This design comes from an exercise in tuning for small area, a short achievable clock period and few clock cycles on the open sky130 flow, not from production work. Only simulation tests tie the RTL to the original design; equivalence was not proved. The series may have gaps, and a smaller design here may also do less where the tests do not look. Power and IR drop assume default switching activity.

$ cat design/flow/run.sh
#!/bin/bash
# synth_recipe.tcl (not shown) runs the flow's synth.tcl, then flattens the netlist and writes it again
# the make line also repeats each setting of config.mk as NAME=value (left out here)
make -C /OpenROAD-flow-scripts/flow DESIGN_CONFIG=/design/flow/config.mk WORK_HOME=/design/flow/orfs CLKGATE_MAP_FILE= SYNTH_SCRIPT=/design/flow/synth_recipe.tcl finish
$ cat design/flow/config.mk
export PLATFORM = sky130hd
export DESIGN_NAME = y86_pipe
export DESIGN_NICKNAME = y86_pipe
export VERILOG_FILES = /design/flow/design.v
export SDC_FILE = /design/flow/constraint.sdc
export NUM_CORES = 8
export LEC_CHECK = 0
export CAP_MARGIN = 20
export CORE_MARGIN = 2
export CORE_UTILIZATION = 25
export SLEW_MARGIN = 20
$ cat design/flow/constraint.sdc
create_clock -name core_clock -period 28.0 [get_ports {clk}]
set_input_delay 5.6000 -clock core_clock [delete_from_list [all_inputs] [get_ports {clk}]]
set_output_delay 5.6000 -clock core_clock [all_outputs]
set_load 0.01 [all_outputs]
$ cat design/flow/design.v
module fetch(f_PC,imem_data,imem_error,f_icode,f_ifun,instr_valid,need_regids,need_valC,f_rA,f_rB,f_valC,f_valP,predPC,f_stat);
input [63:0]f_PC;
input [79:0]imem_data;
output reg imem_error;
output reg[3:0]f_icode,f_ifun;
output reg  instr_valid,need_regids,need_valC;
output reg [3:0]f_rA,f_rB;
output reg[63:0]f_valC;
output reg [63:0] f_valP;
reg halt;
output reg [63:0]predPC;
output reg [2:0] f_stat;
always@(*)begin
halt = 0;
imem_error = (f_PC > 64'd1023);
if(imem_error)begin
    f_icode = 4'h1;
    f_ifun = 4'h0;
end
else begin
    f_icode = imem_data[7:4];
    f_ifun = imem_data[3:0];
end
if(f_icode==4'h0 && !imem_error)
    halt = 1;
if((f_icode)==4'h3 || (f_icode)==4'h4 || (f_icode)==4'h5 || (f_icode)==4'h7 || (f_icode)==4'h8 )
     need_valC=1'b1;
else
     need_valC=1'b0;
if((f_icode==4'h2) || (f_icode==4'h3) || (f_icode==4'h4) || (f_icode==4'h5) || (f_icode==4'h6) || (f_icode==4'hA) || (f_icode==4'hB) )
     need_regids=1'b1;
else
     need_regids=1'b0;
if(f_icode <= 4'hB)
     instr_valid = 1'b1;
else
     instr_valid = 1'b0;
if(need_regids)begin
    f_rA = imem_data[15:12];
    f_rB = imem_data[11:8];
    f_valC = imem_data[79:16];
end
else begin
    f_rA = 4'hF;
    f_rB = 4'hF;
    f_valC = imem_data[71:8];
end
f_valP = f_PC + 64'd1 + {63'd0,need_regids} + {60'd0,need_valC,3'd0};
end
always@(*)begin
if(f_icode==4'h7 || f_icode==4'h8)
    predPC=f_valC;
else
    predPC=f_valP;
end
always@(*)begin
    if(imem_error==1)
        f_stat=3'h2;
    else if(instr_valid==0)
        f_stat=3'h3;
    else if(halt==1)
        f_stat=3'h4;
    else
        f_stat=3'h1;
end
endmodule
module selectPC(F_predPC,W_valM,M_valA,M_Cnd,M_icode,W_icode,updatedPC);
input [63:0]F_predPC,W_valM,M_valA;
input M_Cnd;
input [3:0]M_icode,W_icode;
output reg[63:0]updatedPC;
always@(*)begin
    if(W_icode==4'h9)
        updatedPC=W_valM; 
    else if(M_icode==4'h7 && M_Cnd==0)
        updatedPC=M_valA;
    else
        updatedPC=F_predPC;
end
endmodule
module f_reg(clk,rst,F_stall,f_PC,predPC,F_predPC);
input clk,rst;
input F_stall;
input[63:0]predPC,f_PC;
output reg [63:0]F_predPC;
always@(posedge clk)begin
  if(rst)
    F_predPC <= 64'd0;
  else if(F_stall==1)
    F_predPC <= f_PC;
  else
    F_predPC <= predPC;
end
endmodule
module D_register(clk, rst, f_stat, f_icode, f_ifun, f_rA, f_rB, f_valC, f_valP, D_stat, D_stall, D_bubble, D_icode, D_ifun,D_rA,D_rB,D_valC,D_valP);
input clk,rst, D_bubble, D_stall;
input [3:0] f_rA, f_rB, f_icode,f_ifun;
input [63:0] f_valC, f_valP;
input [2:0] f_stat;
output reg [3:0] D_rA, D_rB, D_icode, D_ifun;
output reg [63:0] D_valC, D_valP;
output reg [2:0] D_stat;
always @(posedge(clk)) begin
    if (rst || (D_stall == 1'b0 && D_bubble == 1'b1)) begin  
        D_icode <= 4'h1;
        D_ifun <= 4'h0;
        D_rA <= 4'hF;
        D_rB <= 4'hF;
        D_stat <= 3'd1;
    end
    else if (D_stall == 1'b0) begin  
        D_icode <= f_icode;
        D_ifun <= f_ifun;
        D_rA <= f_rA;
        D_rB <= f_rB;
        D_valC <= f_valC;
        D_valP <= f_valP;
        D_stat <= f_stat;
    end
end
endmodule
module decode(D_icode,D_rA,D_rB,D_valP,
e_dstE,e_valE,M_dstE,M_valE,M_dstM,m_valM,W_dstM, W_valM,W_dstE,W_valE,
d_valA,d_valB, d_dstE,d_dstM, d_srcA,d_srcB,
rax, rcx, rdx, rbx, rsp, rbp, rsi, rdi, r8, r9, r10, r11, r12, r13, r14);
input [3:0] D_icode;
input [3:0] D_rA,D_rB;
input [63:0] e_valE, M_valE, m_valM,W_valM,W_valE, D_valP;
input [3:0] e_dstE, M_dstE, M_dstM, W_dstM, W_dstE;
input [63:0] rax;
input [63:0] rcx;
input [63:0] rdx;
input [63:0] rbx;
input [63:0] rsp;
input [63:0] rbp;
input [63:0] rsi;
input [63:0] rdi;
input [63:0] r8;
input [63:0] r9;
input [63:0] r10;
input [63:0] r11;
input [63:0] r12;
input [63:0] r13;
input [63:0] r14;
output reg [63:0] d_valA,d_valB;
output reg [3:0] d_dstE, d_dstM, d_srcA, d_srcB;
reg [63:0] rfA, rfB;
wire [63:0] rf [0:15];
assign rf[0] = rax;
assign rf[1] = rcx;
assign rf[2] = rdx;
assign rf[3] = rbx;
assign rf[4] = rsp;
assign rf[5] = rbp;
assign rf[6] = rsi;
assign rf[7] = rdi;
assign rf[8] = r8;
assign rf[9] = r9;
assign rf[10] = r10;
assign rf[11] = r11;
assign rf[12] = r12;
assign rf[13] = r13;
assign rf[14] = r14;
assign rf[15] = 64'd0;
always@(*) begin
case(D_icode)
    4'h2,4'h4,4'h6,4'hA : d_srcA = D_rA;
    4'h9,4'hB : d_srcA = 4'h4;
    default : d_srcA = 4'hF;
endcase
case(D_icode)
    4'h4,4'h6,4'h5 : d_srcB = D_rB;
    4'hA,4'hB,4'h8, 4'h9 : d_srcB = 4'h4;
    default : d_srcB = 4'hF;
endcase
case(D_icode)
    4'h2,4'h3, 4'h6 : d_dstE = D_rB;
    4'hA,4'hB,4'h8,4'h9 : d_dstE = 4'h4;
    default : d_dstE = 4'hF;
endcase
case(D_icode)
    4'h5,4'hB: d_dstM = D_rA;
    default : d_dstM = 4'hF;
endcase
end
always@(*) begin
    rfA = rf[d_srcA];
    if (D_icode == 4'h8 ||D_icode == 4'h7)
    d_valA = D_valP;  
    else if (d_srcA == 4'hF)
    d_valA = 64'd0;
    else if (d_srcA == e_dstE)
    d_valA = e_valE;  
    else if(d_srcA == M_dstM)
    d_valA = m_valM;  
    else if(d_srcA == M_dstE)
    d_valA = M_valE;  
    else if(d_srcA == W_dstM)
    d_valA = W_valM;  
    else if(d_srcA == W_dstE)
    d_valA = W_valE;  
    else
    d_valA = rfA; 
end
always @(*) begin
    rfB = rf[d_srcB];
    if (d_srcB == 4'hF)
    d_valB = 64'd0;
    else if(d_srcB == e_dstE)
    d_valB = e_valE;  
    else if(d_srcB == M_dstM)
    d_valB = m_valM;  
    else if(d_srcB == M_dstE)
    d_valB = M_valE;  
    else if(d_srcB == W_dstM)
    d_valB = W_valM;  
    else if(d_srcB == W_dstE)
    d_valB = W_valE;  
    else
    d_valB = rfB;
end
endmodule
module e_reg(clk,rst,E_bubble,D_icode,D_ifun,D_valC,d_valA,d_valB,d_dstE,d_dstM,D_stat,E_stat,E_icode,E_ifun,E_valC,E_valA,E_valB,E_dstE,E_dstM);
input clk,rst,E_bubble;
input [2:0] D_stat;
input [3:0] D_icode,D_ifun,d_dstE,d_dstM;
input [63:0] D_valC,d_valA,d_valB;
output reg [2:0]E_stat;
output reg [3:0]E_icode,E_ifun;
output reg [63:0]E_valC,E_valB,E_valA;
output reg[3:0]  E_dstE ,E_dstM;
always@(posedge(clk))begin
    if(rst || E_bubble == 1)begin  
        E_icode<=4'h1;
        E_ifun<=4'h0;
        E_dstE<=4'hF;
        E_dstM<=4'hF;
        E_stat<=3'd1;
    end
    else begin  
        E_stat <= D_stat ;
        E_icode<=D_icode;
        E_ifun<=D_ifun;
        E_dstE<=d_dstE;
        E_dstM<=d_dstM;
        E_valA <= d_valA ;
        E_valB <=d_valB ;
        E_valC <= D_valC ;
    end
end
endmodule
module full_adder_1bit(A,B,Cin,Sum,Carry);
input A,B,Cin;
output Sum,Carry;
wire temp1,temp2,temp3,temp4;
xor(temp1,A,B);
xor(Sum,temp1,Cin);
and(temp2,temp1,Cin);
and(temp3,A,B);
or(Carry,temp2,temp3);
endmodule
module adder_64bit(A,B,Sum,carry_overflow);
input [63:0]A;
input [63:0]B;
output [63:0] Sum;
output carry_overflow;
wire [64:0] Cin;
assign Cin[0]=1'b0;
genvar iterator_add;
generate
    for(iterator_add=0;iterator_add<64;iterator_add=iterator_add+1)begin
      full_adder_1bit inst3(A[iterator_add],B[iterator_add],Cin[iterator_add],Sum[iterator_add],Cin[iterator_add+1]);
    end
endgenerate
assign carry_overflow=Cin[64];
endmodule
module and_1bit(A,B,Y);
input A,B;
output Y;
wire temp;
and(temp,A,B);
assign Y=temp;
endmodule
module and_64bit(A,B,Y);
input [63:0] A;
input [63:0] B;
output[63:0] Y;
genvar iterator_and;
generate
    for(iterator_and=0;iterator_and<64;iterator_and=iterator_and+1)begin
      and_1bit inst1(A[iterator_and],B[iterator_and],Y[iterator_and]);
    end
endgenerate
endmodule
module full_subtractor_1bit(A,B,Cin,M,Sum,Carry);
input A,B,Cin,M;
output Sum,Carry;
wire temp1,temp2,temp3,temp4;
wire bxorM;
xor(bxorM,B,M);
xor(temp1,A,bxorM);
xor(Sum,temp1,Cin);
and(temp2,temp1,Cin);
and(temp3,A,bxorM);
or(Carry,temp2,temp3);
endmodule
module subtractor_64bit(A,B,Sum,carry_overflow);
input [63:0]A;
input [63:0]B;
output [63:0] Sum;
output carry_overflow;
wire M;
assign M=1'b1;
wire [64:0] Cin;
assign Cin[0]=1'b1;
genvar iterator_sub;
generate
    for(iterator_sub=0;iterator_sub<64;iterator_sub=iterator_sub+1)begin
      full_subtractor_1bit inst3(A[iterator_sub],B[iterator_sub],Cin[iterator_sub],M,Sum[iterator_sub],Cin[iterator_sub+1]);
    end
endgenerate
assign carry_overflow=Cin[64];
endmodule
module xor_1bit(A,B,Y);
input A,B;
output Y;
wire temp;
xor(temp,A,B);
assign Y=temp;
endmodule
module xor_64bit(A,B,Y);
input [63:0] A;
input [63:0] B;
output[63:0] Y;
genvar iterator_xor;
generate
    for(iterator_xor=0;iterator_xor<64;iterator_xor=iterator_xor+1)begin
      xor_1bit inst2(A[iterator_xor],B[iterator_xor],Y[iterator_xor]);
    end
endgenerate
endmodule
module alu_64bit(Control,X,Y,Result,carry,Zero_flag,Sign_flag,Overflow_flag);
input [63:0]X;
input [63:0]Y;
input [1:0] Control;
output reg [63:0] Result;
output reg carry;
output reg Zero_flag,Sign_flag,Overflow_flag;
wire[63:0]adder_out;
wire adder_overflow;
wire[63:0]subtractor_out;
wire subtractor_overflow;
wire[63:0]and_out;
wire[63:0]xor_out;
adder_64bit inst10(X,Y,adder_out,adder_overflow);
subtractor_64bit inst1(X,Y,subtractor_out,subtractor_overflow);
and_64bit inst2(X,Y,and_out);
xor_64bit inst3(X,Y,xor_out);
always@(*)
begin
    case(Control)
    2'b00:begin  
        Result=adder_out;
        carry=adder_overflow;
        Overflow_flag=(X[63]==Y[63]) && (Result[63]!=X[63]);
    end
    2'b01:begin  
        Result=subtractor_out;
        carry=subtractor_overflow;
        Overflow_flag=(X[63]!=Y[63]) && (Result[63]!=X[63]);
    end
    2'b10:begin
        Result=and_out;
        carry=1'b0;
        Overflow_flag=1'b0;
    end
    default:begin
        Result=xor_out;
        carry=1'b0;
        Overflow_flag=1'b0;
    end
    endcase
    Zero_flag=(Result==64'd0);
    Sign_flag=Result[63];
end
endmodule
module ALU_A(E_icode,E_valA,E_valC,alu_A);
input [3:0]E_icode;
input [63:0]E_valA,E_valC;
output reg [63:0] alu_A;
always @(*)begin
if(E_icode==4'h2 || E_icode==4'h6)
     alu_A=E_valA;
else if(E_icode==4'h3|| E_icode==4'h4||E_icode==4'h5)
     alu_A=E_valC;
else if(E_icode==4'h8||E_icode==4'hA)
     alu_A=-64'd8;
else if(E_icode==4'h9||E_icode==4'hB)
     alu_A=64'd8;
else
     alu_A=64'd0;
end
endmodule
module ALU_B(E_icode,E_valB,alu_B);
input [3:0]E_icode;
input [63:0]E_valB;
output reg[63:0]alu_B;
always @(*)begin
if(E_icode==4'h4||E_icode==4'h5|| E_icode==4'h6|| E_icode==4'h8||E_icode==4'h9|| E_icode==4'hA||E_icode==4'hB)
     alu_B=E_valB;
else
     alu_B=64'b0;
end
endmodule
module alu_exe(clk,rst,set_cc,E_icode,E_ifun,alu_A,alu_B,e_valE,e_Cnd);
input clk,rst;
input [3:0]E_icode,E_ifun;
input[63:0]alu_A,alu_B;
output [63:0]e_valE;
output reg e_Cnd;
input set_cc;
reg ZF,SF,OF;
wire tempzf,tempsf,tempof;
reg [1:0]alu_fn;
wire carrytemp;
always @(*)begin
if(E_icode==4'h6)
     alu_fn=E_ifun[1:0];
else
     alu_fn=2'b0;
end
alu_64bit inst(alu_fn,alu_B,alu_A,e_valE,carrytemp,tempzf,tempsf,tempof);
always @(posedge clk)begin
if(rst)begin
    ZF<=1'b1;
    SF<=1'b0;
    OF<=1'b0;
end
else if(set_cc==1)begin
    ZF<=tempzf;
    SF<=tempsf;
    OF<=tempof;
end
end
always @(*)begin
if(E_icode==4'h7||E_icode==4'h2)begin
    case(E_ifun)
    4'h0: e_Cnd=1'b1;             
    4'h1: e_Cnd=(SF^OF)|ZF;       
    4'h2: e_Cnd=SF^OF;            
    4'h3: e_Cnd=ZF;               
    4'h4: e_Cnd=~ZF;              
    4'h5: e_Cnd=~(SF^OF);         
    4'h6: e_Cnd=~(SF^OF) & ~ZF;   
    default: e_Cnd=1'b0;
    endcase
end
else
    e_Cnd=1'b0;
end
endmodule
module execute(clk,rst,set_cc,E_icode,E_ifun,E_valC,E_valA,E_valB,E_dstE,e_Cnd,e_valE,e_dstE);
input clk,rst;
input [3:0]E_icode,E_ifun;
input set_cc;
input [63:0]E_valA,E_valC,E_valB;
input [3:0] E_dstE;
wire [63:0] alu_A;
wire [63:0] alu_B;
output wire[63:0] e_valE;
output reg [3:0] e_dstE;
output wire e_Cnd;
ALU_A inst1(E_icode,E_valA,E_valC,alu_A);
ALU_B inst2(E_icode,E_valB,alu_B);
alu_exe inst3(clk,rst,set_cc,E_icode,E_ifun,alu_A,alu_B,e_valE,e_Cnd);
always @(*) begin
    if(E_icode == 4'h2 && e_Cnd == 1'b0)
        e_dstE = 4'hF;
    else
        e_dstE = E_dstE;
end
endmodule
module M_register(clk, rst, E_stat, E_icode, e_dstE, E_dstM, E_valA, e_valE, e_Cnd, M_bubble, M_stat, M_icode, M_Cnd, M_valE, M_valA, M_dstE, M_dstM);
input clk, rst;
input [2:0] E_stat;
input [3:0] E_icode;
input [3:0] e_dstE, E_dstM;
input [63:0] E_valA, e_valE;
input e_Cnd, M_bubble;
output reg [2:0] M_stat;
output reg [3:0] M_icode;
output reg [3:0] M_dstE, M_dstM;
output reg [63:0] M_valA, M_valE;
output reg M_Cnd;
always@(posedge clk)
    begin
        if(rst || M_bubble == 1'b1) 
        begin
            M_icode <= 4'h1;
            M_dstE <= 4'hF;
            M_dstM <= 4'hF;
            M_stat <= 3'd1;
        end
        else begin
            M_icode <= E_icode;
            M_dstE <= e_dstE;
            M_dstM <= E_dstM;
            M_valA <= E_valA;
            M_valE <= e_valE;
            M_Cnd <= e_Cnd;
            M_stat <= E_stat;
        end
    end
endmodule
module memory(M_icode, M_stat, M_valE, M_valA, m_stat, m_valM, dmem_addr, dmem_wdata, dmem_we, dmem_rdata);
input [3:0] M_icode;
input [2:0] M_stat;
input [63:0] M_valE, M_valA;
input [63:0] dmem_rdata;
output reg[2:0] m_stat;
output reg [63:0] m_valM;
output reg [10:0] dmem_addr;
output reg [63:0] dmem_wdata;
output reg dmem_we;
reg dmem_error;
reg mem_read,mem_write;
reg [63:0] mem_addr;
always@(*) begin
    mem_read = (M_icode == 4'h5 || M_icode == 4'hB || M_icode == 4'h9);
    mem_write = (M_icode == 4'h4|| M_icode == 4'hA || M_icode == 4'h8);
    if (M_icode == 4'hB || M_icode == 4'h9)
        mem_addr = M_valA;
    else
        mem_addr = M_valE;
    dmem_error = (mem_read || mem_write) && (mem_addr > 64'd2000);
    dmem_addr = mem_addr[10:0];
    dmem_wdata = M_valA;
    dmem_we = mem_write && !dmem_error;
    m_valM = dmem_rdata;
    if(dmem_error == 1'b1)
        m_stat = 3'd2;  
    else
        m_stat = M_stat;
end
endmodule
module W_register(clk,rst,m_stat,M_icode,M_valE,m_valM, M_dstE, M_dstM,W_stall, W_stat,W_icode, W_valE, W_valM,W_dstE,W_dstM);
input clk,rst;
input [2:0] m_stat;
input [3:0] M_icode;
input [63:0] M_valE, m_valM;
input [3:0] M_dstE, M_dstM;
input W_stall;
output reg [2:0] W_stat;
output reg [3:0] W_icode;
output reg [63:0] W_valE, W_valM;
output reg [3:0] W_dstE, W_dstM;
always @(posedge clk)begin
    if(rst)begin
        W_stat <= 3'd1;
        W_icode <= 4'h1;
        W_dstE <= 4'hF;
        W_dstM <= 4'hF;
    end
    else if(W_stall == 1'b0)begin
        W_stat <= m_stat;
        W_icode <= M_icode;
        W_valE <= M_valE;
        W_valM <= m_valM;
        W_dstE <= M_dstE;
        W_dstM <= M_dstM;
    end
end
endmodule
module writeBack(clk,rst,W_stat,W_valE, W_valM, W_dstE, W_dstM, rax, rcx, rdx, rbx, rsp, rbp, rsi, rdi, r8, r9, r10, r11, r12, r13, r14);
input clk,rst;
input [2:0] W_stat;
input [63:0] W_valE,W_valM;
input [3:0] W_dstE, W_dstM;
output [63:0] rax;
output [63:0] rcx;
output [63:0] rdx;
output [63:0] rbx;
output [63:0] rsp;
output [63:0] rbp;
output [63:0] rsi;
output [63:0] rdi;
output [63:0] r8;
output [63:0] r9;
output [63:0] r10;
output [63:0] r11;
output [63:0] r12;
output [63:0] r13;
output [63:0] r14;
reg [63:0] register_file[0:14];
wire [63:0] init_val [0:14];
assign init_val[0] = 64'h1;
assign init_val[1] = 64'h8;
assign init_val[2] = 64'h6;
assign init_val[3] = 64'h5;
assign init_val[4] = 64'h100;
assign init_val[5] = 64'h6;
assign init_val[6] = 64'h7;
assign init_val[7] = 64'h5;
assign init_val[8] = 64'h9;
assign init_val[9] = 64'ha;
assign init_val[10] = 64'hb;
assign init_val[11] = 64'h1;
assign init_val[12] = 64'h2;
assign init_val[13] = 64'h3;
assign init_val[14] = 64'h4;
genvar g;
generate
for (g = 0; g < 15; g = g + 1) begin : rf
always@(posedge clk)begin
    if(rst)
        register_file[g] <= init_val[g];
    else if(W_stat == 3'd1 && W_dstM == g)
        register_file[g] <= W_valM;
    else if(W_stat == 3'd1 && W_dstE == g)
        register_file[g] <= W_valE;
end
end
endgenerate
assign rax = register_file[0];
assign rcx = register_file[1];
assign rdx = register_file[2];
assign rbx = register_file[3];
assign rsp = register_file[4];
assign rbp = register_file[5];
assign rsi = register_file[6];
assign rdi = register_file[7];
assign r8 = register_file[8];
assign r9 = register_file[9];
assign r10 = register_file[10];
assign r11 = register_file[11];
assign r12 = register_file[12];
assign r13 = register_file[13];
assign r14 = register_file[14];
endmodule
module control(W_stat,m_stat,M_icode,e_Cnd,E_dstM,E_icode,d_srcA,d_srcB,D_icode,W_stall,M_bubble,set_cc,E_bubble,D_bubble,D_stall,F_stall);
input [2:0] W_stat,m_stat;
input [3:0] M_icode,E_icode,D_icode;
input e_Cnd;
input [3:0] E_dstM,d_srcA,d_srcB;
output reg W_stall, M_bubble, set_cc, E_bubble, D_bubble, D_stall, F_stall;
always @(*)begin
    if((E_icode == 4'h5 || E_icode == 4'hB) &&(E_dstM == d_srcA || E_dstM == d_srcB) || (D_icode == 4'h9 || E_icode == 4'h9 ||M_icode == 4'h9))
    F_stall = 1'b1;
    else
    F_stall = 1'b0;
    if((E_icode == 4'h5 || E_icode == 4'hB) &&(E_dstM == d_srcA || E_dstM == d_srcB))
    D_stall= 1'b1;
    else
    D_stall = 1'b0;
    if (((E_icode == 4'h7) && !e_Cnd) || (!((E_icode == 4'h5 || E_icode == 4'hb) && (E_dstM == d_srcA || E_dstM == d_srcB)) && (D_icode == 4'h9 || E_icode == 4'h9 || M_icode == 4'h9)))
    D_bubble =1'b1;
    else
    D_bubble = 1'b0;
    if (((E_icode == 4'h7) && !e_Cnd) || ((E_icode == 4'h5 || E_icode == 4'hb) && (E_dstM == d_srcA || E_dstM == d_srcB)))
    E_bubble =1'b1;
    else
    E_bubble = 1'b0;
    if(E_icode == 4'h6 && !(m_stat==3'd2 || m_stat == 3'd3 || m_stat==3'd4) && !(W_stat==3'd2 || W_stat == 3'd3 || W_stat==3'd4))
    set_cc = 1'b1;
    else
    set_cc=1'b0;
    if(m_stat != 3'd1 || W_stat != 3'd1 )
    M_bubble = 1'b1;
    else
    M_bubble=1'b0;
    if(W_stat != 3'd1)
    W_stall = 1'b1;
    else
    W_stall=1'b0;
end
endmodule
module y86_pipe(clk, rst, imem_addr, imem_data, dmem_addr, dmem_wdata, dmem_we, dmem_rdata, stat);
input clk;
input rst;
output [9:0] imem_addr;
input [79:0] imem_data;
output [10:0] dmem_addr;
output [63:0] dmem_wdata;
output dmem_we;
input [63:0] dmem_rdata;
output [2:0] stat;
wire [63:0] f_PC;
wire imem_error;
wire[3:0]f_icode,f_ifun;
wire  instr_valid,need_regids,need_valC;
wire [3:0]f_rA,f_rB;
wire[63:0]f_valC;
wire [63:0] f_valP;
wire [63:0]predPC;
wire [2:0] f_stat;
wire F_stall;
wire [63:0]F_predPC;
wire D_bubble, D_stall;
wire [3:0] D_rA, D_rB, D_icode, D_ifun;
wire [63:0] D_valC, D_valP;
wire [2:0] D_stat;
wire [63:0] rax, rcx, rdx, rbx, rsp, rbp, rsi, rdi;
wire [63:0] r8, r9, r10, r11, r12, r13, r14;
wire [63:0] d_valA,d_valB;
wire [3:0] d_dstE, d_dstM, d_srcA, d_srcB;
wire E_bubble;
wire [2:0]E_stat;
wire [3:0]E_icode,E_ifun;
wire [63:0]E_valC,E_valB,E_valA;
wire[3:0]  E_dstE ,E_dstM;
wire set_cc;
wire[63:0] e_valE;
wire [3:0] e_dstE;
wire e_Cnd;
wire M_bubble;
wire [2:0] M_stat;
wire [3:0] M_icode;
wire [3:0] M_dstE, M_dstM;
wire [63:0] M_valA, M_valE;
wire M_Cnd;
wire[2:0] m_stat;
wire [63:0] m_valM;
wire W_stall;
wire [2:0] W_stat;
wire [3:0] W_icode;
wire [63:0] W_valE, W_valM;
wire [3:0] W_dstE, W_dstM;
selectPC inst0(F_predPC,W_valM,M_valA,M_Cnd,M_icode,W_icode,f_PC);
f_reg inst1(clk,rst,F_stall,f_PC,predPC,F_predPC);
fetch inst2(f_PC,imem_data,imem_error,f_icode,f_ifun,instr_valid,need_regids,need_valC,f_rA,f_rB,f_valC,f_valP,predPC,f_stat);
D_register inst3(clk,rst, f_stat, f_icode, f_ifun, f_rA, f_rB, f_valC, f_valP, D_stat, D_stall, D_bubble, D_icode, D_ifun,D_rA,D_rB,D_valC,D_valP);
decode inst4(D_icode,D_rA,D_rB,D_valP,
e_dstE,e_valE,M_dstE,M_valE,M_dstM,m_valM,W_dstM, W_valM,W_dstE,W_valE,
d_valA, d_valB, d_dstE,d_dstM, d_srcA,d_srcB,
rax, rcx, rdx, rbx, rsp, rbp, rsi, rdi, r8, r9, r10, r11, r12, r13, r14);
e_reg inst5(clk,rst,E_bubble,D_icode,D_ifun,D_valC,d_valA,d_valB,d_dstE,d_dstM,D_stat,E_stat,E_icode,E_ifun,E_valC,E_valA,E_valB,E_dstE,E_dstM);
execute inst6(clk,rst,set_cc,E_icode,E_ifun,E_valC,E_valA,E_valB,E_dstE,e_Cnd,e_valE,e_dstE);
M_register inst7(clk,rst, E_stat, E_icode, e_dstE, E_dstM, E_valA, e_valE, e_Cnd, M_bubble, M_stat, M_icode, M_Cnd, M_valE, M_valA, M_dstE, M_dstM);
memory inst8(M_icode, M_stat, M_valE, M_valA, m_stat, m_valM, dmem_addr, dmem_wdata, dmem_we, dmem_rdata);
W_register inst9(clk,rst,m_stat,M_icode,M_valE,m_valM, M_dstE, M_dstM,W_stall, W_stat,W_icode, W_valE, W_valM,W_dstE,W_dstM);
writeBack inst10(clk,rst,W_stat,W_valE, W_valM, W_dstE, W_dstM, rax, rcx, rdx, rbx, rsp, rbp, rsi, rdi, r8, r9, r10, r11, r12, r13, r14);
control inst11(W_stat,m_stat,M_icode,e_Cnd,E_dstM,E_icode,d_srcA,d_srcB,D_icode,W_stall,M_bubble,set_cc,E_bubble,D_bubble,D_stall,F_stall);
assign imem_addr = f_PC[9:0];
assign stat = W_stat;
endmodule
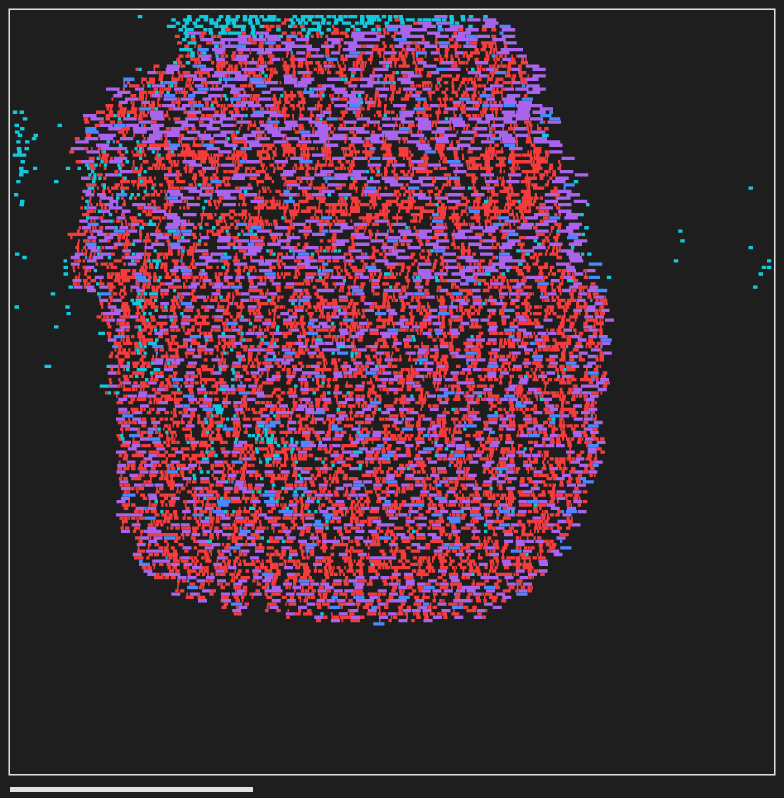
*Cell classes on the final placement, run 1*
The bar under the picture is 200 um long.
| class | color | cells | share of their area |
|---|---|---|---|
| flip-flops | purple | 1672 | 37% |
| other buffers and delay cells | cyan | 624 | 5.2% |
| all other logic | red | 7756 | 52% |
| clock drivers and dummy loads | blue | 346 | 5.8% |

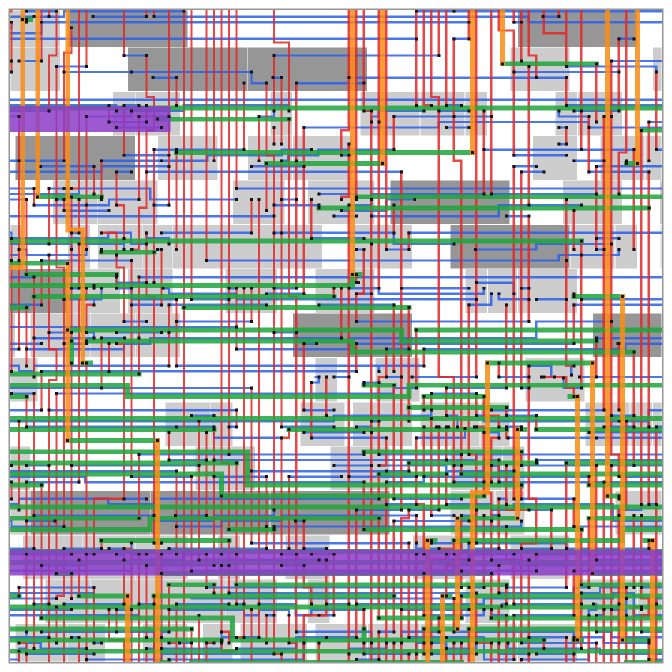
*A small window of the routed layout, run 1*
Window x 295 to 335, y 169 to 209 um. Cells in gray, sequential cells in the stronger gray; small squares are vias.
| layer | color |
|---|---|
| met3 | green |
| met1 | blue |
| met5 | purple |
| met4 | orange |
| met2 | red |
sequential cells in the window: 12
netlist names of flops here include: inst10.register_file (12)
most frequent: mux2i_1 (16), nor2_1 (14), dfxtp_1 (12)
cells with their middle in the window: 96

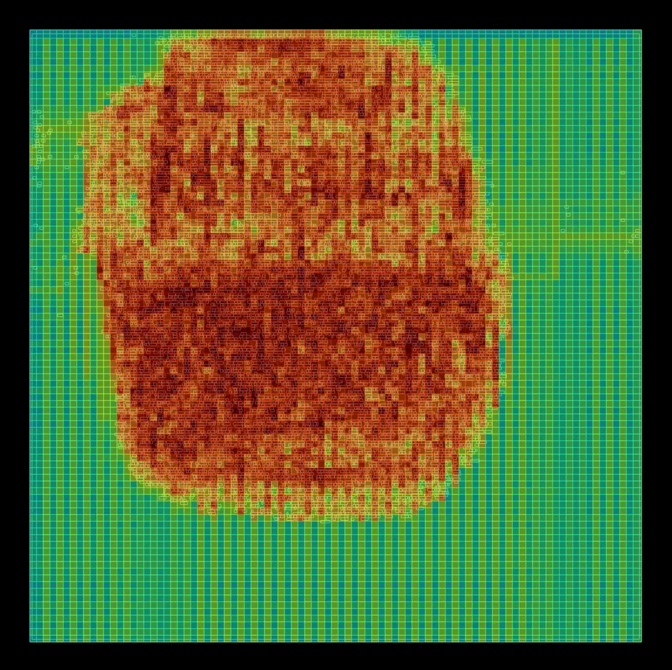
*Routing congestion map, run 1*
Finished Core Util: 28.9%
busiest grt layer: met2
Global Route Usage Sum: 26.6%

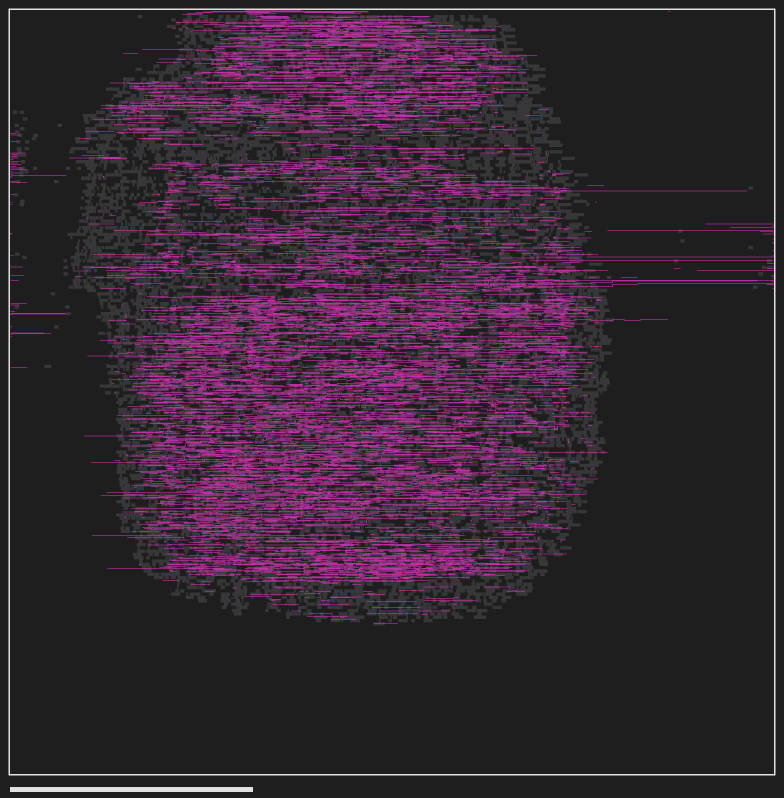
*Metal 3, run 1*
The bar under the picture is 200 um long.
main direction: horizontal
longest straight run: 243 um

[run 1: flip-flops by register name, indices dropped and copies added (netlist names), 64 cells and up]
| signal | flops |
|---|---|
| inst5.E_valA | 64 |
| inst3.D_valC | 64 |
| inst7.M_valA | 64 |
| inst9.W_valM | 64 |
| inst7.M_valE | 64 |
| inst5.E_valB | 64 |
| inst1.F_predPC | 64 |
| inst10.register_file | 960 |
| inst9.W_valE | 64 |
| inst5.E_valC | 64 |
| inst3.D_valP | 64 |
[run 1: layout make-up]
type / instances / share of cell area [%]
repair buffers: 624 / 4.86
clock buffers: 268 / 4.80
diodes: 73 / 0.162
multi-input cells: 7611 / 48.3
inverters: 145 / 0.486
clock inverters: 78 / 0.683
flip-flops and latches: 1672 / 34.9
well taps: 5197 / 5.78
[run 1: kinds of logic after synthesis]
family | count (synthesis) | share of synthesized area, %
AO/OA/AOI/OAI | 3153 | 23.7
adder cells (fa/ha/maj) | 192 | 3.41
flip-flops | 1672 | 40.1
buffers and inverters | 1410 | 5.56
XOR/XNOR | 120 | 1.07
AND/OR/NAND/NOR | 2914 | 13.3
multiplexers | 1232 | 12.9
[run 1: layer usage]
| metal | up-vias | part of all wire, % |
|---|---|---|
| met5 | - | 0.11 |
| met4 | 48 | 11 |
| met3 | 2878 | 15 |
| met2 | 9506 | 39 |
| met1 | 48700 | 35 |
| li1 | 39700 | - |
[run 1: cells in the mapped netlist, drive strengths merged, types with 28 or more instances]
cell type and count:
ha 68, and3 58, a31oi 41, nand3 238, nand2 688, inv 143, o21ai 334, nor3 159
fa 124, buf 304, dfxtp 1095, clkbuf 961, a22oi 425, nor2 1327, a22o 109, a2111oi 36
o211ai 121, a221o 96, o2111ai 28, a221oi 107, a211oi 1037, mux2 134, a222oi 101, mux2i 1091
o221ai 104, a21oi 389, edfxtp 577, xnor2 75, nor4 111, nand4 159, xor2 45
[run 1: power by group through the flow]
| stage | logic [uW] | clock network, uW | registers (uW) |
|---|---|---|---|
| after CTS | 3580 | 2560 | 3670 |
| after detailed placement | 3560 | 0 | 3710 |
| after global routing | 3890 | 2660 | 3700 |
| after floorplan | 2250 | 0 | 3270 |
| final | 3840 | 2590 | 3700 |
| after global placement | 3520 | 0 | 3720 |
==> results.sh, run 1 <==
export IMPL_status="finished clean"
export IMPL_fp_dieH_um=630
export IMPL_seq_area_frac_synth_pct=40.1
export IMPL_fin_crit_sh_pct=97.6
export IMPL_viasPerCell=6.43
export IMPL_grt_max_degree=198
export IMPL_post_drt_wl_per_cell_um=35.4
export IMPL_swShare_pct=44.0
export IMPL_hold_buffers=0
export IMPL_numCtsBuffers=187
export IMPL_synth_top_area_share_pct=22.4
export IMPL_drc=0
export IMPL_crit_required_ns=28.84
export IMPL_critical_path_startpoint_type="register"
export IMPL_tritoncts="yes"
export IMPL_synth_distinct_cells=106
export IMPL_io_pin_count=235
export IMPL_hp_class="register to register"
export IMPL_htreeDepth=4
export IMPL_max_clock_path_buffers=3
export IMPL_ys_flop_type="dfxtp_1"
export IMPL_cts_sinks=1672
export IMPL_final_max_slew_viol_count=0
export IMPL_clk_pin_slew_worst_paths_ns=0.07
export IMPL_leakage_uw=0.0398
export IMPL_drt_iter0_drc=18700
export IMPL_fin_cells=15700
export IMPL_areaGrowthSynthToFinish_pct=15.0
export IMPL_syn_num_nets=11000
export IMPL_netlist_area_mm2=0.0979
export IMPL_crit_end="inst6.inst3.ZF$_SDFFE_PP1P_"
export IMPL_path_class="register to register"
export IMPL_grtUsageMet1_pct=31.8
export IMPL_cp_startpoint="inst5.E_icode[1]$_SDFF_PP0_"
export IMPL_grt_use_met3_pct=11.8
export IMPL_critPathArrivalTime_ns=28.18
export IMPL_crit_family="adder cells"
export IMPL_cp_common_cell="fa_2"
export IMPL_p_per_area_mw_per_mm2=90.0
export IMPL_multi_input_area_mm2=0.0544
export IMPL_nets=10600
export IMPL_hold_end="inst5.E_valC[19]$_DFFE_PN_"
export IMPL_grt_ovfl_total=0
export IMPL_drive_above_1_share_pct=11.3
export IMPL_syn_inst=10700
export IMPL_pre_cts_ws_ns=-1.02
export IMPL_cp_slowest_cell="or4_4"
export IMPL_reg2reg_from="inst5.E_icode[1]$_SDFF_PP0_"
export IMPL_tightest_slew_ns=1.33
export IMPL_nFillCells=40700
export IMPL_grt_antenna_before_repair=80
export IMPL_rows=229
export IMPL_worstSetupPathDepth=77
export IMPL_seqPwrFrac_pct=36.5
export IMPL_worst_slack_ns=0.658
export IMPL_cpPeakStageDelay_ns=0.55
export IMPL_drt_pass1_iterations=14
export IMPL_holdPathStages=0
export IMPL_num_vias=101000
export IMPL_ant_nets=0
export IMPL_critPathBufInv=5
export IMPL_p_total_uw=10100
export IMPL_final_common_cell="nor2_1"
export IMPL_synth_edf_count=577
export IMPL_hold_viol_final=0
export IMPL_fp_dieW_um=630
export IMPL_finalClockSkew_ns=0.0567
export IMPL_whs_ns=0.406
export IMPL_cts_setup_buffers=0
export IMPL_grt_pass1_vias=91300
export IMPL_p_switching_uw=4460
export IMPL_finalWirelength_um=555000
export IMPL_min_from="inst3.D_valC[19]$_DFFE_PP_"
export IMPL_clk_latency_ns=0.92
export IMPL_globalplace_congestion=1.01
export IMPL_coreArea_mm2=0.389
export IMPL_io_buffers=234
export IMPL_worstRegToRegCells=77
export IMPL_fin_crit_ns=27.34
export IMPL_use_met2_pct=35.8
export IMPL_start_util_pct=25.1
export IMPL_setup_violations=0
export IMPL_fin_area_mm2=0.113
export IMPL_place_inst=15200
export IMPL_clockPowerShare_pct=25.6
export IMPL_drv_cap=0
export IMPL_clockRootBuffer="clkbuf_16"
export IMPL_slew_headroom_pct=11.4
export IMPL_worst_r2r_setup_slack_ns=0.66
export IMPL_avgSynthCellArea_um2=9.15
export IMPL_cp_max_fo=5
export IMPL_vdd_drop_max_mv=0.127
export IMPL_fin_tns_setup_ns=0
export IMPL_fmax_mhz=36.6
export IMPL_synth_area_leader_cell="dfxtp_1"
export IMPL_hpwlAfterDp_um=358000
export IMPL_p_comb_share_pct=37.9
export IMPL_r2r_end="inst6.inst3.ZF$_SDFFE_PP1P_"
export IMPL_grt_pass1_wl_um=754000
export IMPL_yosys_top_cells_area="dfxtp_1 22%, edfxtp_1 18%, mux2i_1 11%, a211oi_1 7.8%, nor2_1 5.1%"
export IMPL_yosysWarningCount=17
export IMPL_placed_area_mm2=0.106
export IMPL_post_cts_resized=26
export IMPL_async_flop_share_pct=0
export IMPL_seqCellArea_mm2=0.0393
export IMPL_p_int_uw=5670
export IMPL_worst_setup_path_end_kind="register"
export IMPL_die_area_mm2=0.396
export IMPL_final_cell_mix="1303 x nor2_1, 1089 x mux2i_1, 1088 x dfxtp_1"
export IMPL_ys_ff_latch=1672
Testbench counts for the RTL of run 1, summed over its fixed seeds: cycles 17,438.
### The metal 4 layer, run 1

The bar under the picture is 200 um long. Supply wires on this layer in gray.
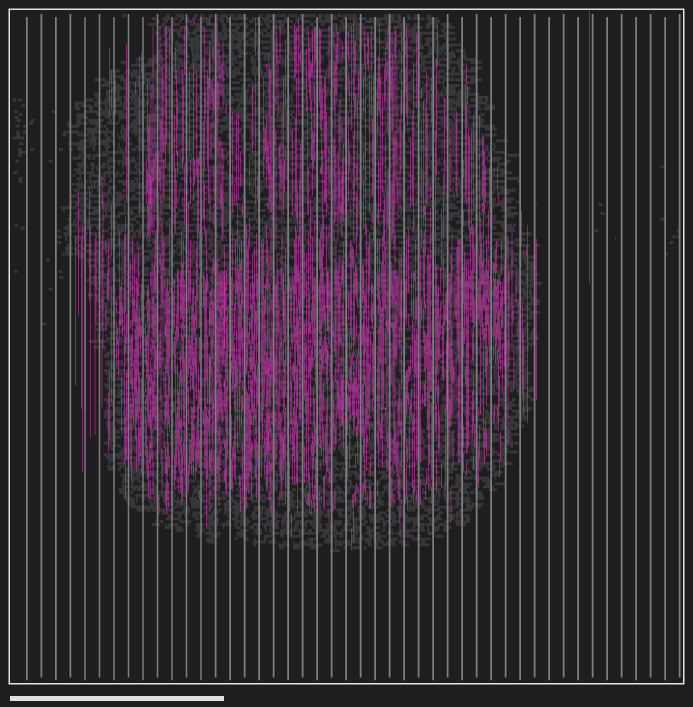

--- run 2 (changed files replaced; the others as in run 1) ---
==> design/flow/design.v <==
module y86_pipe(clk, rst, imem_addr, imem_data, dmem_addr, dmem_wdata, dmem_we, dmem_rdata, stat);
input clk;
input rst;
output [9:0] imem_addr;
input [79:0] imem_data;
output [10:0] dmem_addr;
output [63:0] dmem_wdata;
output dmem_we;
input [63:0] dmem_rdata;
output [2:0] stat;
localparam [2:0] S_AOK = 3'd1, S_ADR = 3'd2, S_INS = 3'd3, S_HLT = 3'd4;
localparam [3:0] RNONE = 4'hF, RSP = 4'h4;
reg [9:0]  pc;           
reg        pc_bad;       
reg        fetch_on;     
reg        x_v;          
reg        x_ok;         
reg [2:0]  x_stat;
reg [3:0]  x_icode, x_ifun, x_rA, x_rB;
reg [63:0] x_valC;
reg [10:0] x_valP;
reg        m_we;         
reg        m_load;       
reg        m_ret;        
reg [10:0] m_addr;
reg [63:0] m_wdata;
reg [63:0] m_valE;
reg [3:0]  m_dstE, m_dstM;
reg [63:0] rf [0:14];
reg [14:0] rv;           
reg        zf, sf, of;
reg [2:0]  stat_r;
wire live = (stat_r == S_AOK);
function [63:0] init_val(input [3:0] r);
    case (r)
        4'd0: init_val = 64'h1;
        4'd1: init_val = 64'h8;
        4'd2: init_val = 64'h6;
        4'd3: init_val = 64'h5;
        4'd4: init_val = 64'h100;
        4'd5: init_val = 64'h6;
        4'd6: init_val = 64'h7;
        4'd7: init_val = 64'h5;
        4'd8: init_val = 64'h9;
        4'd9: init_val = 64'ha;
        4'd10: init_val = 64'hb;
        4'd11: init_val = 64'h1;
        4'd12: init_val = 64'h2;
        4'd13: init_val = 64'h3;
        4'd14: init_val = 64'h4;
        default: init_val = 64'h0;
    endcase
endfunction
wire [63:0] rf_rd [0:15];
genvar gi;
generate
for (gi = 0; gi < 15; gi = gi + 1) begin : rdv
    assign rf_rd[gi] = rv[gi] ? rf[gi] : init_val(gi);
end
endgenerate
assign rf_rd[15] = 64'd0;
wire xi_rr   = (x_icode == 4'h2);
wire xi_ir   = (x_icode == 4'h3);
wire xi_rm   = (x_icode == 4'h4);
wire xi_mr   = (x_icode == 4'h5);
wire xi_op   = (x_icode == 4'h6);
wire xi_call = (x_icode == 4'h8);
wire xi_ret  = (x_icode == 4'h9);
wire xi_push = (x_icode == 4'hA);
wire xi_pop  = (x_icode == 4'hB);
wire x_useA = x_ok & (xi_rr | xi_rm | xi_op | xi_push);
wire x_useB = x_ok & (xi_rm | xi_mr | xi_op);
wire x_useS = x_ok & (xi_call | xi_ret | xi_push | xi_pop);
wire [3:0] srcA = x_rA;
wire [3:0] srcB = x_useS ? RSP : x_rB;
wire ldstall = x_v & (m_dstM != RNONE) &
               ((x_useA & (srcA == m_dstM)) | ((x_useB | x_useS) & (srcB == m_dstM)));
wire x_act = x_v & live & ~ldstall;
wire [63:0] valA = (srcA != RNONE && srcA == m_dstE) ? m_valE : rf_rd[srcA];
wire [63:0] valB = (srcB != RNONE && srcB == m_dstE) ? m_valE : rf_rd[srcB];
function cond(input [3:0] fn, input z, input s, input o);
    case (fn)
        4'h0: cond = 1'b1;
        4'h1: cond = (s ^ o) | z;
        4'h2: cond = s ^ o;
        4'h3: cond = z;
        4'h4: cond = ~z;
        4'h5: cond = ~(s ^ o);
        4'h6: cond = ~(s ^ o) & ~z;
        default: cond = 1'b0;
    endcase
endfunction
reg [63:0] aluA, aluB;
always @(*) begin
    case (x_icode)
        4'h2, 4'h6:        aluA = valA;
        4'h3, 4'h4, 4'h5:  aluA = x_valC;
        4'h8, 4'hA:        aluA = -64'd8;
        4'h9, 4'hB:        aluA = 64'd8;
        default:           aluA = 64'd0;
    endcase
    case (x_icode)
        4'h4, 4'h5, 4'h6, 4'h8, 4'h9, 4'hA, 4'hB: aluB = valB;
        default:                                  aluB = 64'd0;
    endcase
end
wire [1:0] alu_fn = xi_op ? x_ifun[1:0] : 2'b00;
wire       alu_sub = (alu_fn == 2'b01);
wire [63:0] alu_sum = aluB + (alu_sub ? ~aluA : aluA) + {63'd0, alu_sub};
reg  [63:0] valE;
always @(*) begin
    case (alu_fn)
        2'b00, 2'b01: valE = alu_sum;
        2'b10:        valE = aluB & aluA;
        default:      valE = aluB ^ aluA;
    endcase
end
wire n_zf = (valE == 64'd0);
wire n_sf = valE[63];
wire n_of = (alu_fn == 2'b00) ? ((aluA[63] == aluB[63]) & (valE[63] != aluB[63])) :
            (alu_fn == 2'b01) ? ((aluA[63] != aluB[63]) & (valE[63] != aluB[63])) : 1'b0;
wire x_setcc = x_act & xi_op;
wire c_zf = x_setcc ? n_zf : zf;
wire c_sf = x_setcc ? n_sf : sf;
wire c_of = x_setcc ? n_of : of;
wire x_cnd = cond(x_ifun, zf, sf, of);
wire x_memrd = xi_mr | xi_pop | xi_ret;
wire x_memwr = xi_rm | xi_push | xi_call;
wire x_mem   = x_ok & (x_memrd | x_memwr);
wire [63:0] x_addr = (xi_pop | xi_ret) ? valB : valE;
wire x_addr_bad = (x_addr > 64'd2000);
wire x_fault = x_act & x_mem & x_addr_bad;
wire x_go = x_act & x_ok & ~x_fault;       
wire [3:0] x_dstE = (xi_op | xi_ir | (xi_rr & x_cnd)) ? x_rB :
                    (xi_call | xi_ret | xi_push | xi_pop) ? RSP : RNONE;
wire [3:0] x_dstM = (xi_mr | xi_pop) ? x_rA : RNONE;
wire [3:0] f_icode = imem_data[7:4];
wire [3:0] f_ifun  = imem_data[3:0];
wire f_regids = (f_icode == 4'h2) | (f_icode == 4'h3) | (f_icode == 4'h4) | (f_icode == 4'h5) |
                (f_icode == 4'h6) | (f_icode == 4'hA) | (f_icode == 4'hB);
wire f_hasC   = (f_icode == 4'h3) | (f_icode == 4'h4) | (f_icode == 4'h5) |
                (f_icode == 4'h7) | (f_icode == 4'h8);
wire [63:0] f_valC = f_regids ? imem_data[79:16] : imem_data[71:8];
wire [10:0] pc1  = {1'b0, pc} + 11'd1;
wire [10:0] pc2  = {1'b0, pc} + 11'd2;
wire [10:0] pc9  = {1'b0, pc} + 11'd9;
wire [10:0] pc10 = {1'b0, pc} + 11'd10;
wire [10:0] f_valP = f_hasC ? (f_regids ? pc10 : pc9) : (f_regids ? pc2 : pc1);
wire [2:0] f_stat = pc_bad ? S_ADR :
                    (f_icode > 4'hB) ? S_INS :
                    (f_icode == 4'h0) ? S_HLT : S_AOK;
wire f_ok = (f_stat == S_AOK);
wire f_jmp  = (f_icode == 4'h7);
wire f_call = (f_icode == 4'h8);
wire f_ret  = (f_icode == 4'h9);
wire f_taken = cond(f_ifun, c_zf, c_sf, c_of);
wire f_go = fetch_on & live & ~ldstall;
wire f_to_C = f_call | (f_jmp & f_taken);
wire [9:0] f_npc = f_to_C ? f_valC[9:0] : f_valP[9:0];
wire f_nbad = f_to_C ? (|f_valC[63:10]) : f_valP[10];
wire f_early = f_go & ~f_ok & ~(x_act & x_mem);
assign dmem_addr  = m_addr;
assign dmem_wdata = m_wdata;
assign dmem_we    = m_we;
assign imem_addr  = pc;
assign stat       = stat_r;
wire m_ret_go = m_ret;
wire [63:0] wbus = m_load ? dmem_rdata : m_valE;
wire [63:0] wsp  = (m_dstM == RSP) ? dmem_rdata : m_valE;
always @(posedge clk) begin
    if (rst) begin
        pc <= 10'd0;
        pc_bad <= 1'b0;
        fetch_on <= 1'b1;
    end else if (m_ret_go) begin
        pc <= dmem_rdata[9:0];
        pc_bad <= |dmem_rdata[63:10];
        fetch_on <= 1'b1;
    end else if (f_go) begin
        pc <= f_npc;
        pc_bad <= f_nbad;
        if (f_ret | ~f_ok) fetch_on <= 1'b0;
    end
end
always @(posedge clk) begin
    if (rst) x_v <= 1'b0;
    else if (~ldstall) x_v <= f_go;
    if (~ldstall) begin
        x_ok <= f_ok;
        x_stat <= f_stat;
        x_icode <= f_icode;
        x_ifun <= f_ifun;
        x_rA <= f_regids ? imem_data[15:12] : RNONE;
        x_rB <= f_regids ? imem_data[11:8] : RNONE;
        x_valC <= f_valC;
        x_valP <= f_valP;
    end
end
always @(posedge clk) begin
    if (rst) begin
        m_we <= 1'b0;
        m_load <= 1'b0;
        m_ret <= 1'b0;
        m_dstE <= RNONE;
        m_dstM <= RNONE;
    end else begin
        m_we <= x_go & x_memwr;
        m_load <= x_go & (xi_mr | xi_pop);
        m_ret <= x_go & xi_ret;
        m_dstE <= x_go ? x_dstE : RNONE;
        m_dstM <= x_go ? x_dstM : RNONE;
    end
    m_addr <= x_addr[10:0];
    m_wdata <= xi_call ? {53'd0, x_valP} : valA;
    m_valE <= valE;
end
always @(posedge clk) begin
    if (rst) begin
        zf <= 1'b1; sf <= 1'b0; of <= 1'b0;
    end else if (x_setcc) begin
        zf <= n_zf; sf <= n_sf; of <= n_of;
    end
end
always @(posedge clk) begin
    if (rst) stat_r <= S_AOK;
    else if (live) begin
        if (x_act & ~x_ok) stat_r <= x_stat;
        else if (x_fault) stat_r <= S_ADR;
        else if (f_early) stat_r <= f_stat;
    end
end
genvar gr;
generate
for (gr = 0; gr < 15; gr = gr + 1) begin : rfw
    wire wen = (m_dstE == gr) | (m_dstM == gr);
    always @(posedge clk) begin
        if (rst) rv[gr] <= 1'b0;
        else if (wen) rv[gr] <= 1'b1;
        if (wen) rf[gr] <= (gr == 4) ? wsp : wbus;
    end
end
endgenerate
endmodule
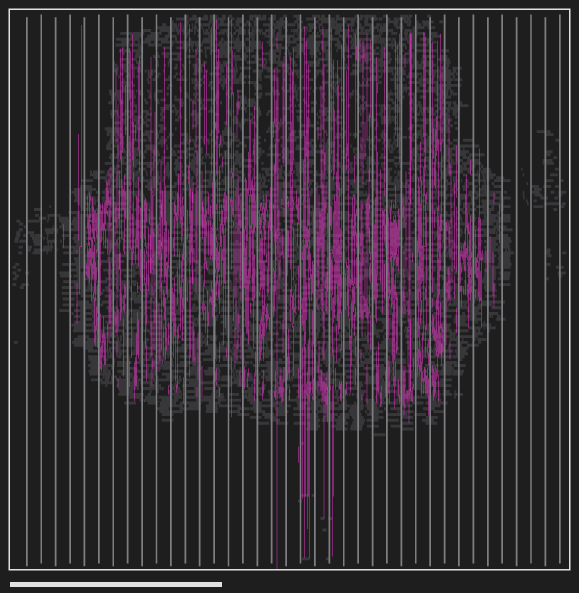
*The metal 4 layer, run 2*
The bar under the picture is 200 um long. Supply wires on this layer in gray.
wire length on this layer: 36.4 mm
share of all routed wire: 9.8%
nets with wire on the layer: 479
longest straight run: 295 um

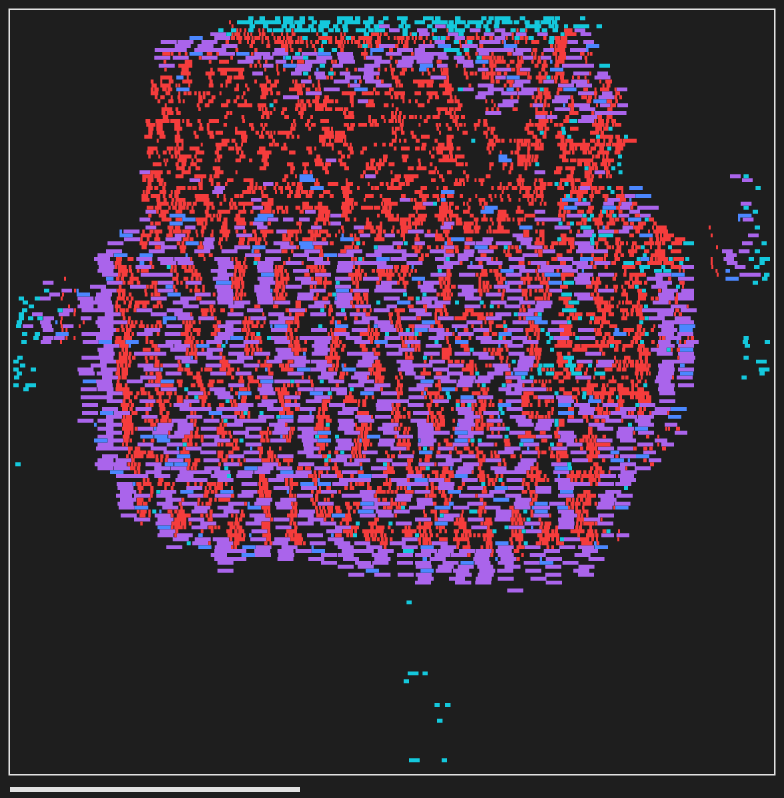
*Cell classes on the final placement, run 2*
The bar under the picture is 200 um long.
| class | color | cells | share of their area |
|---|---|---|---|
| all other logic | red | 5125 | 41% |
| clock drivers and dummy loads | blue | 251 | 6.0% |
| other buffers and delay cells | cyan | 443 | 5.5% |
| flip-flops | purple | 1239 | 47% |

==> results.sh, run 2 <==
export IMPL_status="finished clean"
export IMPL_finalClockSkew_ns=0.0666
export IMPL_areaGrowthSynthToFinish_pct=16.7
export IMPL_grt_use_total_pct=25.5
export IMPL_viasPerCell=6.45
export IMPL_min_from="x_stat[0]$_DFFE_PN_"
export IMPL_ant_nets=0
export IMPL_final_common_cell="nand3_1"
export IMPL_hold_buffers=0
export IMPL_final_cell_mix="1177 x nand3_1, 1055 x edfxtp_1, 608 x nand2_1"
export IMPL_synth_area_leader_cell="edfxtp_1"
export IMPL_ys_flop_type="edfxtp_1"
export IMPL_grt_antenna_before_repair=31
export IMPL_vdd_drop_max_mv=0.0488
export IMPL_yosys_top_cells_area="edfxtp_1 46%, nand3_1 8.6%, dfxtp_1 5.4%, nand2_1 3.3%, a21oi_1 3.0%"
export IMPL_grt_max_degree=95
export IMPL_reg2reg_from="x_rA[0]$_SDFFCE_PP1N_"
export IMPL_clockRootBuffer="clkbuf_16"
export IMPL_cp_max_fo=38
export IMPL_drt_iter0_drc=15500
export IMPL_synth_top_area_share_pct=46.4
export IMPL_critical_path_startpoint_type="register"
export IMPL_cp_slowest_cell="a211oi_1"
export IMPL_crit_required_ns=28.69
export IMPL_ys_ff_latch=1239
export IMPL_hold_viol_final=0
export IMPL_fin_crit_ns=11.60
export IMPL_netlist_area_mm2=0.0683
export IMPL_cts_sinks=1239
export IMPL_crit_family="compound AO/OA/AOI/OAI gates"
export IMPL_path_class="register to register"
export IMPL_fp_dieH_um=527
export IMPL_cp_common_cell="buf_4"
export IMPL_io_pin_count=235
export IMPL_pre_cts_ws_ns=17.21
export IMPL_die_area_mm2=0.277
export IMPL_r2r_end="pc_bad$_SDFFE_PP0P_"
export IMPL_post_drt_wl_per_cell_um=34.9
export IMPL_leakage_uw=0.0269
export IMPL_post_cts_resized=0
export IMPL_setup_violations=0
export IMPL_worst_setup_path_end_kind="register"
export IMPL_grt_ovfl_total=0
export IMPL_globalplace_congestion=1.02
export IMPL_critPathBufInv=4
export IMPL_hp_class="register to register"
export IMPL_nets=7219
export IMPL_clk_pin_slew_worst_paths_ns=0.06
export IMPL_htreeDepth=4
export IMPL_numCtsBuffers=138
export IMPL_final_max_slew_viol_count=0
export IMPL_critPathArrivalTime_ns=12.30
export IMPL_synth_distinct_cells=102
export IMPL_drc=0
export IMPL_fin_crit_sh_pct=41.4
export IMPL_avgSynthCellArea_um2=9.77
export IMPL_start_util_pct=25.2
export IMPL_yosysWarningCount=2
export IMPL_largest_reg_flops=960
export IMPL_synth_common_cells="1178 x nand3_1, 1055 x edfxtp_1, 609 x nand2_1"
export IMPL_io_buffers=234
export IMPL_worstRegToRegCells=33
export IMPL_whs_ns=0.470
export IMPL_p_per_area_mw_per_mm2=58.6
export IMPL_coreArea_mm2=0.271
export IMPL_drv_cap=0
export IMPL_syn_num_nets=7259
export IMPL_tritoncts="yes"
export IMPL_seq_area_frac_synth_pct=51.8
Testbench counts for the RTL of run 2, summed over its fixed seeds: cycles 15,233.
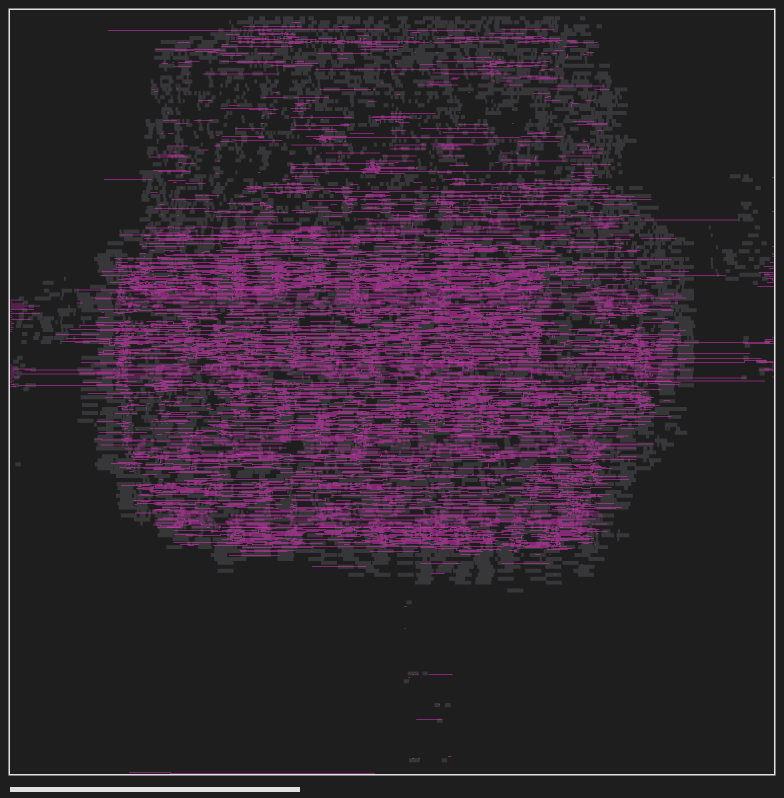
*Metal 3, run 2*
The bar under the picture is 200 um long.
routing usage on met3: 10.1%
via count: 68700
drt total wl: 372000 um

## run 2: worst max path at each step
stage / start / endpoint / slack, ns / cells past startpoint
floorplan: m_dstM[1]$_SDFF_PP1_ / pc_bad$_SDFFE_PP0P_ / 18.63 / 13
global placement: x_rA[0]$_SDFFCE_PP1N_ / pc_bad$_SDFFE_PP0P_ / 17.27 / 33
detailed placement: x_rA[0]$_SDFFCE_PP1N_ / pc_bad$_SDFFE_PP0P_ / 17.21 / 33
CTS: x_rA[0]$_SDFFCE_PP1N_ / pc_bad$_SDFFE_PP0P_ / 17.13 / 33
global route: x_rA[0]$_SDFFCE_PP1N_ / pc_bad$_SDFFE_PP0P_ / 16.22 / 33
finish: x_rA[0]$_SDFFCE_PP1N_ / pc_bad$_SDFFE_PP0P_ / 16.40 / 33
## run 2: through the flow
step	area, um2	utilization, %	power (uW)	cells
3_3_place_gp	75000	27.6	2780	10400
5_1_grt	79600	29.3	4740	10600
3_5_place_dp	75000	27.7	2790	10400
2_1_floorplan	68300	-	2470	6987
4_1_cts	79500	29.3	4620	10600
6_report	79700	29.4	4670	10700
## run 2: worst reg2reg max path, delay by kind of cell, from the launching register on
kind / cells / cell delay (ns)
simple gates: 11 / 4.01
compound gates: 16 / 4.55
buf+inv: 4 / 1.99
fa+ha+maj: 1 / 0.45
flops: 1 / 0.32
xor+xnor: 1 / 0.12
## run 2: area by class of cell
cell class	count	area (um2)
multi-input combinational	5072	30900
fill	27800	192000
inverter	53	199
tap	3570	4470
antenna	32	80.1
clock buffer	188	3820
clock inverter	63	713
timing repair buffer	443	4100
sequential	1239	35400
## run 2: cells by family after synthesis
family | share of synthesized area [%]
mux | 3.03
simple gates | 22.9
flops | 51.8
compound gates | 14.5
fa+ha+maj | 2.36
buf+inv | 3.90
xor+xnor | 1.54
## run 2: power by group
group | switching (uW) | internal, uW
clock | 821 | 1060
sequential | 63.3 | 2100
combinational | 457 | 172
total | 1340 | 3330
## run 2: routing by layer
layer / track usage, % / part of all wire [%] / vias up
met5: 0 / 0.019 / -
met4: 19.6 / 9.8 / 10
met3: 10.1 / 16 / 1920
met2: 35.0 / 39 / 7159
met1: 31.5 / 35 / 32800
li1: - / - / 26800
### A small window of the routed layout, run 2

Window x 243 to 283, y 138 to 178 um. Cells in gray, sequential cells in the stronger gray; small squares are vias.
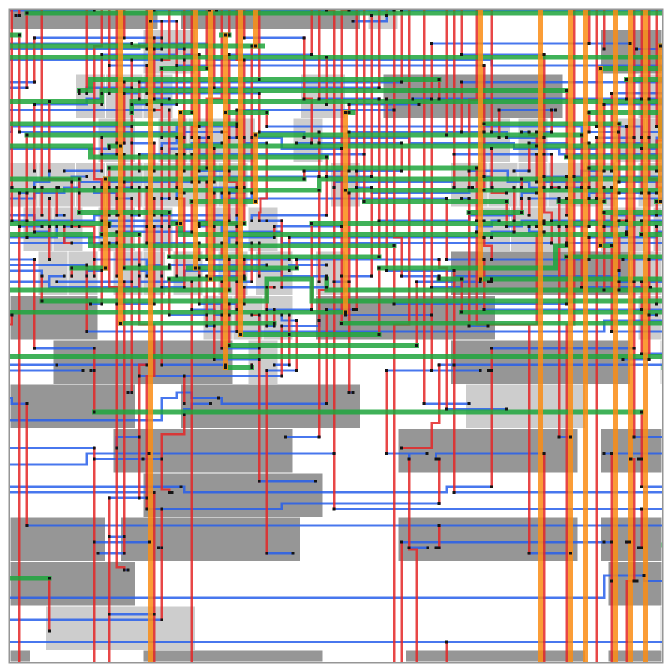

==> run 3: a larger rewrite; changed files in full <==
removed: design/flow/run.sh
==> design/flow/design.v <==
module y86_pipe(clk, rst, imem_addr, imem_data, dmem_addr, dmem_wdata, dmem_we, dmem_rdata, stat);
input clk;
input rst;
output [9:0] imem_addr;
input [79:0] imem_data;
output [10:0] dmem_addr;
output [63:0] dmem_wdata;
output dmem_we;
input [63:0] dmem_rdata;
output [2:0] stat;
localparam [2:0] S_AOK = 3'd1, S_ADR = 3'd2, S_INS = 3'd3, S_HLT = 3'd4;
localparam [3:0] RNONE = 4'hF, RSP = 4'h4;
reg [9:0]  pc;           
reg        pc_bad;       
reg        fetch_on;     
reg        x_v;          
reg        x_ok;         
reg [2:0]  x_stat;
reg [3:0]  x_icode, x_ifun, x_rA, x_rB;
reg [63:0] x_valC;
reg [10:0] x_valP;
reg [14:0] x_selA, x_selB;   
reg        x_fwdA, x_fwdB;   
reg        x_ldst;           
reg        m_we;         
reg        m_load;       
reg        m_ret;        
reg [10:0] m_addr;
reg [63:0] m_wdata;
reg [63:0] m_valE;
reg [3:0]  m_dstE, m_dstM;
reg [63:0] rf [0:14];
reg [14:0] rv;           
reg        zf, sf, of;
reg [2:0]  stat_r;
wire live = (stat_r == S_AOK);
function cond(input [3:0] fn, input z, input s, input o);
    case (fn)
        4'h0: cond = 1'b1;
        4'h1: cond = (s ^ o) | z;
        4'h2: cond = s ^ o;
        4'h3: cond = z;
        4'h4: cond = ~z;
        4'h5: cond = ~(s ^ o);
        4'h6: cond = ~(s ^ o) & ~z;
        default: cond = 1'b0;
    endcase
endfunction
function [14:0] onehot(input [3:0] r);
    onehot = (r == RNONE) ? 15'd0 : (15'd1 << r);
endfunction
wire xi_rr   = (x_icode == 4'h2);
wire xi_ir   = (x_icode == 4'h3);
wire xi_rm   = (x_icode == 4'h4);
wire xi_mr   = (x_icode == 4'h5);
wire xi_op   = (x_icode == 4'h6);
wire xi_call = (x_icode == 4'h8);
wire xi_ret  = (x_icode == 4'h9);
wire xi_push = (x_icode == 4'hA);
wire xi_pop  = (x_icode == 4'hB);
wire x_act = x_v & live & ~x_ldst;
wire [64*15-1:0] rf_flat;
genvar gi;
generate
for (gi = 0; gi < 15; gi = gi + 1) begin : rff
    assign rf_flat[64*gi +: 64] = rf[gi];
end
endgenerate
wire [63:0] valA, valB;
y86_rdport rpa(.sel(x_selA), .rv(rv), .rf(rf_flat), .fwd(x_fwdA), .fval(m_valE), .val(valA));
y86_rdport rpb(.sel(x_selB), .rv(rv), .rf(rf_flat), .fwd(x_fwdB), .fval(m_valE), .val(valB));
reg [63:0] aluA, aluB;
always @(*) begin
    case (x_icode)
        4'h2, 4'h6:        aluA = valA;
        4'h3, 4'h4, 4'h5:  aluA = x_valC;
        4'h8, 4'hA:        aluA = -64'd8;
        4'h9, 4'hB:        aluA = 64'd8;
        default:           aluA = 64'd0;
    endcase
    case (x_icode)
        4'h4, 4'h5, 4'h6, 4'h8, 4'h9, 4'hA, 4'hB: aluB = valB;
        default:                                  aluB = 64'd0;
    endcase
end
wire [1:0] alu_fn = xi_op ? x_ifun[1:0] : 2'b00;
wire [63:0] valE;
wire n_zf, n_sf, n_of;
y86_alu alu(.fn(alu_fn), .a(aluA), .b(aluB), .e(valE), .zf(n_zf), .sf(n_sf), .of(n_of));
wire x_setcc = x_act & xi_op;
wire x_cnd = cond(x_ifun, zf, sf, of);
wire x_memrd = xi_mr | xi_pop | xi_ret;
wire x_memwr = xi_rm | xi_push | xi_call;
wire x_mem   = x_ok & (x_memrd | x_memwr);
wire x_spaddr = xi_pop | xi_ret;
wire x_addr_bad = x_spaddr ? (valB > 64'd2000) : (valE > 64'd2000);
wire x_fault = x_act & x_mem & x_addr_bad;
wire x_go = x_act & x_ok & ~x_fault;       
wire [3:0] x_dstE = (xi_op | xi_ir | (xi_rr & x_cnd)) ? x_rB :
                    (xi_call | xi_ret | xi_push | xi_pop) ? RSP : RNONE;
wire [3:0] x_dstM = (xi_mr | xi_pop) ? x_rA : RNONE;
wire [3:0] x_fdstE = x_act ? x_dstE : RNONE;
wire [3:0] x_fdstM = x_act ? x_dstM : RNONE;
wire [3:0] f_icode = imem_data[7:4];
wire [3:0] f_ifun  = imem_data[3:0];
wire [3:0] f_rA    = imem_data[15:12];
wire [3:0] f_rB    = imem_data[11:8];
wire f_regids = (f_icode == 4'h2) | (f_icode == 4'h3) | (f_icode == 4'h4) | (f_icode == 4'h5) |
                (f_icode == 4'h6) | (f_icode == 4'hA) | (f_icode == 4'hB);
wire f_hasC   = (f_icode == 4'h3) | (f_icode == 4'h4) | (f_icode == 4'h5) |
                (f_icode == 4'h7) | (f_icode == 4'h8);
wire [10:0] pc1  = {1'b0, pc} + 11'd1;
wire [10:0] pc2  = {1'b0, pc} + 11'd2;
wire [10:0] pc9  = {1'b0, pc} + 11'd9;
wire [10:0] pc10 = {1'b0, pc} + 11'd10;
wire [10:0] f_valP = f_hasC ? (f_regids ? pc10 : pc9) : (f_regids ? pc2 : pc1);
wire [2:0] f_stat = pc_bad ? S_ADR :
                    (f_icode > 4'hB) ? S_INS :
                    (f_icode == 4'h0) ? S_HLT : S_AOK;
wire f_ok = (f_stat == S_AOK);
wire f_jmp  = (f_icode == 4'h7);
wire f_call = (f_icode == 4'h8);
wire f_ret  = (f_icode == 4'h9);
wire f_go = fetch_on & live & ~x_ldst;
wire f_useA = f_ok & ((f_icode == 4'h2) | (f_icode == 4'h4) | (f_icode == 4'h6) | (f_icode == 4'hA));
wire f_useB = f_ok & ((f_icode == 4'h4) | (f_icode == 4'h5) | (f_icode == 4'h6));
wire f_useS = f_ok & ((f_icode == 4'h8) | (f_icode == 4'h9) | (f_icode == 4'hA) | (f_icode == 4'hB));
wire [3:0] f_srcA = f_useA ? f_rA : RNONE;
wire [3:0] f_srcB = f_useS ? RSP : f_useB ? f_rB : RNONE;
wire f_fwdA = (f_srcA != RNONE) & (f_srcA == x_fdstE);
wire f_fwdB = (f_srcB != RNONE) & (f_srcB == x_fdstE);
wire f_ldst = (x_fdstM != RNONE) & ((f_srcA == x_fdstM) | (f_srcB == x_fdstM));
wire c_zf = x_setcc ? n_zf : zf;
wire c_sf = x_setcc ? n_sf : sf;
wire c_of = x_setcc ? n_of : of;
wire f_taken = cond(f_ifun, c_zf, c_sf, c_of);
wire f_toC_now = f_call | (f_jmp & (f_ifun == 4'h0));
wire f_cjmp = f_jmp & (f_ifun != 4'h0);
wire [9:0] npc_nt  = f_toC_now ? imem_data[17:8] : f_valP[9:0];
wire       nbad_nt = f_toC_now ? (|imem_data[71:18]) : f_valP[10];
wire [9:0] f_npc   = (f_cjmp & f_taken) ? imem_data[17:8] : npc_nt;
wire       f_nbad  = (f_cjmp & f_taken) ? (|imem_data[71:18]) : nbad_nt;
wire f_early = f_go & ~f_ok & ~(x_act & x_mem);
assign dmem_addr  = m_addr;
assign dmem_wdata = m_wdata;
assign dmem_we    = m_we;
assign imem_addr  = pc;
assign stat       = stat_r;
wire [63:0] wbus = m_load ? dmem_rdata : m_valE;
wire [63:0] wsp  = (m_dstM == RSP) ? dmem_rdata : m_valE;
always @(posedge clk) begin
    if (rst) begin
        pc <= 10'd0;
        pc_bad <= 1'b0;
        fetch_on <= 1'b1;
    end else if (m_ret) begin
        pc <= dmem_rdata[9:0];
        pc_bad <= |dmem_rdata[63:10];
        fetch_on <= 1'b1;
    end else if (f_go) begin
        pc <= f_npc;
        pc_bad <= f_nbad;
        if (f_ret | ~f_ok) fetch_on <= 1'b0;
    end
end
always @(posedge clk) begin
    if (rst) begin
        x_v <= 1'b0;
        x_ldst <= 1'b0;
        x_fwdA <= 1'b0;
        x_fwdB <= 1'b0;
    end else if (x_ldst) begin
        x_ldst <= 1'b0;
        x_fwdA <= 1'b0;
        x_fwdB <= 1'b0;
    end else begin
        x_v <= f_go;
        x_ldst <= f_go & f_ldst;
        x_fwdA <= f_fwdA;
        x_fwdB <= f_fwdB;
    end
    if (~x_ldst) begin
        x_ok <= f_ok;
        x_stat <= f_stat;
        x_icode <= f_icode;
        x_ifun <= f_ifun;
        x_rA <= f_regids ? f_rA : RNONE;
        x_rB <= f_regids ? f_rB : RNONE;
        x_valC <= imem_data[79:16];
        x_valP <= f_valP;
        x_selA <= onehot(f_srcA);
        x_selB <= onehot(f_srcB);
    end
end
always @(posedge clk) begin
    if (rst) begin
        m_we <= 1'b0;
        m_load <= 1'b0;
        m_ret <= 1'b0;
        m_dstE <= RNONE;
        m_dstM <= RNONE;
    end else begin
        m_we <= x_go & x_memwr;
        m_load <= x_go & (xi_mr | xi_pop);
        m_ret <= x_go & xi_ret;
        m_dstE <= x_go ? x_dstE : RNONE;
        m_dstM <= x_go ? x_dstM : RNONE;
    end
    m_addr <= x_spaddr ? valB[10:0] : valE[10:0];
    m_wdata <= xi_call ? {53'd0, x_valP} : valA;
    m_valE <= valE;
end
always @(posedge clk) begin
    if (rst) begin
        zf <= 1'b1; sf <= 1'b0; of <= 1'b0;
    end else if (x_setcc) begin
        zf <= n_zf; sf <= n_sf; of <= n_of;
    end
end
always @(posedge clk) begin
    if (rst) stat_r <= S_AOK;
    else if (live) begin
        if (x_act & ~x_ok) stat_r <= x_stat;
        else if (x_fault) stat_r <= S_ADR;
        else if (f_early) stat_r <= f_stat;
    end
end
genvar gr;
generate
for (gr = 0; gr < 15; gr = gr + 1) begin : rfw
    wire wen = (m_dstE == gr) | (m_dstM == gr);
    always @(posedge clk) begin
        if (rst) rv[gr] <= 1'b0;
        else if (wen) rv[gr] <= 1'b1;
        if (wen) rf[gr] <= (gr == 4) ? wsp : wbus;
    end
end
endgenerate
endmodule
module y86_rdport(sel, rv, rf, fwd, fval, val);
input [14:0] sel;
input [14:0] rv;
input [64*15-1:0] rf;
input fwd;
input [63:0] fval;
output reg [63:0] val;
function [8:0] init_val(input [3:0] r);
    case (r)
        4'd0: init_val = 9'h1;
        4'd1: init_val = 9'h8;
        4'd2: init_val = 9'h6;
        4'd3: init_val = 9'h5;
        4'd4: init_val = 9'h100;
        4'd5: init_val = 9'h6;
        4'd6: init_val = 9'h7;
        4'd7: init_val = 9'h5;
        4'd8: init_val = 9'h9;
        4'd9: init_val = 9'ha;
        4'd10: init_val = 9'hb;
        4'd11: init_val = 9'h1;
        4'd12: init_val = 9'h2;
        4'd13: init_val = 9'h3;
        4'd14: init_val = 9'h4;
        default: init_val = 9'h0;
    endcase
endfunction
wire [14:0] s = sel & rv & {15{~fwd}};
wire [14:0] si = sel & ~rv & {15{~fwd}};
reg [8:0] ini;
integer i;
always @(*) begin
    ini = 9'd0;
    for (i = 0; i < 15; i = i + 1)
        ini = ini | ({9{si[i]}} & init_val(i));
    val = ({64{fwd}} & fval) | {55'd0, ini};
    for (i = 0; i < 15; i = i + 1)
        val = val | ({64{s[i]}} & rf[64*i +: 64]);
end
endmodule
module y86_alu(fn, a, b, e, zf, sf, of);
input [1:0] fn;
input [63:0] a, b;
output [63:0] e;
output zf, sf, of;
wire sub = (fn == 2'b01);
wire [63:0] a2 = sub ? ~a : a;
wire [63:0] p = b ^ a2;
wire [63:0] g = b & a2;
wire [63:0] G [0:6];
wire [63:0] P [0:6];
assign G[0] = {g[63:1], g[0] | (p[0] & sub)};
assign P[0] = p;
genvar k, i;
generate
for (k = 0; k < 6; k = k + 1) begin : lvl
    for (i = 0; i < 64; i = i + 1) begin : bt
        if (i >= (1 << k)) begin : comb
            assign G[k+1][i] = G[k][i] | (P[k][i] & G[k][i - (1 << k)]);
            assign P[k+1][i] = P[k][i] & P[k][i - (1 << k)];
        end else begin : pass
            assign G[k+1][i] = G[k][i];
            assign P[k+1][i] = P[k][i];
        end
    end
end
endgenerate
wire [64:0] c = {G[6], sub};      
wire [63:0] sum = p ^ c[63:0];
assign e = (fn == 2'b10) ? g : (fn == 2'b11) ? p : sum;
assign zf = (e == 64'd0);
assign sf = e[63];
assign of = ~fn[1] & (c[64] ^ c[63]);
endmodule
==> design/flow/flow/run.sh <==
#!/bin/bash
# The standard ORFS layout (standard.sh, unchanged synthesis), with
# repair_timing asked to leave extra setup slack, so that the design is sized
# for a clock well below the design's period. The log of the ORFS run is
# kept in standard.log; ORFS's own per-step logs are under orfs/logs.
set -e
bash standard.sh SETUP_SLACK_MARGIN=20 finish > standard.log 2>&1
==> design/flow/standard.sh <==
#!/bin/bash
# synth_recipe.tcl (not shown) runs the flow's synth.tcl, then flattens the netlist and writes it again
# the make line also repeats each setting of config.mk as NAME=value (left out here)
make -C /OpenROAD-flow-scripts/flow DESIGN_CONFIG=/design/flow/config.mk WORK_HOME=/design/flow/orfs CLKGATE_MAP_FILE= SYNTH_SCRIPT=/design/flow/synth_recipe.tcl "${@:-finish}"
==> design/flow/config.mk <==
export PLATFORM = sky130hd
export DESIGN_NAME = y86_pipe
export DESIGN_NICKNAME = y86_pipe
export VERILOG_FILES = /design/flow/design.v
export SDC_FILE = /design/flow/constraint.sdc
export NUM_CORES = 8
export LEC_CHECK = 0
export CAP_MARGIN = 20
export CORE_MARGIN = 2
export CORE_UTILIZATION = 40
export SLEW_MARGIN = 20
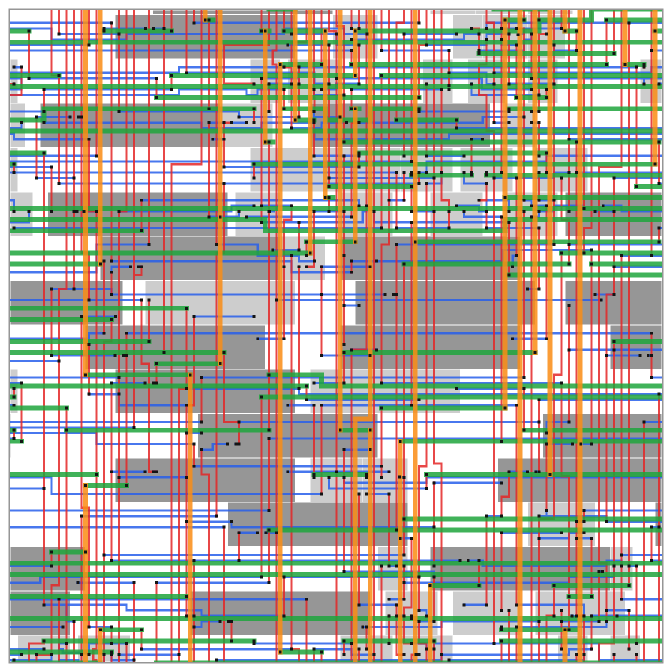
*A small window of the routed layout, run 3*
Window x 178 to 218, y 99 to 139 um. Cells in gray, sequential cells in the stronger gray; small squares are vias.
| layer | color |
|---|---|
| met3 | green |
| met4 | orange |
| met2 | red |
| met1 | blue |
cells with their middle in the window: 60
sequential cells in the window: 20
netlist names of flops here include: rf (20)
most frequent: edfxtp_1 (20)

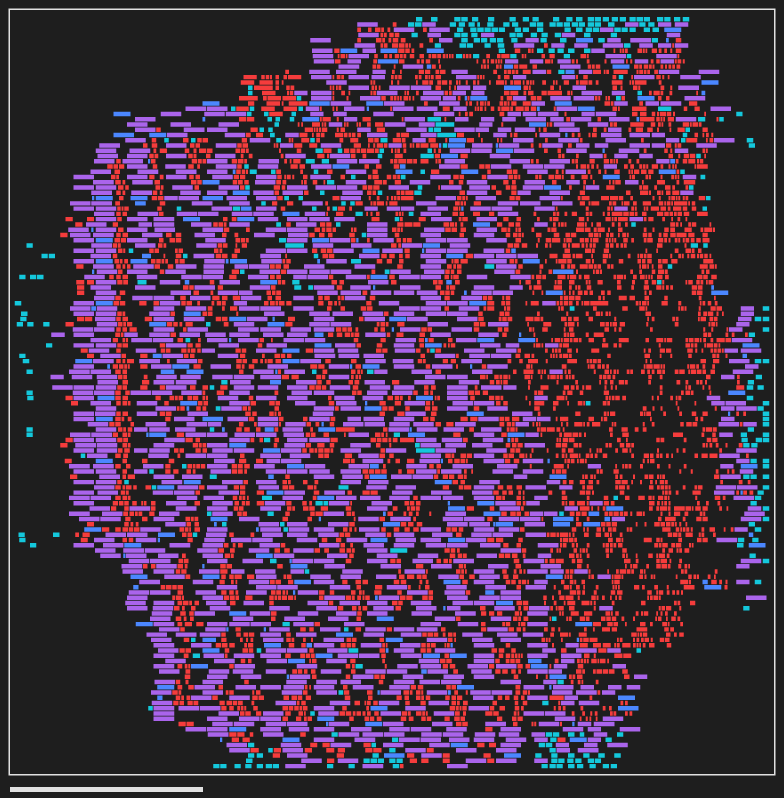
*Cell classes on the final placement, run 3*
The bar under the picture is 100 um long.
| class | color | cells | share of their area |
|---|---|---|---|
| all other logic | red | 3539 | 35% |
| clock drivers and dummy loads | blue | 249 | 6.4% |
| flip-flops | purple | 1272 | 53% |
| other buffers and delay cells | cyan | 376 | 5.3% |

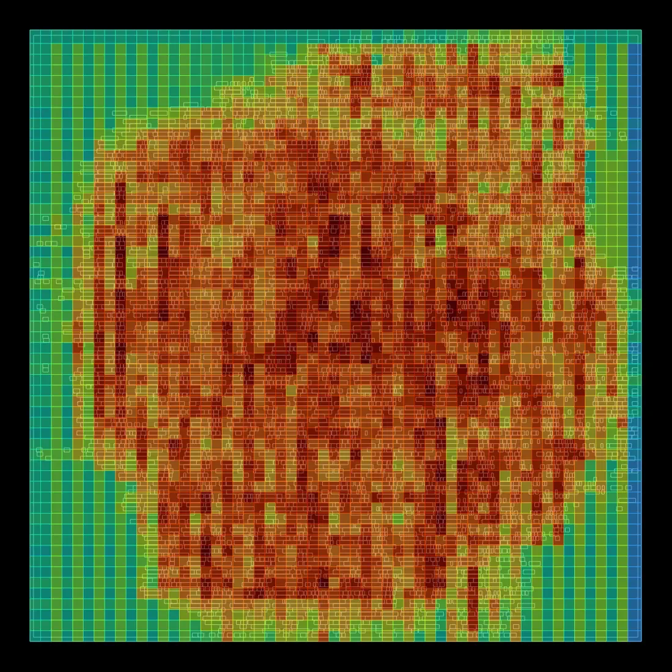
*Routing congestion map, run 3*
M1 GR Usage: 44.6%
GR Util met2: 53.2%

==> results.sh, run 3 <==
export IMPL_p_total_uw=4380
export IMPL_drc=0
export IMPL_async_flop_share_pct=0
export IMPL_die_area_mm2=0.156
export IMPL_ant_nets=0
export IMPL_critical_path_startpoint_type="register"
export IMPL_hold_viol_final=0
export IMPL_cpPeakStageDelay_ns=0.63
export IMPL_critPathArrivalTime_ns=8.76
export IMPL_synth_area_leader_cell="edfxtp_1"
export IMPL_fin_crit_ns=8.03
export IMPL_vdd_drop_max_mv=0.0554
export IMPL_worst_setup_path_end_kind="register"
export IMPL_synth_common_cells="1085 x edfxtp_1, 575 x a22oi_1, 462 x nor2_1"
export IMPL_grt_pass1_wl_um=401000
export IMPL_fin_tns_setup_ns=0
export IMPL_largest_register="rf"
export IMPL_drt_iter0_drc=10700
export IMPL_cp_max_fo=33
export IMPL_grt_pass1_vias=50800
export IMPL_clockRootBuffer="clkbuf_16"
export IMPL_cts_sinks=1272
export IMPL_post_drt_wl_per_cell_um=40.0
export IMPL_coreArea_mm2=0.152
export IMPL_grt_ovfl_total=0
export IMPL_seq_area_frac_synth_pct=59.4
export IMPL_avgSynthCellArea_um2=11.8
export IMPL_crit_required_ns=28.73
export IMPL_tritoncts="yes"
export IMPL_fp_dieH_um=395
export IMPL_tightest_slew_ns=1.73
export IMPL_grt_use_total_pct=36.4
export IMPL_final_max_slew_viol_count=16
export IMPL_clk_latency_ns=0.82
export IMPL_synth_most_common_cell="edfxtp_1"
export IMPL_final_cell_mix="1085 x edfxtp_1, 575 x a22oi_1, 413 x nor2_1"
export IMPL_seqPwrFrac_pct=49.8
export IMPL_synth_distinct_cells=96
export IMPL_worst_slack_ns=19.97
export IMPL_areaGrowthSynthToFinish_pct=16.6
export IMPL_rows=143
export IMPL_setup_violations=0
export IMPL_drive_above_1_share_pct=12.4
export IMPL_start_util_pct=40.3
export IMPL_p_comb_share_pct=8.4
export IMPL_synth_edf_count=1085
export IMPL_syn_num_nets=5399
export IMPL_drt_pass1_iterations=8
export IMPL_status="failed layout checks"
export IMPL_io_pin_count=235
export IMPL_path_class="register to register"
export IMPL_finalClockSkew_ns=0.0420
export IMPL_hold_buffers=0
export IMPL_whs_ns=0.463
export IMPL_clk_pin_slew_worst_paths_ns=0.06
export IMPL_final_common_cell="edfxtp_1"
export IMPL_max_clock_path_buffers=3
export IMPL_rsz0062_at_grt="false"
export IMPL_slew_headroom_pct=-15.1
export IMPL_hp_class="register to register"
export IMPL_finalWirelength_um=299000
export IMPL_fp_dieW_um=395
export IMPL_pre_cts_ws_ns=18.46
export IMPL_fin_crit_sh_pct=28.7
export IMPL_p_per_area_mw_per_mm2=61.4
export IMPL_io_buffers=234
export IMPL_num_vias=54200
export IMPL_hpwlAfterDp_um=182000
export IMPL_htreeDepth=4
export IMPL_swShare_pct=25.5
export IMPL_grt_antenna_before_repair=28
export IMPL_grt_max_degree=77
export IMPL_nets=5540
export IMPL_clockPowerShare_pct=41.8
export IMPL_ys_flop_type="edfxtp_1"
export IMPL_cp_slowest_cell="or4_1"
export IMPL_drv_cap=1
export IMPL_fmax_mhz=124
export IMPL_largest_reg_flops=960
export IMPL_viasPerCell=7.25
export IMPL_check_faults="max-capacitance violations, max-slew violations"
export IMPL_numCtsBuffers=138
export IMPL_p_switching_uw=1120
export IMPL_yosys_top_cells_area="edfxtp_1 53%, a22oi_1 7.1%, dfxtp_1 6.1%, a221oi_1 3.3%, a22o_1 3.2%"
export IMPL_syn_inst=5186
export IMPL_globalplace_congestion=1.01
export IMPL_yosysWarningCount=4
export IMPL_netlist_area_mm2=0.0612
export IMPL_ys_ff_latch=1272
export IMPL_p_int_uw=3270
export IMPL_leakage_uw=0.0236
export IMPL_synth_top_area_share_pct=53.2
export IMPL_worst_r2r_setup_slack_ns=19.97
Testbench counts for the RTL of run 3, summed over its fixed seeds: cycles 15,233.
run 3: worst max-delay path: cells and delay by family (launching register included):
| kind | cells | cell delay, ns |
|---|---|---|
| buffers and inverters | 3 | 0.98 |
| AOI/OAI and AO/OA | 10 | 2.75 |
| adders and majority gates | 1 | 0.40 |
| DFF | 1 | 0.50 |
| and+or+nand+nor | 10 | 2.91 |
| xor gates and xnor gates | 2 | 0.29 |
run 3: metal layers:
metal,share of wire (%),global-route usage [%]
met4,7.3,21.6
met2,42,53.2
met5,0.049,0
met1,34,44.6
met3,16,15.5
run 3: worst paths after layout:
check	from	cells past startpoint	to
max	x_fwdA$_SDFF_PP0_	26	pc_bad$_SDFFE_PP0P_
min	x_rB[2]$_SDFFCE_PP1N_	2	m_dstE[2]$_SDFF_PP1_
max reg2reg	x_fwdA$_SDFF_PP0_	26	pc_bad$_SDFFE_PP0P_
min reg2reg	x_rB[2]$_SDFFCE_PP1N_	2	m_dstE[2]$_SDFF_PP1_
run 3: area by class of cell:
type / instances / area, um2
Fill cell: 13500 / 80600
Sequential cell: 1272 / 36300
Multi-Input combinational cell: 3486 / 24100
Clock buffer: 175 / 3710
Timing Repair Buffer: 376 / 3660
Tap cell: 2030 / 2540
Clock inverter: 74 / 712
Inverter: 53 / 204
Antenna cell: 18 / 45.0
run 3: timing repair:
item,4_1_cts,5_1_grt
setup endpoints to repair,25,24
cloned,4,7
endpoints found under the hold margin,0,0
pin swaps,3,11
buffers inserted,6,21
gates resized for setup,47,100
run 3: kinds of logic after synthesis:
family	after synthesis	share of synthesized area, %
DFF	1272	59.4
and+or+nand+nor	1391	11.2
AOI/OAI and AO/OA	1764	21.1
xor gates and xnor gates	106	1.52
buffers and inverters	438	2.77
adders and majority gates	68	1.40
muxes	147	2.68
run 3: power groups by stage:
stage	Combinational, uW	Sequential (uW)	Clock [uW]
2_1_floorplan	180	2190	0
3_3_place_gp	339	2220	0
3_5_place_dp	339	2220	0
4_1_cts	345	2180	1830
5_1_grt	378	2180	1890
6_report	367	2180	1830
run 3: metrics by stage:
step | instances | cell area (um2) | util [%]
6_report | 7484 | 71300 | 47.0
2_1_floorplan | 5186 | 61200 | -
3_5_place_dp | 7178 | 65900 | 43.4
3_3_place_gp | 7177 | 65900 | 43.4
4_1_cts | 7437 | 70600 | 46.5
5_1_grt | 7471 | 71300 | 46.9
### Metal 3, run 3

The bar under the picture is 100 um long.
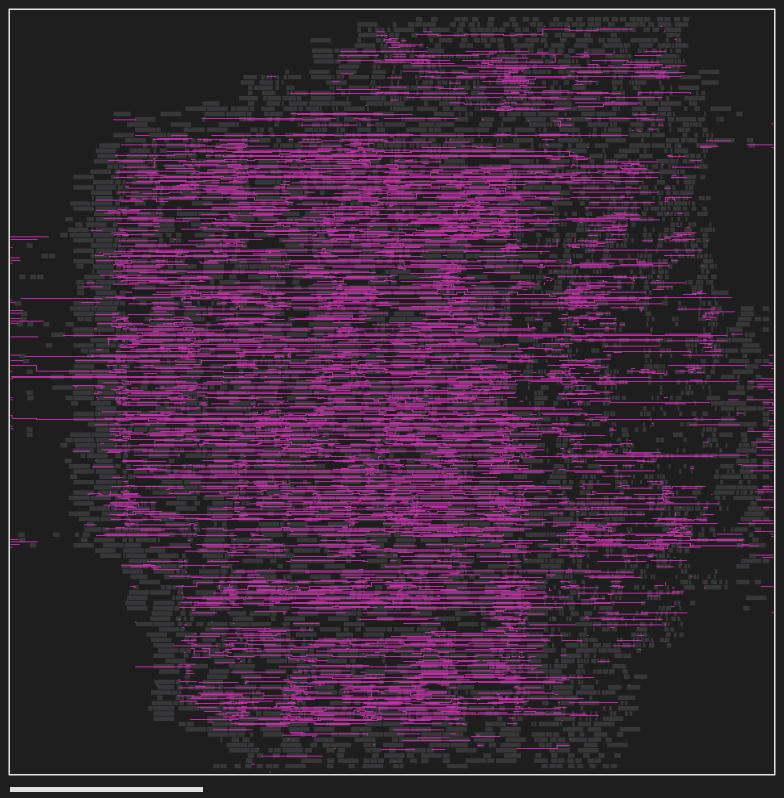

==> run 4: a larger rewrite; changed files in full <==
==> design/flow/design.v <==
module y86_pipe(clk, rst, imem_addr, imem_data, dmem_addr, dmem_wdata, dmem_we, dmem_rdata, stat);
input clk;
input rst;
output [9:0] imem_addr;
input [79:0] imem_data;
output [10:0] dmem_addr;
output [63:0] dmem_wdata;
output dmem_we;
input [63:0] dmem_rdata;
output [2:0] stat;
localparam [2:0] S_AOK = 3'd1, S_ADR = 3'd2;
localparam [3:0] RNONE = 4'hF, RSP = 4'h4;
reg [9:0]  pc;           
reg        pc_bad;       
reg        fetch_on;     
reg        x_v;          
reg        x_ok;         
reg [2:0]  x_stat;
reg [3:0]  x_icode, x_ifun, x_rA, x_rB;
reg [63:0] x_valC;
reg [10:0] x_valP;
reg [14:0] x_selA, x_selB;   
reg        x_fwdA, x_fwdB;   
reg        x_ldst;           
reg        x_retE;           
reg        m_we;         
reg        m_load;       
reg        m_ret;        
reg [10:0] m_addr;
reg [63:0] m_wdata;
reg [63:0] m_valE;
reg [3:0]  m_dstE, m_dstM;
reg [63:0] rf [0:14];
reg [14:0] rv;           
reg        zf, lt;       
reg [2:0]  stat_r;
wire live = (stat_r == S_AOK);
wire [64*15-1:0] rf_flat;
genvar gi;
generate
for (gi = 0; gi < 15; gi = gi + 1) begin : rff
    assign rf_flat[64*gi +: 64] = rf[gi];
end
endgenerate
wire x_act = x_v & live & ~x_ldst;
wire [63:0] valA, valE;
wire [10:0] x_addr;
wire        x_addr_bad, n_zf, n_lt, x_cnd, x_setcc, x_mem, x_memwr, x_load, x_isret, x_call;
wire [3:0]  x_dstE, x_dstM;
y86_exec ex(
    .icode(x_icode), .ifun(x_ifun), .rA(x_rA), .rB(x_rB), .valC(x_valC),
    .selA(x_selA), .selB(x_selB), .fwdA(x_fwdA), .fwdB(x_fwdB),
    .rv(rv), .rf(rf_flat), .m_valE(m_valE), .zf(zf), .lt(lt), .ok(x_ok),
    .valA(valA), .valE(valE), .addr(x_addr), .addr_bad(x_addr_bad),
    .n_zf(n_zf), .n_lt(n_lt), .cnd(x_cnd), .isop(x_setcc), .mem(x_mem), .memwr(x_memwr),
    .load(x_load), .isret(x_isret), .call(x_call), .dstE(x_dstE), .dstM(x_dstM));
wire x_fault = x_act & x_mem & x_addr_bad;
wire x_go = x_act & x_ok & ~x_fault;       
wire x_cc = x_act & x_setcc;               
wire [10:0] rsp_reg = rv[4] ? rf[4][10:0] : 11'h100;
wire [10:0] rsp_m   = (m_dstM == RSP) ? dmem_rdata[10:0] : m_valE[10:0];
wire        m_wsp   = (m_dstE == RSP) | (m_dstM == RSP);
wire [10:0] rsp_now = (x_act & (x_dstE == RSP)) ? valE[10:0] : m_wsp ? rsp_m : rsp_reg;
wire        f_go, f_ok, f_early, f_stop, f_retE, f_ldst, f_fwdA, f_fwdB;
wire [2:0]  f_stat;
wire [9:0]  f_npc;
wire        f_nbad;
wire [10:0] f_valP;
wire [3:0]  f_rA, f_rB;
wire [14:0] f_selA, f_selB;
y86_fetch fe(
    .imem_data(imem_data), .pc(pc), .pc_bad(pc_bad), .fetch_on(fetch_on), .live(live),
    .x_ldst(x_ldst), .x_act(x_act), .x_mem(x_mem),
    .x_dstE(x_dstE), .x_dstM(x_dstM),
    .x_cc(x_cc), .n_zf(n_zf), .n_lt(n_lt), .zf(zf), .lt(lt),
    .go(f_go), .ok(f_ok), .stat(f_stat), .early(f_early), .stop(f_stop), .retE(f_retE),
    .npc(f_npc), .nbad(f_nbad), .valP(f_valP), .rA(f_rA), .rB(f_rB),
    .selA(f_selA), .selB(f_selB), .fwdA(f_fwdA), .fwdB(f_fwdB), .ldst(f_ldst));
assign dmem_addr  = m_addr;
assign dmem_wdata = m_wdata;
assign dmem_we    = m_we;
assign imem_addr  = pc;
assign stat       = stat_r;
wire [63:0] wbus = m_load ? dmem_rdata : m_valE;
wire [63:0] wsp  = (m_dstM == RSP) ? dmem_rdata : m_valE;
wire ret_now = m_ret | (x_v & x_retE & live);
always @(posedge clk) begin
    if (rst) begin
        pc <= 10'd0;
        pc_bad <= 1'b0;
        fetch_on <= 1'b1;
    end else if (ret_now) begin
        pc <= dmem_rdata[9:0];
        pc_bad <= |dmem_rdata[63:10];
        fetch_on <= 1'b1;
    end else if (f_go) begin
        pc <= f_npc;
        pc_bad <= f_nbad;
        if (f_stop) fetch_on <= 1'b0;
    end
end
always @(posedge clk) begin
    if (rst) begin
        x_v <= 1'b0;
        x_ldst <= 1'b0;
        x_fwdA <= 1'b0;
        x_fwdB <= 1'b0;
        x_retE <= 1'b0;
    end else if (x_ldst) begin
        x_ldst <= 1'b0;
        x_fwdA <= 1'b0;
        x_fwdB <= 1'b0;
    end else begin
        x_v <= f_go;
        x_ldst <= f_go & f_ldst;
        x_fwdA <= f_fwdA;
        x_fwdB <= f_fwdB;
        x_retE <= f_retE;
    end
    if (~x_ldst) begin
        x_ok <= f_ok;
        x_stat <= f_stat;
        x_icode <= imem_data[7:4];
        x_ifun <= imem_data[3:0];
        x_rA <= f_rA;
        x_rB <= f_rB;
        x_valC <= imem_data[79:16];
        x_valP <= f_valP;
        x_selA <= f_selA;
        x_selB <= f_selB;
    end
end
always @(posedge clk) begin
    if (rst) begin
        m_we <= 1'b0;
        m_load <= 1'b0;
        m_ret <= 1'b0;
        m_dstE <= RNONE;
        m_dstM <= RNONE;
    end else begin
        m_we <= x_go & x_memwr;
        m_load <= x_go & x_load;
        m_ret <= x_go & x_isret & ~x_retE;
        m_dstE <= x_go ? x_dstE : RNONE;
        m_dstM <= x_go ? x_dstM : RNONE;
    end
    m_addr <= f_retE ? rsp_now : x_addr;
    m_wdata <= x_call ? {53'd0, x_valP} : valA;
    m_valE <= valE;
end
always @(posedge clk) begin
    if (rst) begin
        zf <= 1'b1; lt <= 1'b0;
    end else if (x_cc) begin
        zf <= n_zf; lt <= n_lt;
    end
end
always @(posedge clk) begin
    if (rst) stat_r <= S_AOK;
    else if (live) begin
        if (x_act & ~x_ok) stat_r <= x_stat;
        else if (x_fault) stat_r <= S_ADR;
        else if (f_early) stat_r <= f_stat;
    end
end
genvar gr;
generate
for (gr = 0; gr < 15; gr = gr + 1) begin : rfw
    wire wen = (m_dstE == gr) | (m_dstM == gr);
    always @(posedge clk) begin
        if (rst) rv[gr] <= 1'b0;
        else if (wen) rv[gr] <= 1'b1;
        if (wen) rf[gr] <= (gr == 4) ? wsp : wbus;
    end
end
endgenerate
endmodule
module y86_fetch(imem_data, pc, pc_bad, fetch_on, live, x_ldst, x_act, x_mem, x_dstE, x_dstM,
                 x_cc, n_zf, n_lt, zf, lt,
                 go, ok, stat, early, stop, retE, npc, nbad, valP, rA, rB,
                 selA, selB, fwdA, fwdB, ldst);
input [79:0] imem_data;
input [9:0]  pc;
input        pc_bad, fetch_on, live, x_ldst, x_act, x_mem;
input [3:0]  x_dstE, x_dstM;
input        x_cc, n_zf, n_lt, zf, lt;
output       go, ok, early, stop, retE;
output [2:0] stat;
output [9:0] npc;
output       nbad;
output [10:0] valP;
output [3:0] rA, rB;
output [14:0] selA, selB;
output       fwdA, fwdB, ldst;
localparam [2:0] S_AOK = 3'd1, S_ADR = 3'd2, S_INS = 3'd3, S_HLT = 3'd4;
localparam [3:0] RNONE = 4'hF, RSP = 4'h4;
wire [3:0] icode = imem_data[7:4];
wire [3:0] ifun  = imem_data[3:0];
wire regids = (icode == 4'h2) | (icode == 4'h3) | (icode == 4'h4) | (icode == 4'h5) |
              (icode == 4'h6) | (icode == 4'hA) | (icode == 4'hB);
wire hasC   = (icode == 4'h3) | (icode == 4'h4) | (icode == 4'h5) |
              (icode == 4'h7) | (icode == 4'h8);
wire [10:0] pc1  = {1'b0, pc} + 11'd1;
wire [10:0] pc2  = {1'b0, pc} + 11'd2;
wire [10:0] pc9  = {1'b0, pc} + 11'd9;
wire [10:0] pc10 = {1'b0, pc} + 11'd10;
assign valP = hasC ? (regids ? pc10 : pc9) : (regids ? pc2 : pc1);
assign stat = pc_bad ? S_ADR :
              (icode > 4'hB) ? S_INS :
              (icode == 4'h0) ? S_HLT : S_AOK;
assign ok = (stat == S_AOK);
wire jmp  = (icode == 4'h7);
wire call = (icode == 4'h8);
wire ret  = (icode == 4'h9);
assign go = fetch_on & live & ~x_ldst;
assign stop = ret | ~ok;
assign retE = go & ok & ret & ~(x_act & x_mem);
assign early = go & ~ok & ~(x_act & x_mem);
assign rA = regids ? imem_data[15:12] : RNONE;
assign rB = regids ? imem_data[11:8] : RNONE;
wire useA = ok & ((icode == 4'h2) | (icode == 4'h4) | (icode == 4'h6) | (icode == 4'hA));
wire useB = ok & ((icode == 4'h4) | (icode == 4'h5) | (icode == 4'h6));
wire useS = ok & ((icode == 4'h8) | (icode == 4'h9) | (icode == 4'hA) | (icode == 4'hB));
wire [3:0] srcA = useA ? imem_data[15:12] : RNONE;
wire [3:0] srcB = useS ? RSP : useB ? imem_data[11:8] : RNONE;
assign selA = (srcA == RNONE) ? 15'd0 : (15'd1 << srcA);
assign selB = (srcB == RNONE) ? 15'd0 : (15'd1 << srcB);
wire [3:0] pdE = x_act ? x_dstE : RNONE;
wire [3:0] pdM = x_act ? x_dstM : RNONE;
assign fwdA = (srcA != RNONE) & (srcA == pdE);
assign fwdB = (srcB != RNONE) & (srcB == pdE);
assign ldst = (pdM != RNONE) & ((srcA == pdM) | (srcB == pdM));
wire c_zf = x_cc ? n_zf : zf;
wire c_lt = x_cc ? n_lt : lt;
reg taken;
always @(*) begin
    case (ifun)
        4'h0: taken = 1'b1;
        4'h1: taken = c_lt | c_zf;
        4'h2: taken = c_lt;
        4'h3: taken = c_zf;
        4'h4: taken = ~c_zf;
        4'h5: taken = ~c_lt;
        4'h6: taken = ~c_lt & ~c_zf;
        default: taken = 1'b0;
    endcase
end
wire toC = call | (jmp & taken);
assign npc  = toC ? imem_data[17:8] : valP[9:0];
assign nbad = toC ? (|imem_data[71:18]) : valP[10];
endmodule
module y86_exec(icode, ifun, rA, rB, valC, selA, selB, fwdA, fwdB, rv, rf, m_valE, zf, lt, ok,
                valA, valE, addr, addr_bad, n_zf, n_lt, cnd, isop, mem, memwr, load, isret, call,
                dstE, dstM);
input [3:0]  icode, ifun, rA, rB;
input [63:0] valC;
input [14:0] selA, selB;
input        fwdA, fwdB;
input [14:0] rv;
input [64*15-1:0] rf;
input [63:0] m_valE;
input        zf, lt, ok;
output [63:0] valA, valE;
output [10:0] addr;
output       addr_bad, n_zf, n_lt, cnd, isop, mem, memwr, load, isret, call;
output [3:0] dstE, dstM;
localparam [3:0] RNONE = 4'hF, RSP = 4'h4;
wire i_rr   = (icode == 4'h2);
wire i_ir   = (icode == 4'h3);
wire i_rm   = (icode == 4'h4);
wire i_mr   = (icode == 4'h5);
wire i_op   = (icode == 4'h6);
wire i_call = (icode == 4'h8);
wire i_ret  = (icode == 4'h9);
wire i_push = (icode == 4'hA);
wire i_pop  = (icode == 4'hB);
wire [63:0] valB;
y86_rdport rpa(.sel(selA), .rv(rv), .rf(rf), .fwd(fwdA), .fval(m_valE), .val(valA));
y86_rdport rpb(.sel(selB), .rv(rv), .rf(rf), .fwd(fwdB), .fval(m_valE), .val(valB));
reg [63:0] aluA, aluB;
always @(*) begin
    case (icode)
        4'h2, 4'h6:        aluA = valA;
        4'h3, 4'h4, 4'h5:  aluA = valC;
        4'h8, 4'hA:        aluA = -64'd8;
        4'h9, 4'hB:        aluA = 64'd8;
        default:           aluA = 64'd0;
    endcase
    case (icode)
        4'h4, 4'h5, 4'h6, 4'h8, 4'h9, 4'hA, 4'hB: aluB = valB;
        default:                                  aluB = 64'd0;
    endcase
end
wire [1:0] fn = i_op ? ifun[1:0] : 2'b00;
y86_alu alu(.fn(fn), .a(aluA), .b(aluB), .e(valE), .zf(n_zf), .lt(n_lt));
assign isop = i_op;
reg c;
always @(*) begin
    case (ifun)
        4'h0: c = 1'b1;
        4'h1: c = lt | zf;
        4'h2: c = lt;
        4'h3: c = zf;
        4'h4: c = ~zf;
        4'h5: c = ~lt;
        4'h6: c = ~lt & ~zf;
        default: c = 1'b0;
    endcase
end
assign cnd = c;
assign memwr = i_rm | i_push | i_call;
assign mem   = ok & (i_mr | i_pop | i_ret | memwr);
assign load  = i_mr | i_pop;
assign isret = i_ret;
assign call  = i_call;
wire spaddr = i_pop | i_ret;
assign addr = spaddr ? valB[10:0] : valE[10:0];
assign addr_bad = spaddr ? (valB > 64'd2000) : (valE > 64'd2000);
assign dstE = (i_op | i_ir | (i_rr & c)) ? rB :
              (i_call | i_ret | i_push | i_pop) ? RSP : RNONE;
assign dstM = (i_mr | i_pop) ? rA : RNONE;
endmodule
module y86_rdport(sel, rv, rf, fwd, fval, val);
input [14:0] sel;
input [14:0] rv;
input [64*15-1:0] rf;
input fwd;
input [63:0] fval;
output reg [63:0] val;
function [8:0] init_val(input [3:0] r);
    case (r)
        4'd0: init_val = 9'h1;
        4'd1: init_val = 9'h8;
        4'd2: init_val = 9'h6;
        4'd3: init_val = 9'h5;
        4'd4: init_val = 9'h100;
        4'd5: init_val = 9'h6;
        4'd6: init_val = 9'h7;
        4'd7: init_val = 9'h5;
        4'd8: init_val = 9'h9;
        4'd9: init_val = 9'ha;
        4'd10: init_val = 9'hb;
        4'd11: init_val = 9'h1;
        4'd12: init_val = 9'h2;
        4'd13: init_val = 9'h3;
        4'd14: init_val = 9'h4;
        default: init_val = 9'h0;
    endcase
endfunction
wire [14:0] s = sel & rv & {15{~fwd}};
wire [14:0] si = sel & ~rv & {15{~fwd}};
reg [8:0] ini;
integer i;
always @(*) begin
    ini = 9'd0;
    for (i = 0; i < 15; i = i + 1)
        ini = ini | ({9{si[i]}} & init_val(i));
    val = ({64{fwd}} & fval) | {55'd0, ini};
    for (i = 0; i < 15; i = i + 1)
        val = val | ({64{s[i]}} & rf[64*i +: 64]);
end
endmodule
module y86_alu(fn, a, b, e, zf, lt);
input [1:0] fn;
input [63:0] a, b;
output [63:0] e;
output zf, lt;
wire sub = (fn == 2'b01);
wire [63:0] a2 = sub ? ~a : a;
wire [63:0] p = b ^ a2;
wire [63:0] g = b & a2;
wire [63:0] G [0:6];
wire [63:0] P [0:6];
assign G[0] = {g[63:1], g[0] | (p[0] & sub)};
assign P[0] = p;
genvar k, i;
generate
for (k = 0; k < 6; k = k + 1) begin : lvl
    for (i = 0; i < 64; i = i + 1) begin : bt
        if (i >= (1 << k)) begin : comb
            assign G[k+1][i] = G[k][i] | (P[k][i] & G[k][i - (1 << k)]);
            assign P[k+1][i] = P[k][i] & P[k][i - (1 << k)];
        end else begin : pass
            assign G[k+1][i] = G[k][i];
            assign P[k+1][i] = P[k][i];
        end
    end
end
endgenerate
wire [64:0] c = {G[6], sub};      
wire [63:0] sum = p ^ c[63:0];
assign e = (fn == 2'b10) ? g : (fn == 2'b11) ? p : sum;
wire [63:0] zneed = {a2[62:0] | b[62:0], sub};
wire z_sum = &(p ~^ zneed);
wire z_and = ~|g;
wire z_xor = ~|p;
assign zf = (fn == 2'b10) ? z_and : (fn == 2'b11) ? z_xor : z_sum;
assign lt = (fn == 2'b10) ? g[63] : (fn == 2'b11) ? p[63] : (p[63] ^ c[64]);
endmodule
==> design/flow/flow/run.sh <==
#!/bin/bash
# The standard ORFS layout (standard.sh, unchanged synthesis), with
# repair_timing asked to leave extra setup slack, so that the design is sized
# for a clock well below the design's period. The log of the ORFS run is
# kept in standard.log; ORFS's own per-step logs are under orfs/logs.
set -e
bash standard.sh SETUP_SLACK_MARGIN=20.5 finish > standard.log 2>&1
==> design/flow/config.mk <==
export PLATFORM = sky130hd
export DESIGN_NAME = y86_pipe
export DESIGN_NICKNAME = y86_pipe
export VERILOG_FILES = /design/flow/design.v
export SDC_FILE = /design/flow/constraint.sdc
export NUM_CORES = 8
export LEC_CHECK = 0
export CAP_MARGIN = 20
export CORE_MARGIN = 2
export CORE_UTILIZATION = 40
export SLEW_MARGIN = 20
export SYNTH_HIERARCHICAL = 1
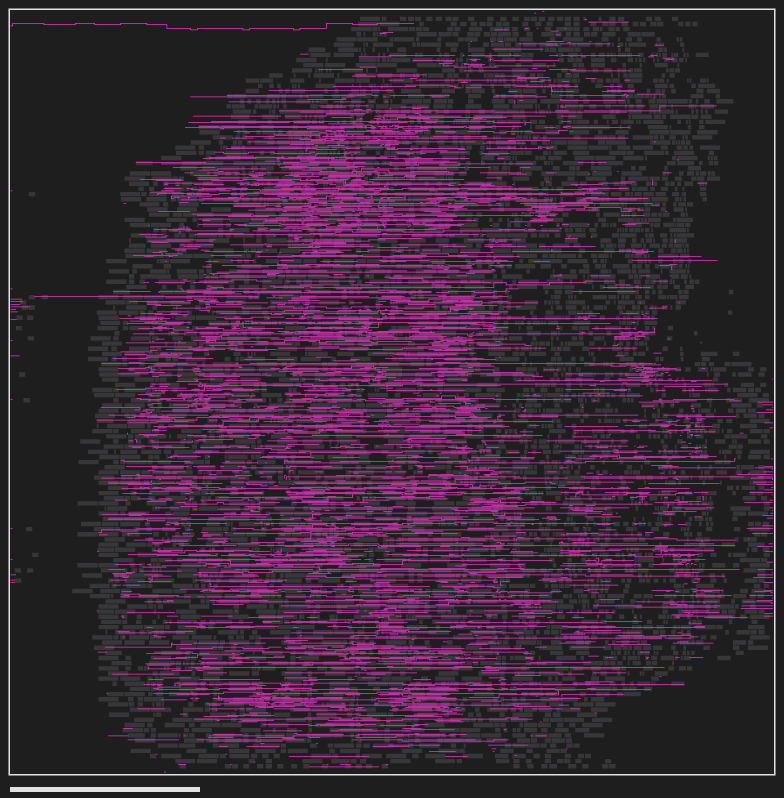
*Metal 3, run 4*
The bar under the picture is 100 um long.
longest straight run: 250 um
nets with wire on the layer: 1196
wire length on this layer: 46.6 mm

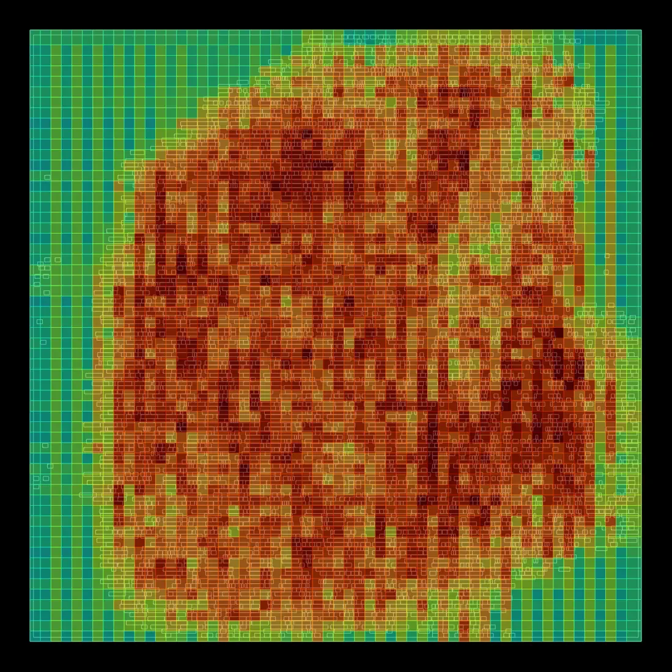
*Routing congestion map, run 4*
routing usage on met3: 13.4%
DR WL/cell: 40.9 um
Finished Core Util: 49.0%
M1 GR Usage: 46.3%

==> results.sh, run 4 <==
export IMPL_rsz0062_at_grt="true"
export IMPL_largest_register="rf"
export IMPL_start_util_pct=40.2
export IMPL_p_comb_share_pct=13.1
export IMPL_critical_path_startpoint_type="register"
export IMPL_cp_common_cell="a21oi_4"
export IMPL_fin_tns_setup_ns=0
export IMPL_drt_pass1_iterations=7
export IMPL_tritoncts="yes"
export IMPL_drv_cap=0
export IMPL_drive_above_1_share_pct=19.3
export IMPL_worst_r2r_setup_slack_ns=20.30
export IMPL_grt_pass1_wl_um=418000
export IMPL_p_switching_uw=1300
export IMPL_hp_class="register to register"
export IMPL_yosysWarningCount=12
export IMPL_fin_crit_ns=7.70
export IMPL_finalClockSkew_ns=0.0571
export IMPL_seqCellArea_mm2=0.0364
export IMPL_fp_dieW_um=403
export IMPL_clockPowerShare_pct=40.1
export IMPL_hold_viol_final=0
export IMPL_fp_dieH_um=403
export IMPL_setup_violations=0
export IMPL_p_per_area_mw_per_mm2=61.0
export IMPL_cts_sinks=1272
export IMPL_cp_startpoint="x_fwdB$_SDFF_PP0_"
export IMPL_cp_slowest_cell="dfxtp_4"
export IMPL_grt_max_degree=77
export IMPL_num_vias=55000
export IMPL_vdd_drop_max_mv=0.0540
export IMPL_hold_buffers=0
export IMPL_multi_input_area_mm2=0.0268
export IMPL_final_common_cell="edfxtp_1"
export IMPL_io_buffers=234
export IMPL_worst_setup_path_end_kind="register"
export IMPL_swShare_pct=27.5
export IMPL_place_inst=7150
export IMPL_fmax_mhz=130
export IMPL_fin_crit_sh_pct=27.5
export IMPL_drt_iter0_drc=10200
export IMPL_viasPerCell=7.12
export IMPL_ant_nets=0
export IMPL_cp_max_fo=46
export IMPL_r2r_end="stat_r[2]$_SDFFE_PP0P_"
export IMPL_crit_end="stat_r[2]$_SDFFE_PP0P_"
export IMPL_clockRootBuffer="clkbuf_16"
export IMPL_p_int_uw=3430
export IMPL_coreArea_mm2=0.158
export IMPL_finalWirelength_um=316000
export IMPL_nFillCells=13700
export IMPL_crit_required_ns=28.70
export IMPL_netlist_area_mm2=0.0637
export IMPL_rows=146
export IMPL_grt_pass1_vias=50000
export IMPL_syn_num_nets=5421
export IMPL_grt_use_total_pct=37.2
export IMPL_status="finished clean"
export IMPL_final_max_slew_viol_count=0
export IMPL_numCtsBuffers=139
export IMPL_p_total_uw=4730
export IMPL_nets=5794
export IMPL_final_cell_mix="1085 x edfxtp_1, 441 x a22o_1, 404 x a221oi_1"
export IMPL_htreeDepth=4
export IMPL_path_class="register to register"
export IMPL_critPathArrivalTime_ns=8.41
export IMPL_worstRegToRegCells=29
export IMPL_drc=0
export IMPL_tightest_slew_ns=1.41
export IMPL_leakage_uw=0.0266
export IMPL_largest_reg_flops=960
export IMPL_areaGrowthSynthToFinish_pct=21.7
export IMPL_worst_slack_ns=20.30
export IMPL_avgSynthCellArea_um2=12.4
export IMPL_fin_cells=7732
export IMPL_die_area_mm2=0.163
export IMPL_grt_antenna_before_repair=44
export IMPL_hpwlAfterDp_um=189000
export IMPL_max_clock_path_buffers=3
export IMPL_seqPwrFrac_pct=46.9
export IMPL_grt_ovfl_total=0
export IMPL_clk_latency_ns=0.84
export IMPL_holdPathStages=1
export IMPL_reg2reg_from="x_fwdB$_SDFF_PP0_"
export IMPL_globalplace_congestion=1.05
export IMPL_slew_headroom_pct=6.01
export IMPL_clk_pin_slew_worst_paths_ns=0.06
export IMPL_syn_inst=5145
export IMPL_pre_cts_ws_ns=17.09
export IMPL_io_pin_count=235
export IMPL_cpPeakStageDelay_ns=0.55
Testbench counts for the RTL of run 4, summed over its fixed seeds: cycles 14,942.
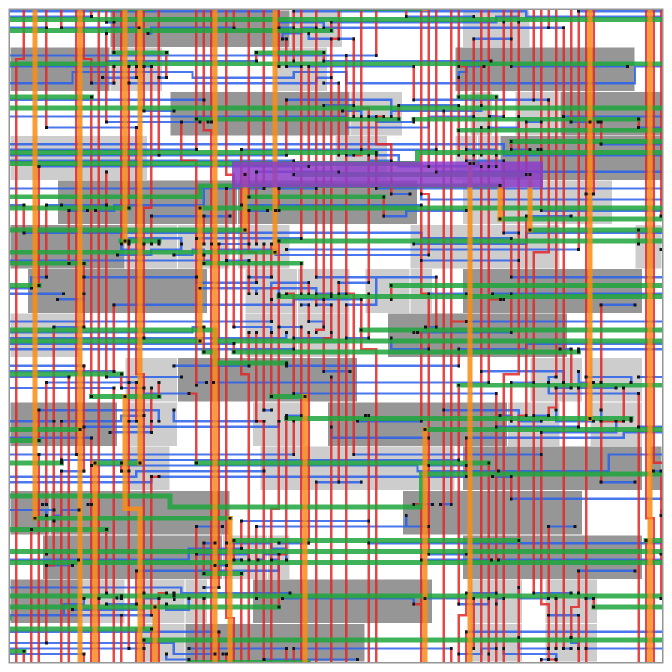
*A small window of the routed layout, run 4*
Window x 182 to 222, y 101 to 141 um. Cells in gray, sequential cells in the stronger gray; small squares are vias.
| layer | color |
|---|---|
| met1 | blue |
| met3 | green |
| met5 | purple |
| met2 | red |
| met4 | orange |
sequential cells in the window: 22
netlist names of flops here include: rf (22)
cells with their middle in the window: 65
most frequent: edfxtp_1 (22), a22o_1 (11), a221oi_1 (10)

==> run 4: cell type report <==
type	count	area share (%)
clock buffer	187	4.86
inverter	166	0.810
antenna	24	0.0774
tap	2072	3.34
timing repair buffer	620	8.40
sequential	1272	46.9
multi-input combinational	3319	34.5
clock inverter	72	1.11
==> run 4: what timing repair did <==
action / in CTS / in global routing
buffers inserted: 164 / 97
resized for setup: 318 / 188
endpoints found under the setup margin: 50 / 28
cloned: 32 / 6
pin swaps: 105 / 109
==> run 4: stage by stage <==
stage | area, um2 | utilization [%] | hold slack, ns
after floorplan | 63700 | - | 0.419
after global placement | 67600 | 42.7 | 0.456
after detailed placement | 67600 | 42.7 | 0.463
after CTS | 75600 | 47.7 | 0.476
after global routing | 77500 | 49.0 | 0.501
final | 77600 | 49.0 | 0.477
==> run 4: worst min path at each step <==
stage	from	endpoint	slack [ns]
finish	x_valP[1]$_DFFE_PN_	m_wdata[1]$_DFF_P_	0.48
CTS	x_valP[1]$_DFFE_PN_	m_wdata[1]$_DFF_P_	0.48
global route	x_valP[1]$_DFFE_PN_	m_wdata[1]$_DFF_P_	0.50
floorplan	x_retE$_SDFFE_PP0N_	m_ret$_SDFF_PP0_	0.42
global placement	x_retE$_SDFFE_PP0N_	m_ret$_SDFF_PP0_	0.46
detailed placement	x_valP[1]$_DFFE_PN_	m_wdata[1]$_DFF_P_	0.46
==> run 4: critical path: cells and delay by family, from the launching register on <==
family | cells | cell delay, ns
XOR/XNOR | 1 | 0.19
AND/OR/NAND/NOR | 8 | 2.92
AO/OA/AOI/OAI | 14 | 2.66
flip-flops | 1 | 0.55
buffers and inverters | 5 | 0.86
adder cells (fa/ha/maj) | 1 | 0.28
==> run 4: power by group through the flow <==
stage                     Combinational (uW)  Sequential (uW)  Clock [uW]
after detailed placement                 515             2250           0
final                                    619             2220        1900
after global placement                   514             2250           0
after global routing                     632             2220        1960
after floorplan                          281             2220           0
after CTS                                558             2210        1890
==> run 4: metal layers <==
| layer | share of wire [%] | GRT usage (%) | up-vias |
|---|---|---|---|
| met3 | 15 | 13.4 | 1310 |
| li1 | - | - | 21500 |
| met4 | 9.2 | 27.0 | 24 |
| met5 | 0.058 | 0 | - |
| met2 | 41 | 53.2 | 5014 |
| met1 | 35 | 46.3 | 27200 |
### Cell classes on the final placement, run 4

The bar under the picture is 100 um long.
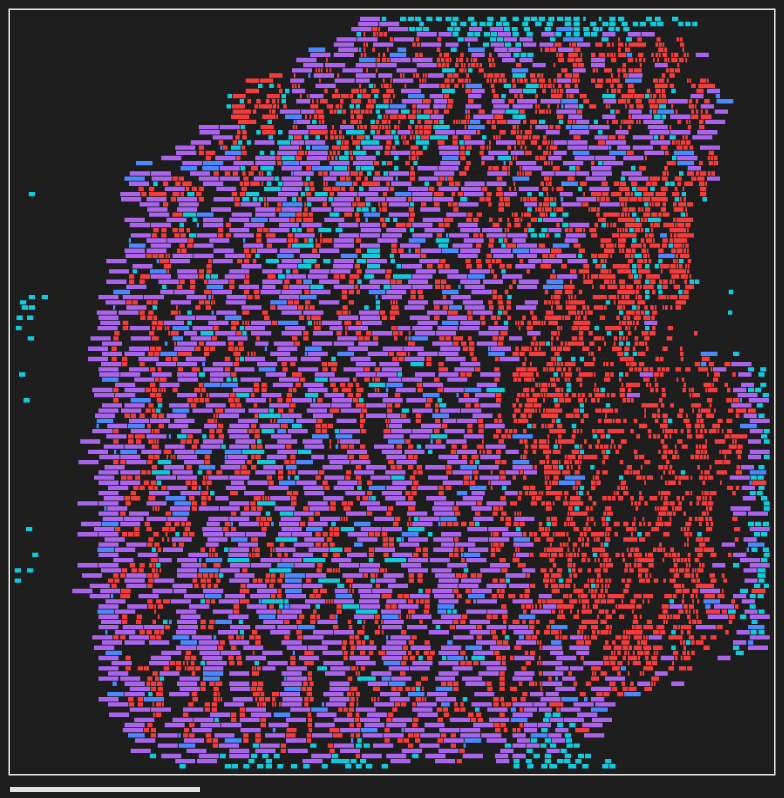

==> run 5: changes to the inputs <==
--- a/design/flow/design.v
+++ b/design/flow/design.v
@@ -19,5 +19,4 @@
 reg [3:0]  x_icode, x_ifun, x_rA, x_rB;
 reg [63:0] x_valC;
-reg [10:0] x_valP;
 reg [14:0] x_selA, x_selB;   
 reg        x_fwdA, x_fwdB;   
@@ -27,4 +26,5 @@
 reg        m_load;       
 reg        m_ret;        
+reg        m_bad;        
 reg [10:0] m_addr;
 reg [63:0] m_wdata;
@@ -35,5 +35,5 @@
 reg        zf, lt;       
 reg [2:0]  stat_r;
-wire live = (stat_r == S_AOK);
+wire live = (stat_r == S_AOK) & ~m_bad;
 wire [64*15-1:0] rf_flat;
 genvar gi;
@@ -55,6 +55,5 @@
     .n_zf(n_zf), .n_lt(n_lt), .cnd(x_cnd), .isop(x_setcc), .mem(x_mem), .memwr(x_memwr),
     .load(x_load), .isret(x_isret), .call(x_call), .dstE(x_dstE), .dstM(x_dstM));
-wire x_fault = x_act & x_mem & x_addr_bad;
-wire x_go = x_act & x_ok & ~x_fault;       
+wire x_go = x_act & x_ok;                  
 wire x_cc = x_act & x_setcc;               
 wire [10:0] rsp_reg = rv[4] ? rf[4][10:0] : 11'h100;
@@ -62,5 +61,5 @@
 wire        m_wsp   = (m_dstE == RSP) | (m_dstM == RSP);
 wire [10:0] rsp_now = (x_act & (x_dstE == RSP)) ? valE[10:0] : m_wsp ? rsp_m : rsp_reg;
-wire        f_go, f_ok, f_early, f_stop, f_retE, f_ldst, f_fwdA, f_fwdB;
+wire        f_go, f_ok, f_early, f_stop, f_retE, f_ldst, f_fwdA, f_fwdB, f_call;
 wire [2:0]  f_stat;
 wire [9:0]  f_npc;
@@ -74,10 +73,10 @@
     .x_dstE(x_dstE), .x_dstM(x_dstM),
     .x_cc(x_cc), .n_zf(n_zf), .n_lt(n_lt), .zf(zf), .lt(lt),
-    .go(f_go), .ok(f_ok), .stat(f_stat), .early(f_early), .stop(f_stop), .retE(f_retE),
+    .go(f_go), .ok(f_ok), .call(f_call), .stat(f_stat), .early(f_early), .stop(f_stop), .retE(f_retE),
     .npc(f_npc), .nbad(f_nbad), .valP(f_valP), .rA(f_rA), .rB(f_rB),
     .selA(f_selA), .selB(f_selB), .fwdA(f_fwdA), .fwdB(f_fwdB), .ldst(f_ldst));
 assign dmem_addr  = m_addr;
 assign dmem_wdata = m_wdata;
-assign dmem_we    = m_we;
+assign dmem_we    = m_we & ~m_bad;
 assign imem_addr  = pc;
 assign stat       = stat_r;
@@ -125,6 +124,5 @@
         x_rA <= f_rA;
         x_rB <= f_rB;
-        x_valC <= imem_data[79:16];
-        x_valP <= f_valP;
+        x_valC <= f_call ? {53'd0, f_valP} : imem_data[79:16];
         x_selA <= f_selA;
         x_selB <= f_selB;
@@ -136,4 +134,5 @@
         m_load <= 1'b0;
         m_ret <= 1'b0;
+        m_bad <= 1'b0;
         m_dstE <= RNONE;
         m_dstM <= RNONE;
@@ -142,9 +141,10 @@
         m_load <= x_go & x_load;
         m_ret <= x_go & x_isret & ~x_retE;
+        m_bad <= x_go & x_mem & x_addr_bad;
         m_dstE <= x_go ? x_dstE : RNONE;
         m_dstM <= x_go ? x_dstM : RNONE;
     end
     m_addr <= f_retE ? rsp_now : x_addr;
-    m_wdata <= x_call ? {53'd0, x_valP} : valA;
+    m_wdata <= x_call ? x_valC : valA;
     m_valE <= valE;
 end
@@ -158,7 +158,7 @@
 always @(posedge clk) begin
     if (rst) stat_r <= S_AOK;
-    else if (live) begin
-        if (x_act & ~x_ok) stat_r <= x_stat;
-        else if (x_fault) stat_r <= S_ADR;
+    else if (stat_r == S_AOK) begin
+        if (m_bad) stat_r <= S_ADR;
+        else if (x_act & ~x_ok) stat_r <= x_stat;
         else if (f_early) stat_r <= f_stat;
     end
@@ -167,5 +167,5 @@
 generate
 for (gr = 0; gr < 15; gr = gr + 1) begin : rfw
-    wire wen = (m_dstE == gr) | (m_dstM == gr);
+    wire wen = ((m_dstE == gr) | (m_dstM == gr)) & ~m_bad;
     always @(posedge clk) begin
         if (rst) rv[gr] <= 1'b0;
@@ -178,5 +178,5 @@
 module y86_fetch(imem_data, pc, pc_bad, fetch_on, live, x_ldst, x_act, x_mem, x_dstE, x_dstM,
                  x_cc, n_zf, n_lt, zf, lt,
-                 go, ok, stat, early, stop, retE, npc, nbad, valP, rA, rB,
+                 go, ok, call, stat, early, stop, retE, npc, nbad, valP, rA, rB,
                  selA, selB, fwdA, fwdB, ldst);
 input [79:0] imem_data;
@@ -185,5 +185,5 @@
 input [3:0]  x_dstE, x_dstM;
 input        x_cc, n_zf, n_lt, zf, lt;
-output       go, ok, early, stop, retE;
+output       go, ok, call, early, stop, retE;
 output [2:0] stat;
 output [9:0] npc;
@@ -211,5 +211,5 @@
 assign ok = (stat == S_AOK);
 wire jmp  = (icode == 4'h7);
-wire call = (icode == 4'h8);
+assign call = (icode == 4'h8);
 wire ret  = (icode == 4'h9);
 assign go = fetch_on & live & ~x_ldst;
==> design/flow/flow/run.sh (replaced) <==
#!/bin/bash
# The standard ORFS layout (standard.sh, unchanged synthesis) with:
#  - repair_timing asked to leave extra setup slack (sized for a faster clock),
#    without gate cloning;
#  - ports buffered with buf_2 cells;
#  - clock tree: larger sink clusters and no dummy balancing loads.
# The log of the ORFS run is kept in standard.log; ORFS's per-step logs are
# under orfs/logs.
set -e
bash standard.sh SETUP_SLACK_MARGIN=20.5 SKIP_GATE_CLONING=1 \
  "BUFFER_PORTS_ARGS=-buffer_cell sky130_fd_sc_hd__buf_2" \
  "CTS_ARGS=-sink_clustering_enable -repair_clock_nets -dont_use_dummy_load -sink_clustering_size 22 -sink_clustering_max_diameter 80" \
  finish > standard.log 2>&1
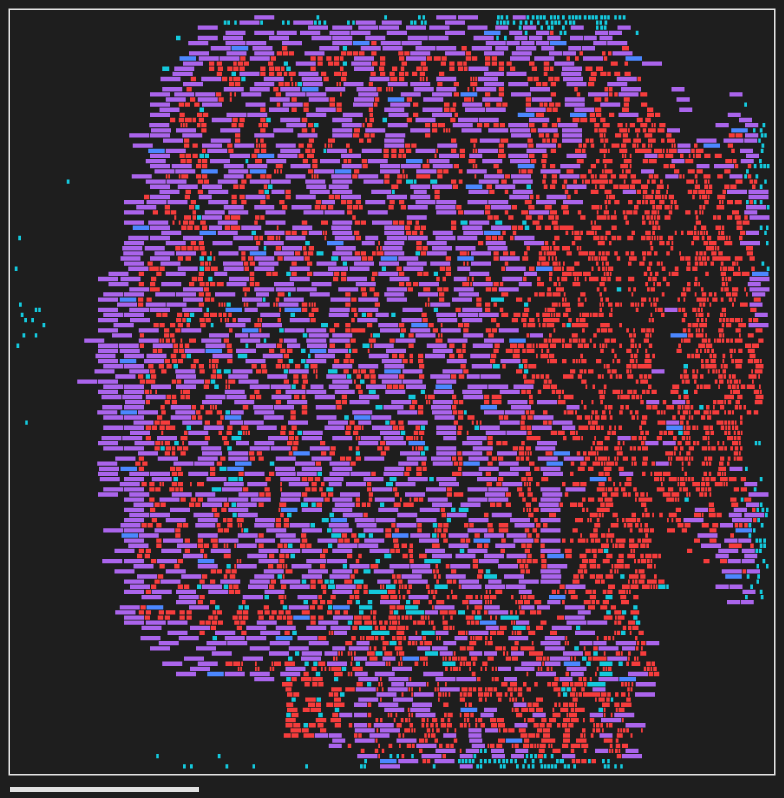
*Cell classes on the final placement, run 5*
The bar under the picture is 100 um long.
| class | color | cells | share of their area |
|---|---|---|---|
| flip-flops | purple | 1262 | 53% |
| all other logic | red | 3545 | 39% |
| cells driving clock nets | blue | 78 | 2.9% |
| other buffers and delay cells | cyan | 457 | 4.9% |

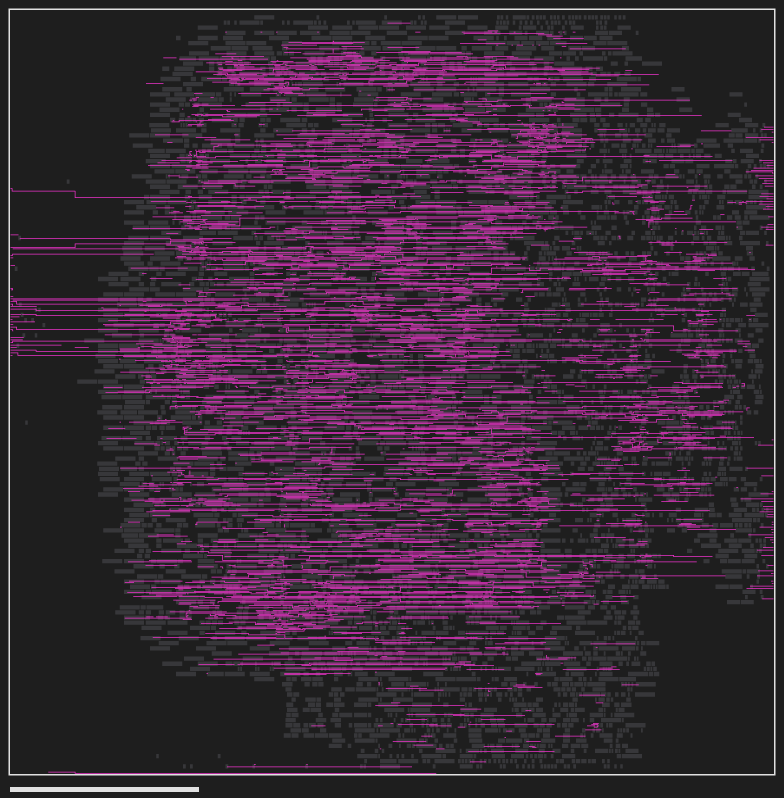
*Metal 3, run 5*
The bar under the picture is 100 um long.
nets with wire on the layer: 1087
share of all routed wire: 15%

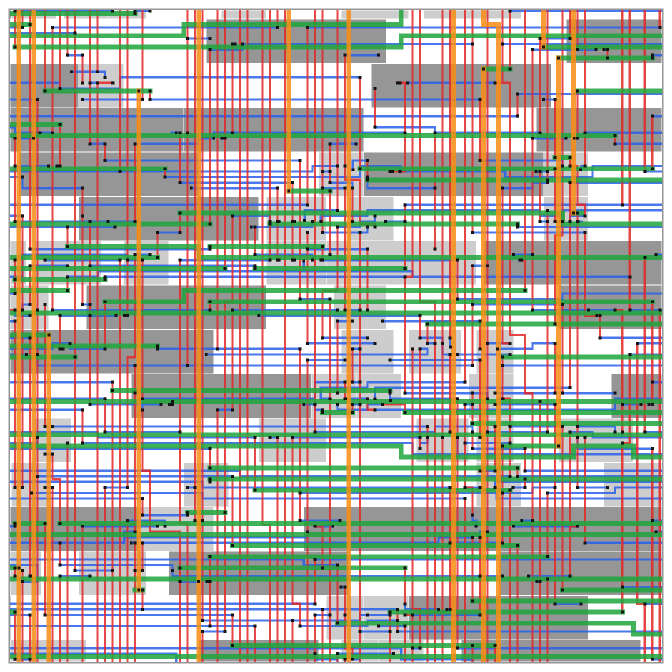
*A small window of the routed layout, run 5*
Window x 183 to 223, y 102 to 142 um. Cells in gray, sequential cells in the stronger gray; small squares are vias.
| layer | color |
|---|---|
| met4 | orange |
| met3 | green |
| met1 | blue |
| met2 | red |
most frequent: edfxtp_1 (21), a22oi_1 (10), nand4_1 (4)
netlist names of flops here include: rf (21), rv (1)
sequential cells in the window: 22
cells with their middle in the window: 56

==> results.sh, run 5 <==
export IMPL_grt_pass1_wl_um=399000
export IMPL_syn_num_nets=5507
export IMPL_netlist_area_mm2=0.0644
export IMPL_clk_latency_ns=0.76
export IMPL_grt_ovfl_total=0
export IMPL_fp_dieW_um=405
export IMPL_globalplace_congestion=1.04
export IMPL_largest_register="rf"
export IMPL_clk_pin_slew_worst_paths_ns=0.08
export IMPL_areaGrowthSynthToFinish_pct=9.96
export IMPL_hold_viol_final=0
export IMPL_whs_ns=0.490
export IMPL_tritoncts="yes"
export IMPL_drt_iter0_drc=10300
export IMPL_p_per_area_mw_per_mm2=55.3
export IMPL_max_clock_path_buffers=3
export IMPL_start_util_pct=40.2
export IMPL_final_cell_mix="1074 x edfxtp_1, 439 x a22o_1, 436 x a221oi_1"
export IMPL_syn_inst=5231
export IMPL_hp_class="register to register"
export IMPL_worst_setup_path_end_kind="register"
export IMPL_crit_required_ns=28.52
export IMPL_cts_sinks=1262
export IMPL_hpwlAfterDp_um=190000
export IMPL_tightest_slew_ns=1.32
export IMPL_fin_crit_ns=7.59
export IMPL_clockRootBuffer="clkbuf_16"
export IMPL_yosysWarningCount=12
export IMPL_rows=147
export IMPL_fp_dieH_um=405
export IMPL_path_class="input pin to register"
export IMPL_numCtsBuffers=78
export IMPL_drv_cap=0
export IMPL_finalClockSkew_ns=0.113
export IMPL_htreeDepth=3
export IMPL_drive_above_1_share_pct=16.9
export IMPL_status="finished clean"
Testbench counts for the RTL of run 5, summed over its fixed seeds: cycles 14,942.
run 5: worst paths after layout:
| check | startpoint | to | cells past startpoint |
|---|---|---|---|
| min | fetch_on$_SDFFE_PP1P_ | fetch_on$_SDFFE_PP1P_ | 2 |
| min reg2reg | fetch_on$_SDFFE_PP1P_ | fetch_on$_SDFFE_PP1P_ | 2 |
| max | imem_data[24] | pc_bad$_SDFFE_PP0P_ | 8 |
| max reg2reg | x_fwdB$_SDFF_PP0_ | m_bad$_SDFF_PP0_ | 24 |
run 5: per-layer routing:
layer,vias to the layer above,GRT usage (%),part of all wire (%)
li1,21200,-,-
met1,26600,43.4,36
met2,4617,50.7,42
met3,1067,13.5,15
met4,40,21.1,7.2
met5,-,0,0.16
run 5: where the power goes:
group          leakage (uW)  switching (uW)  internal (uW)
logic                0.0117             408            173
clock network      0.000961             634            495
registers            0.0116            65.6           2140
run 5: final cells by class:
class / count / area, um2
inverters: 180 / 679
multi-input cells: 3365 / 26100
well taps: 2160 / 2700
fillers: 14600 / 89400
diodes: 25 / 62.6
clock buffers: 78 / 1950
flip-flops and latches: 1262 / 36000
repair buffers: 457 / 3300
run 5: critical path, stage by stage:
cell and delay, ns:
buf_2 0.12, nor4_4 0.85, nand4_1 0.23, or4_4 0.66, mux2_2 0.31, mux2i_1 0.13
a21o_1 0.14, a31oi_1 0.05
run 5: what timing repair did:
| action | CTS | global route |
|---|---|---|
| setup endpoints to repair | 27 | 22 |
| gates resized for setup | 82 | 48 |
| pin swaps | 18 | 24 |
| buffers inserted | 54 | 55 |
run 5: stage by stage:
step                instances  power (uW)  area, um2  utilization, %
detailed placement       7315        2780      67200            41.9
global route             7505        3980      70700            44.1
global placement         7315        2770      67200            41.9
finish                   7527        3910      70800            44.2
CTS                      7447        3880      70000            43.7
floorplan                5231        2520      64400               -

re-timing with driven ports:
How much do the figures lean on ideal ports? The routed layouts below were timed once more, with nothing changed but the port constraints. Step 1 assumes that a clkbuf_16 drives the clock port and a buf_2 every other input. Step 2 times the ports against the registers' clock, not the clock port: input delays grow and output delays shrink by t, the midpoint of the rising clock arrivals with the driver on. a / b / c = ideal / step 1 / step 2; a / b = the first two.
| run | shift t [ns] | setup slack, ns | worst register clock-pin slew, ns |
|---|---|---|---|
| run 1 | 1.006 | 0.658 / 0.658 / 0.658 | 0.07 / 0.07 |
| run 2 | 0.921 | 16.396 / 16.396 / 16.396 | 0.07 / 0.07 |
| run 3 | 0.879 | 19.966 / 19.966 / 19.159 | 0.07 / 0.07 |
| run 4 | 0.893 | 20.297 / 20.297 / 19.582 | 0.07 / 0.07 |
| run 5 | 0.788 | 20.410 / 20.463 / 19.684 | 0.10 / 0.10 |
For run 3, which loses most, drivers alone change the setup slack by 0.000 ns; drivers and shift together by -0.807 ns.
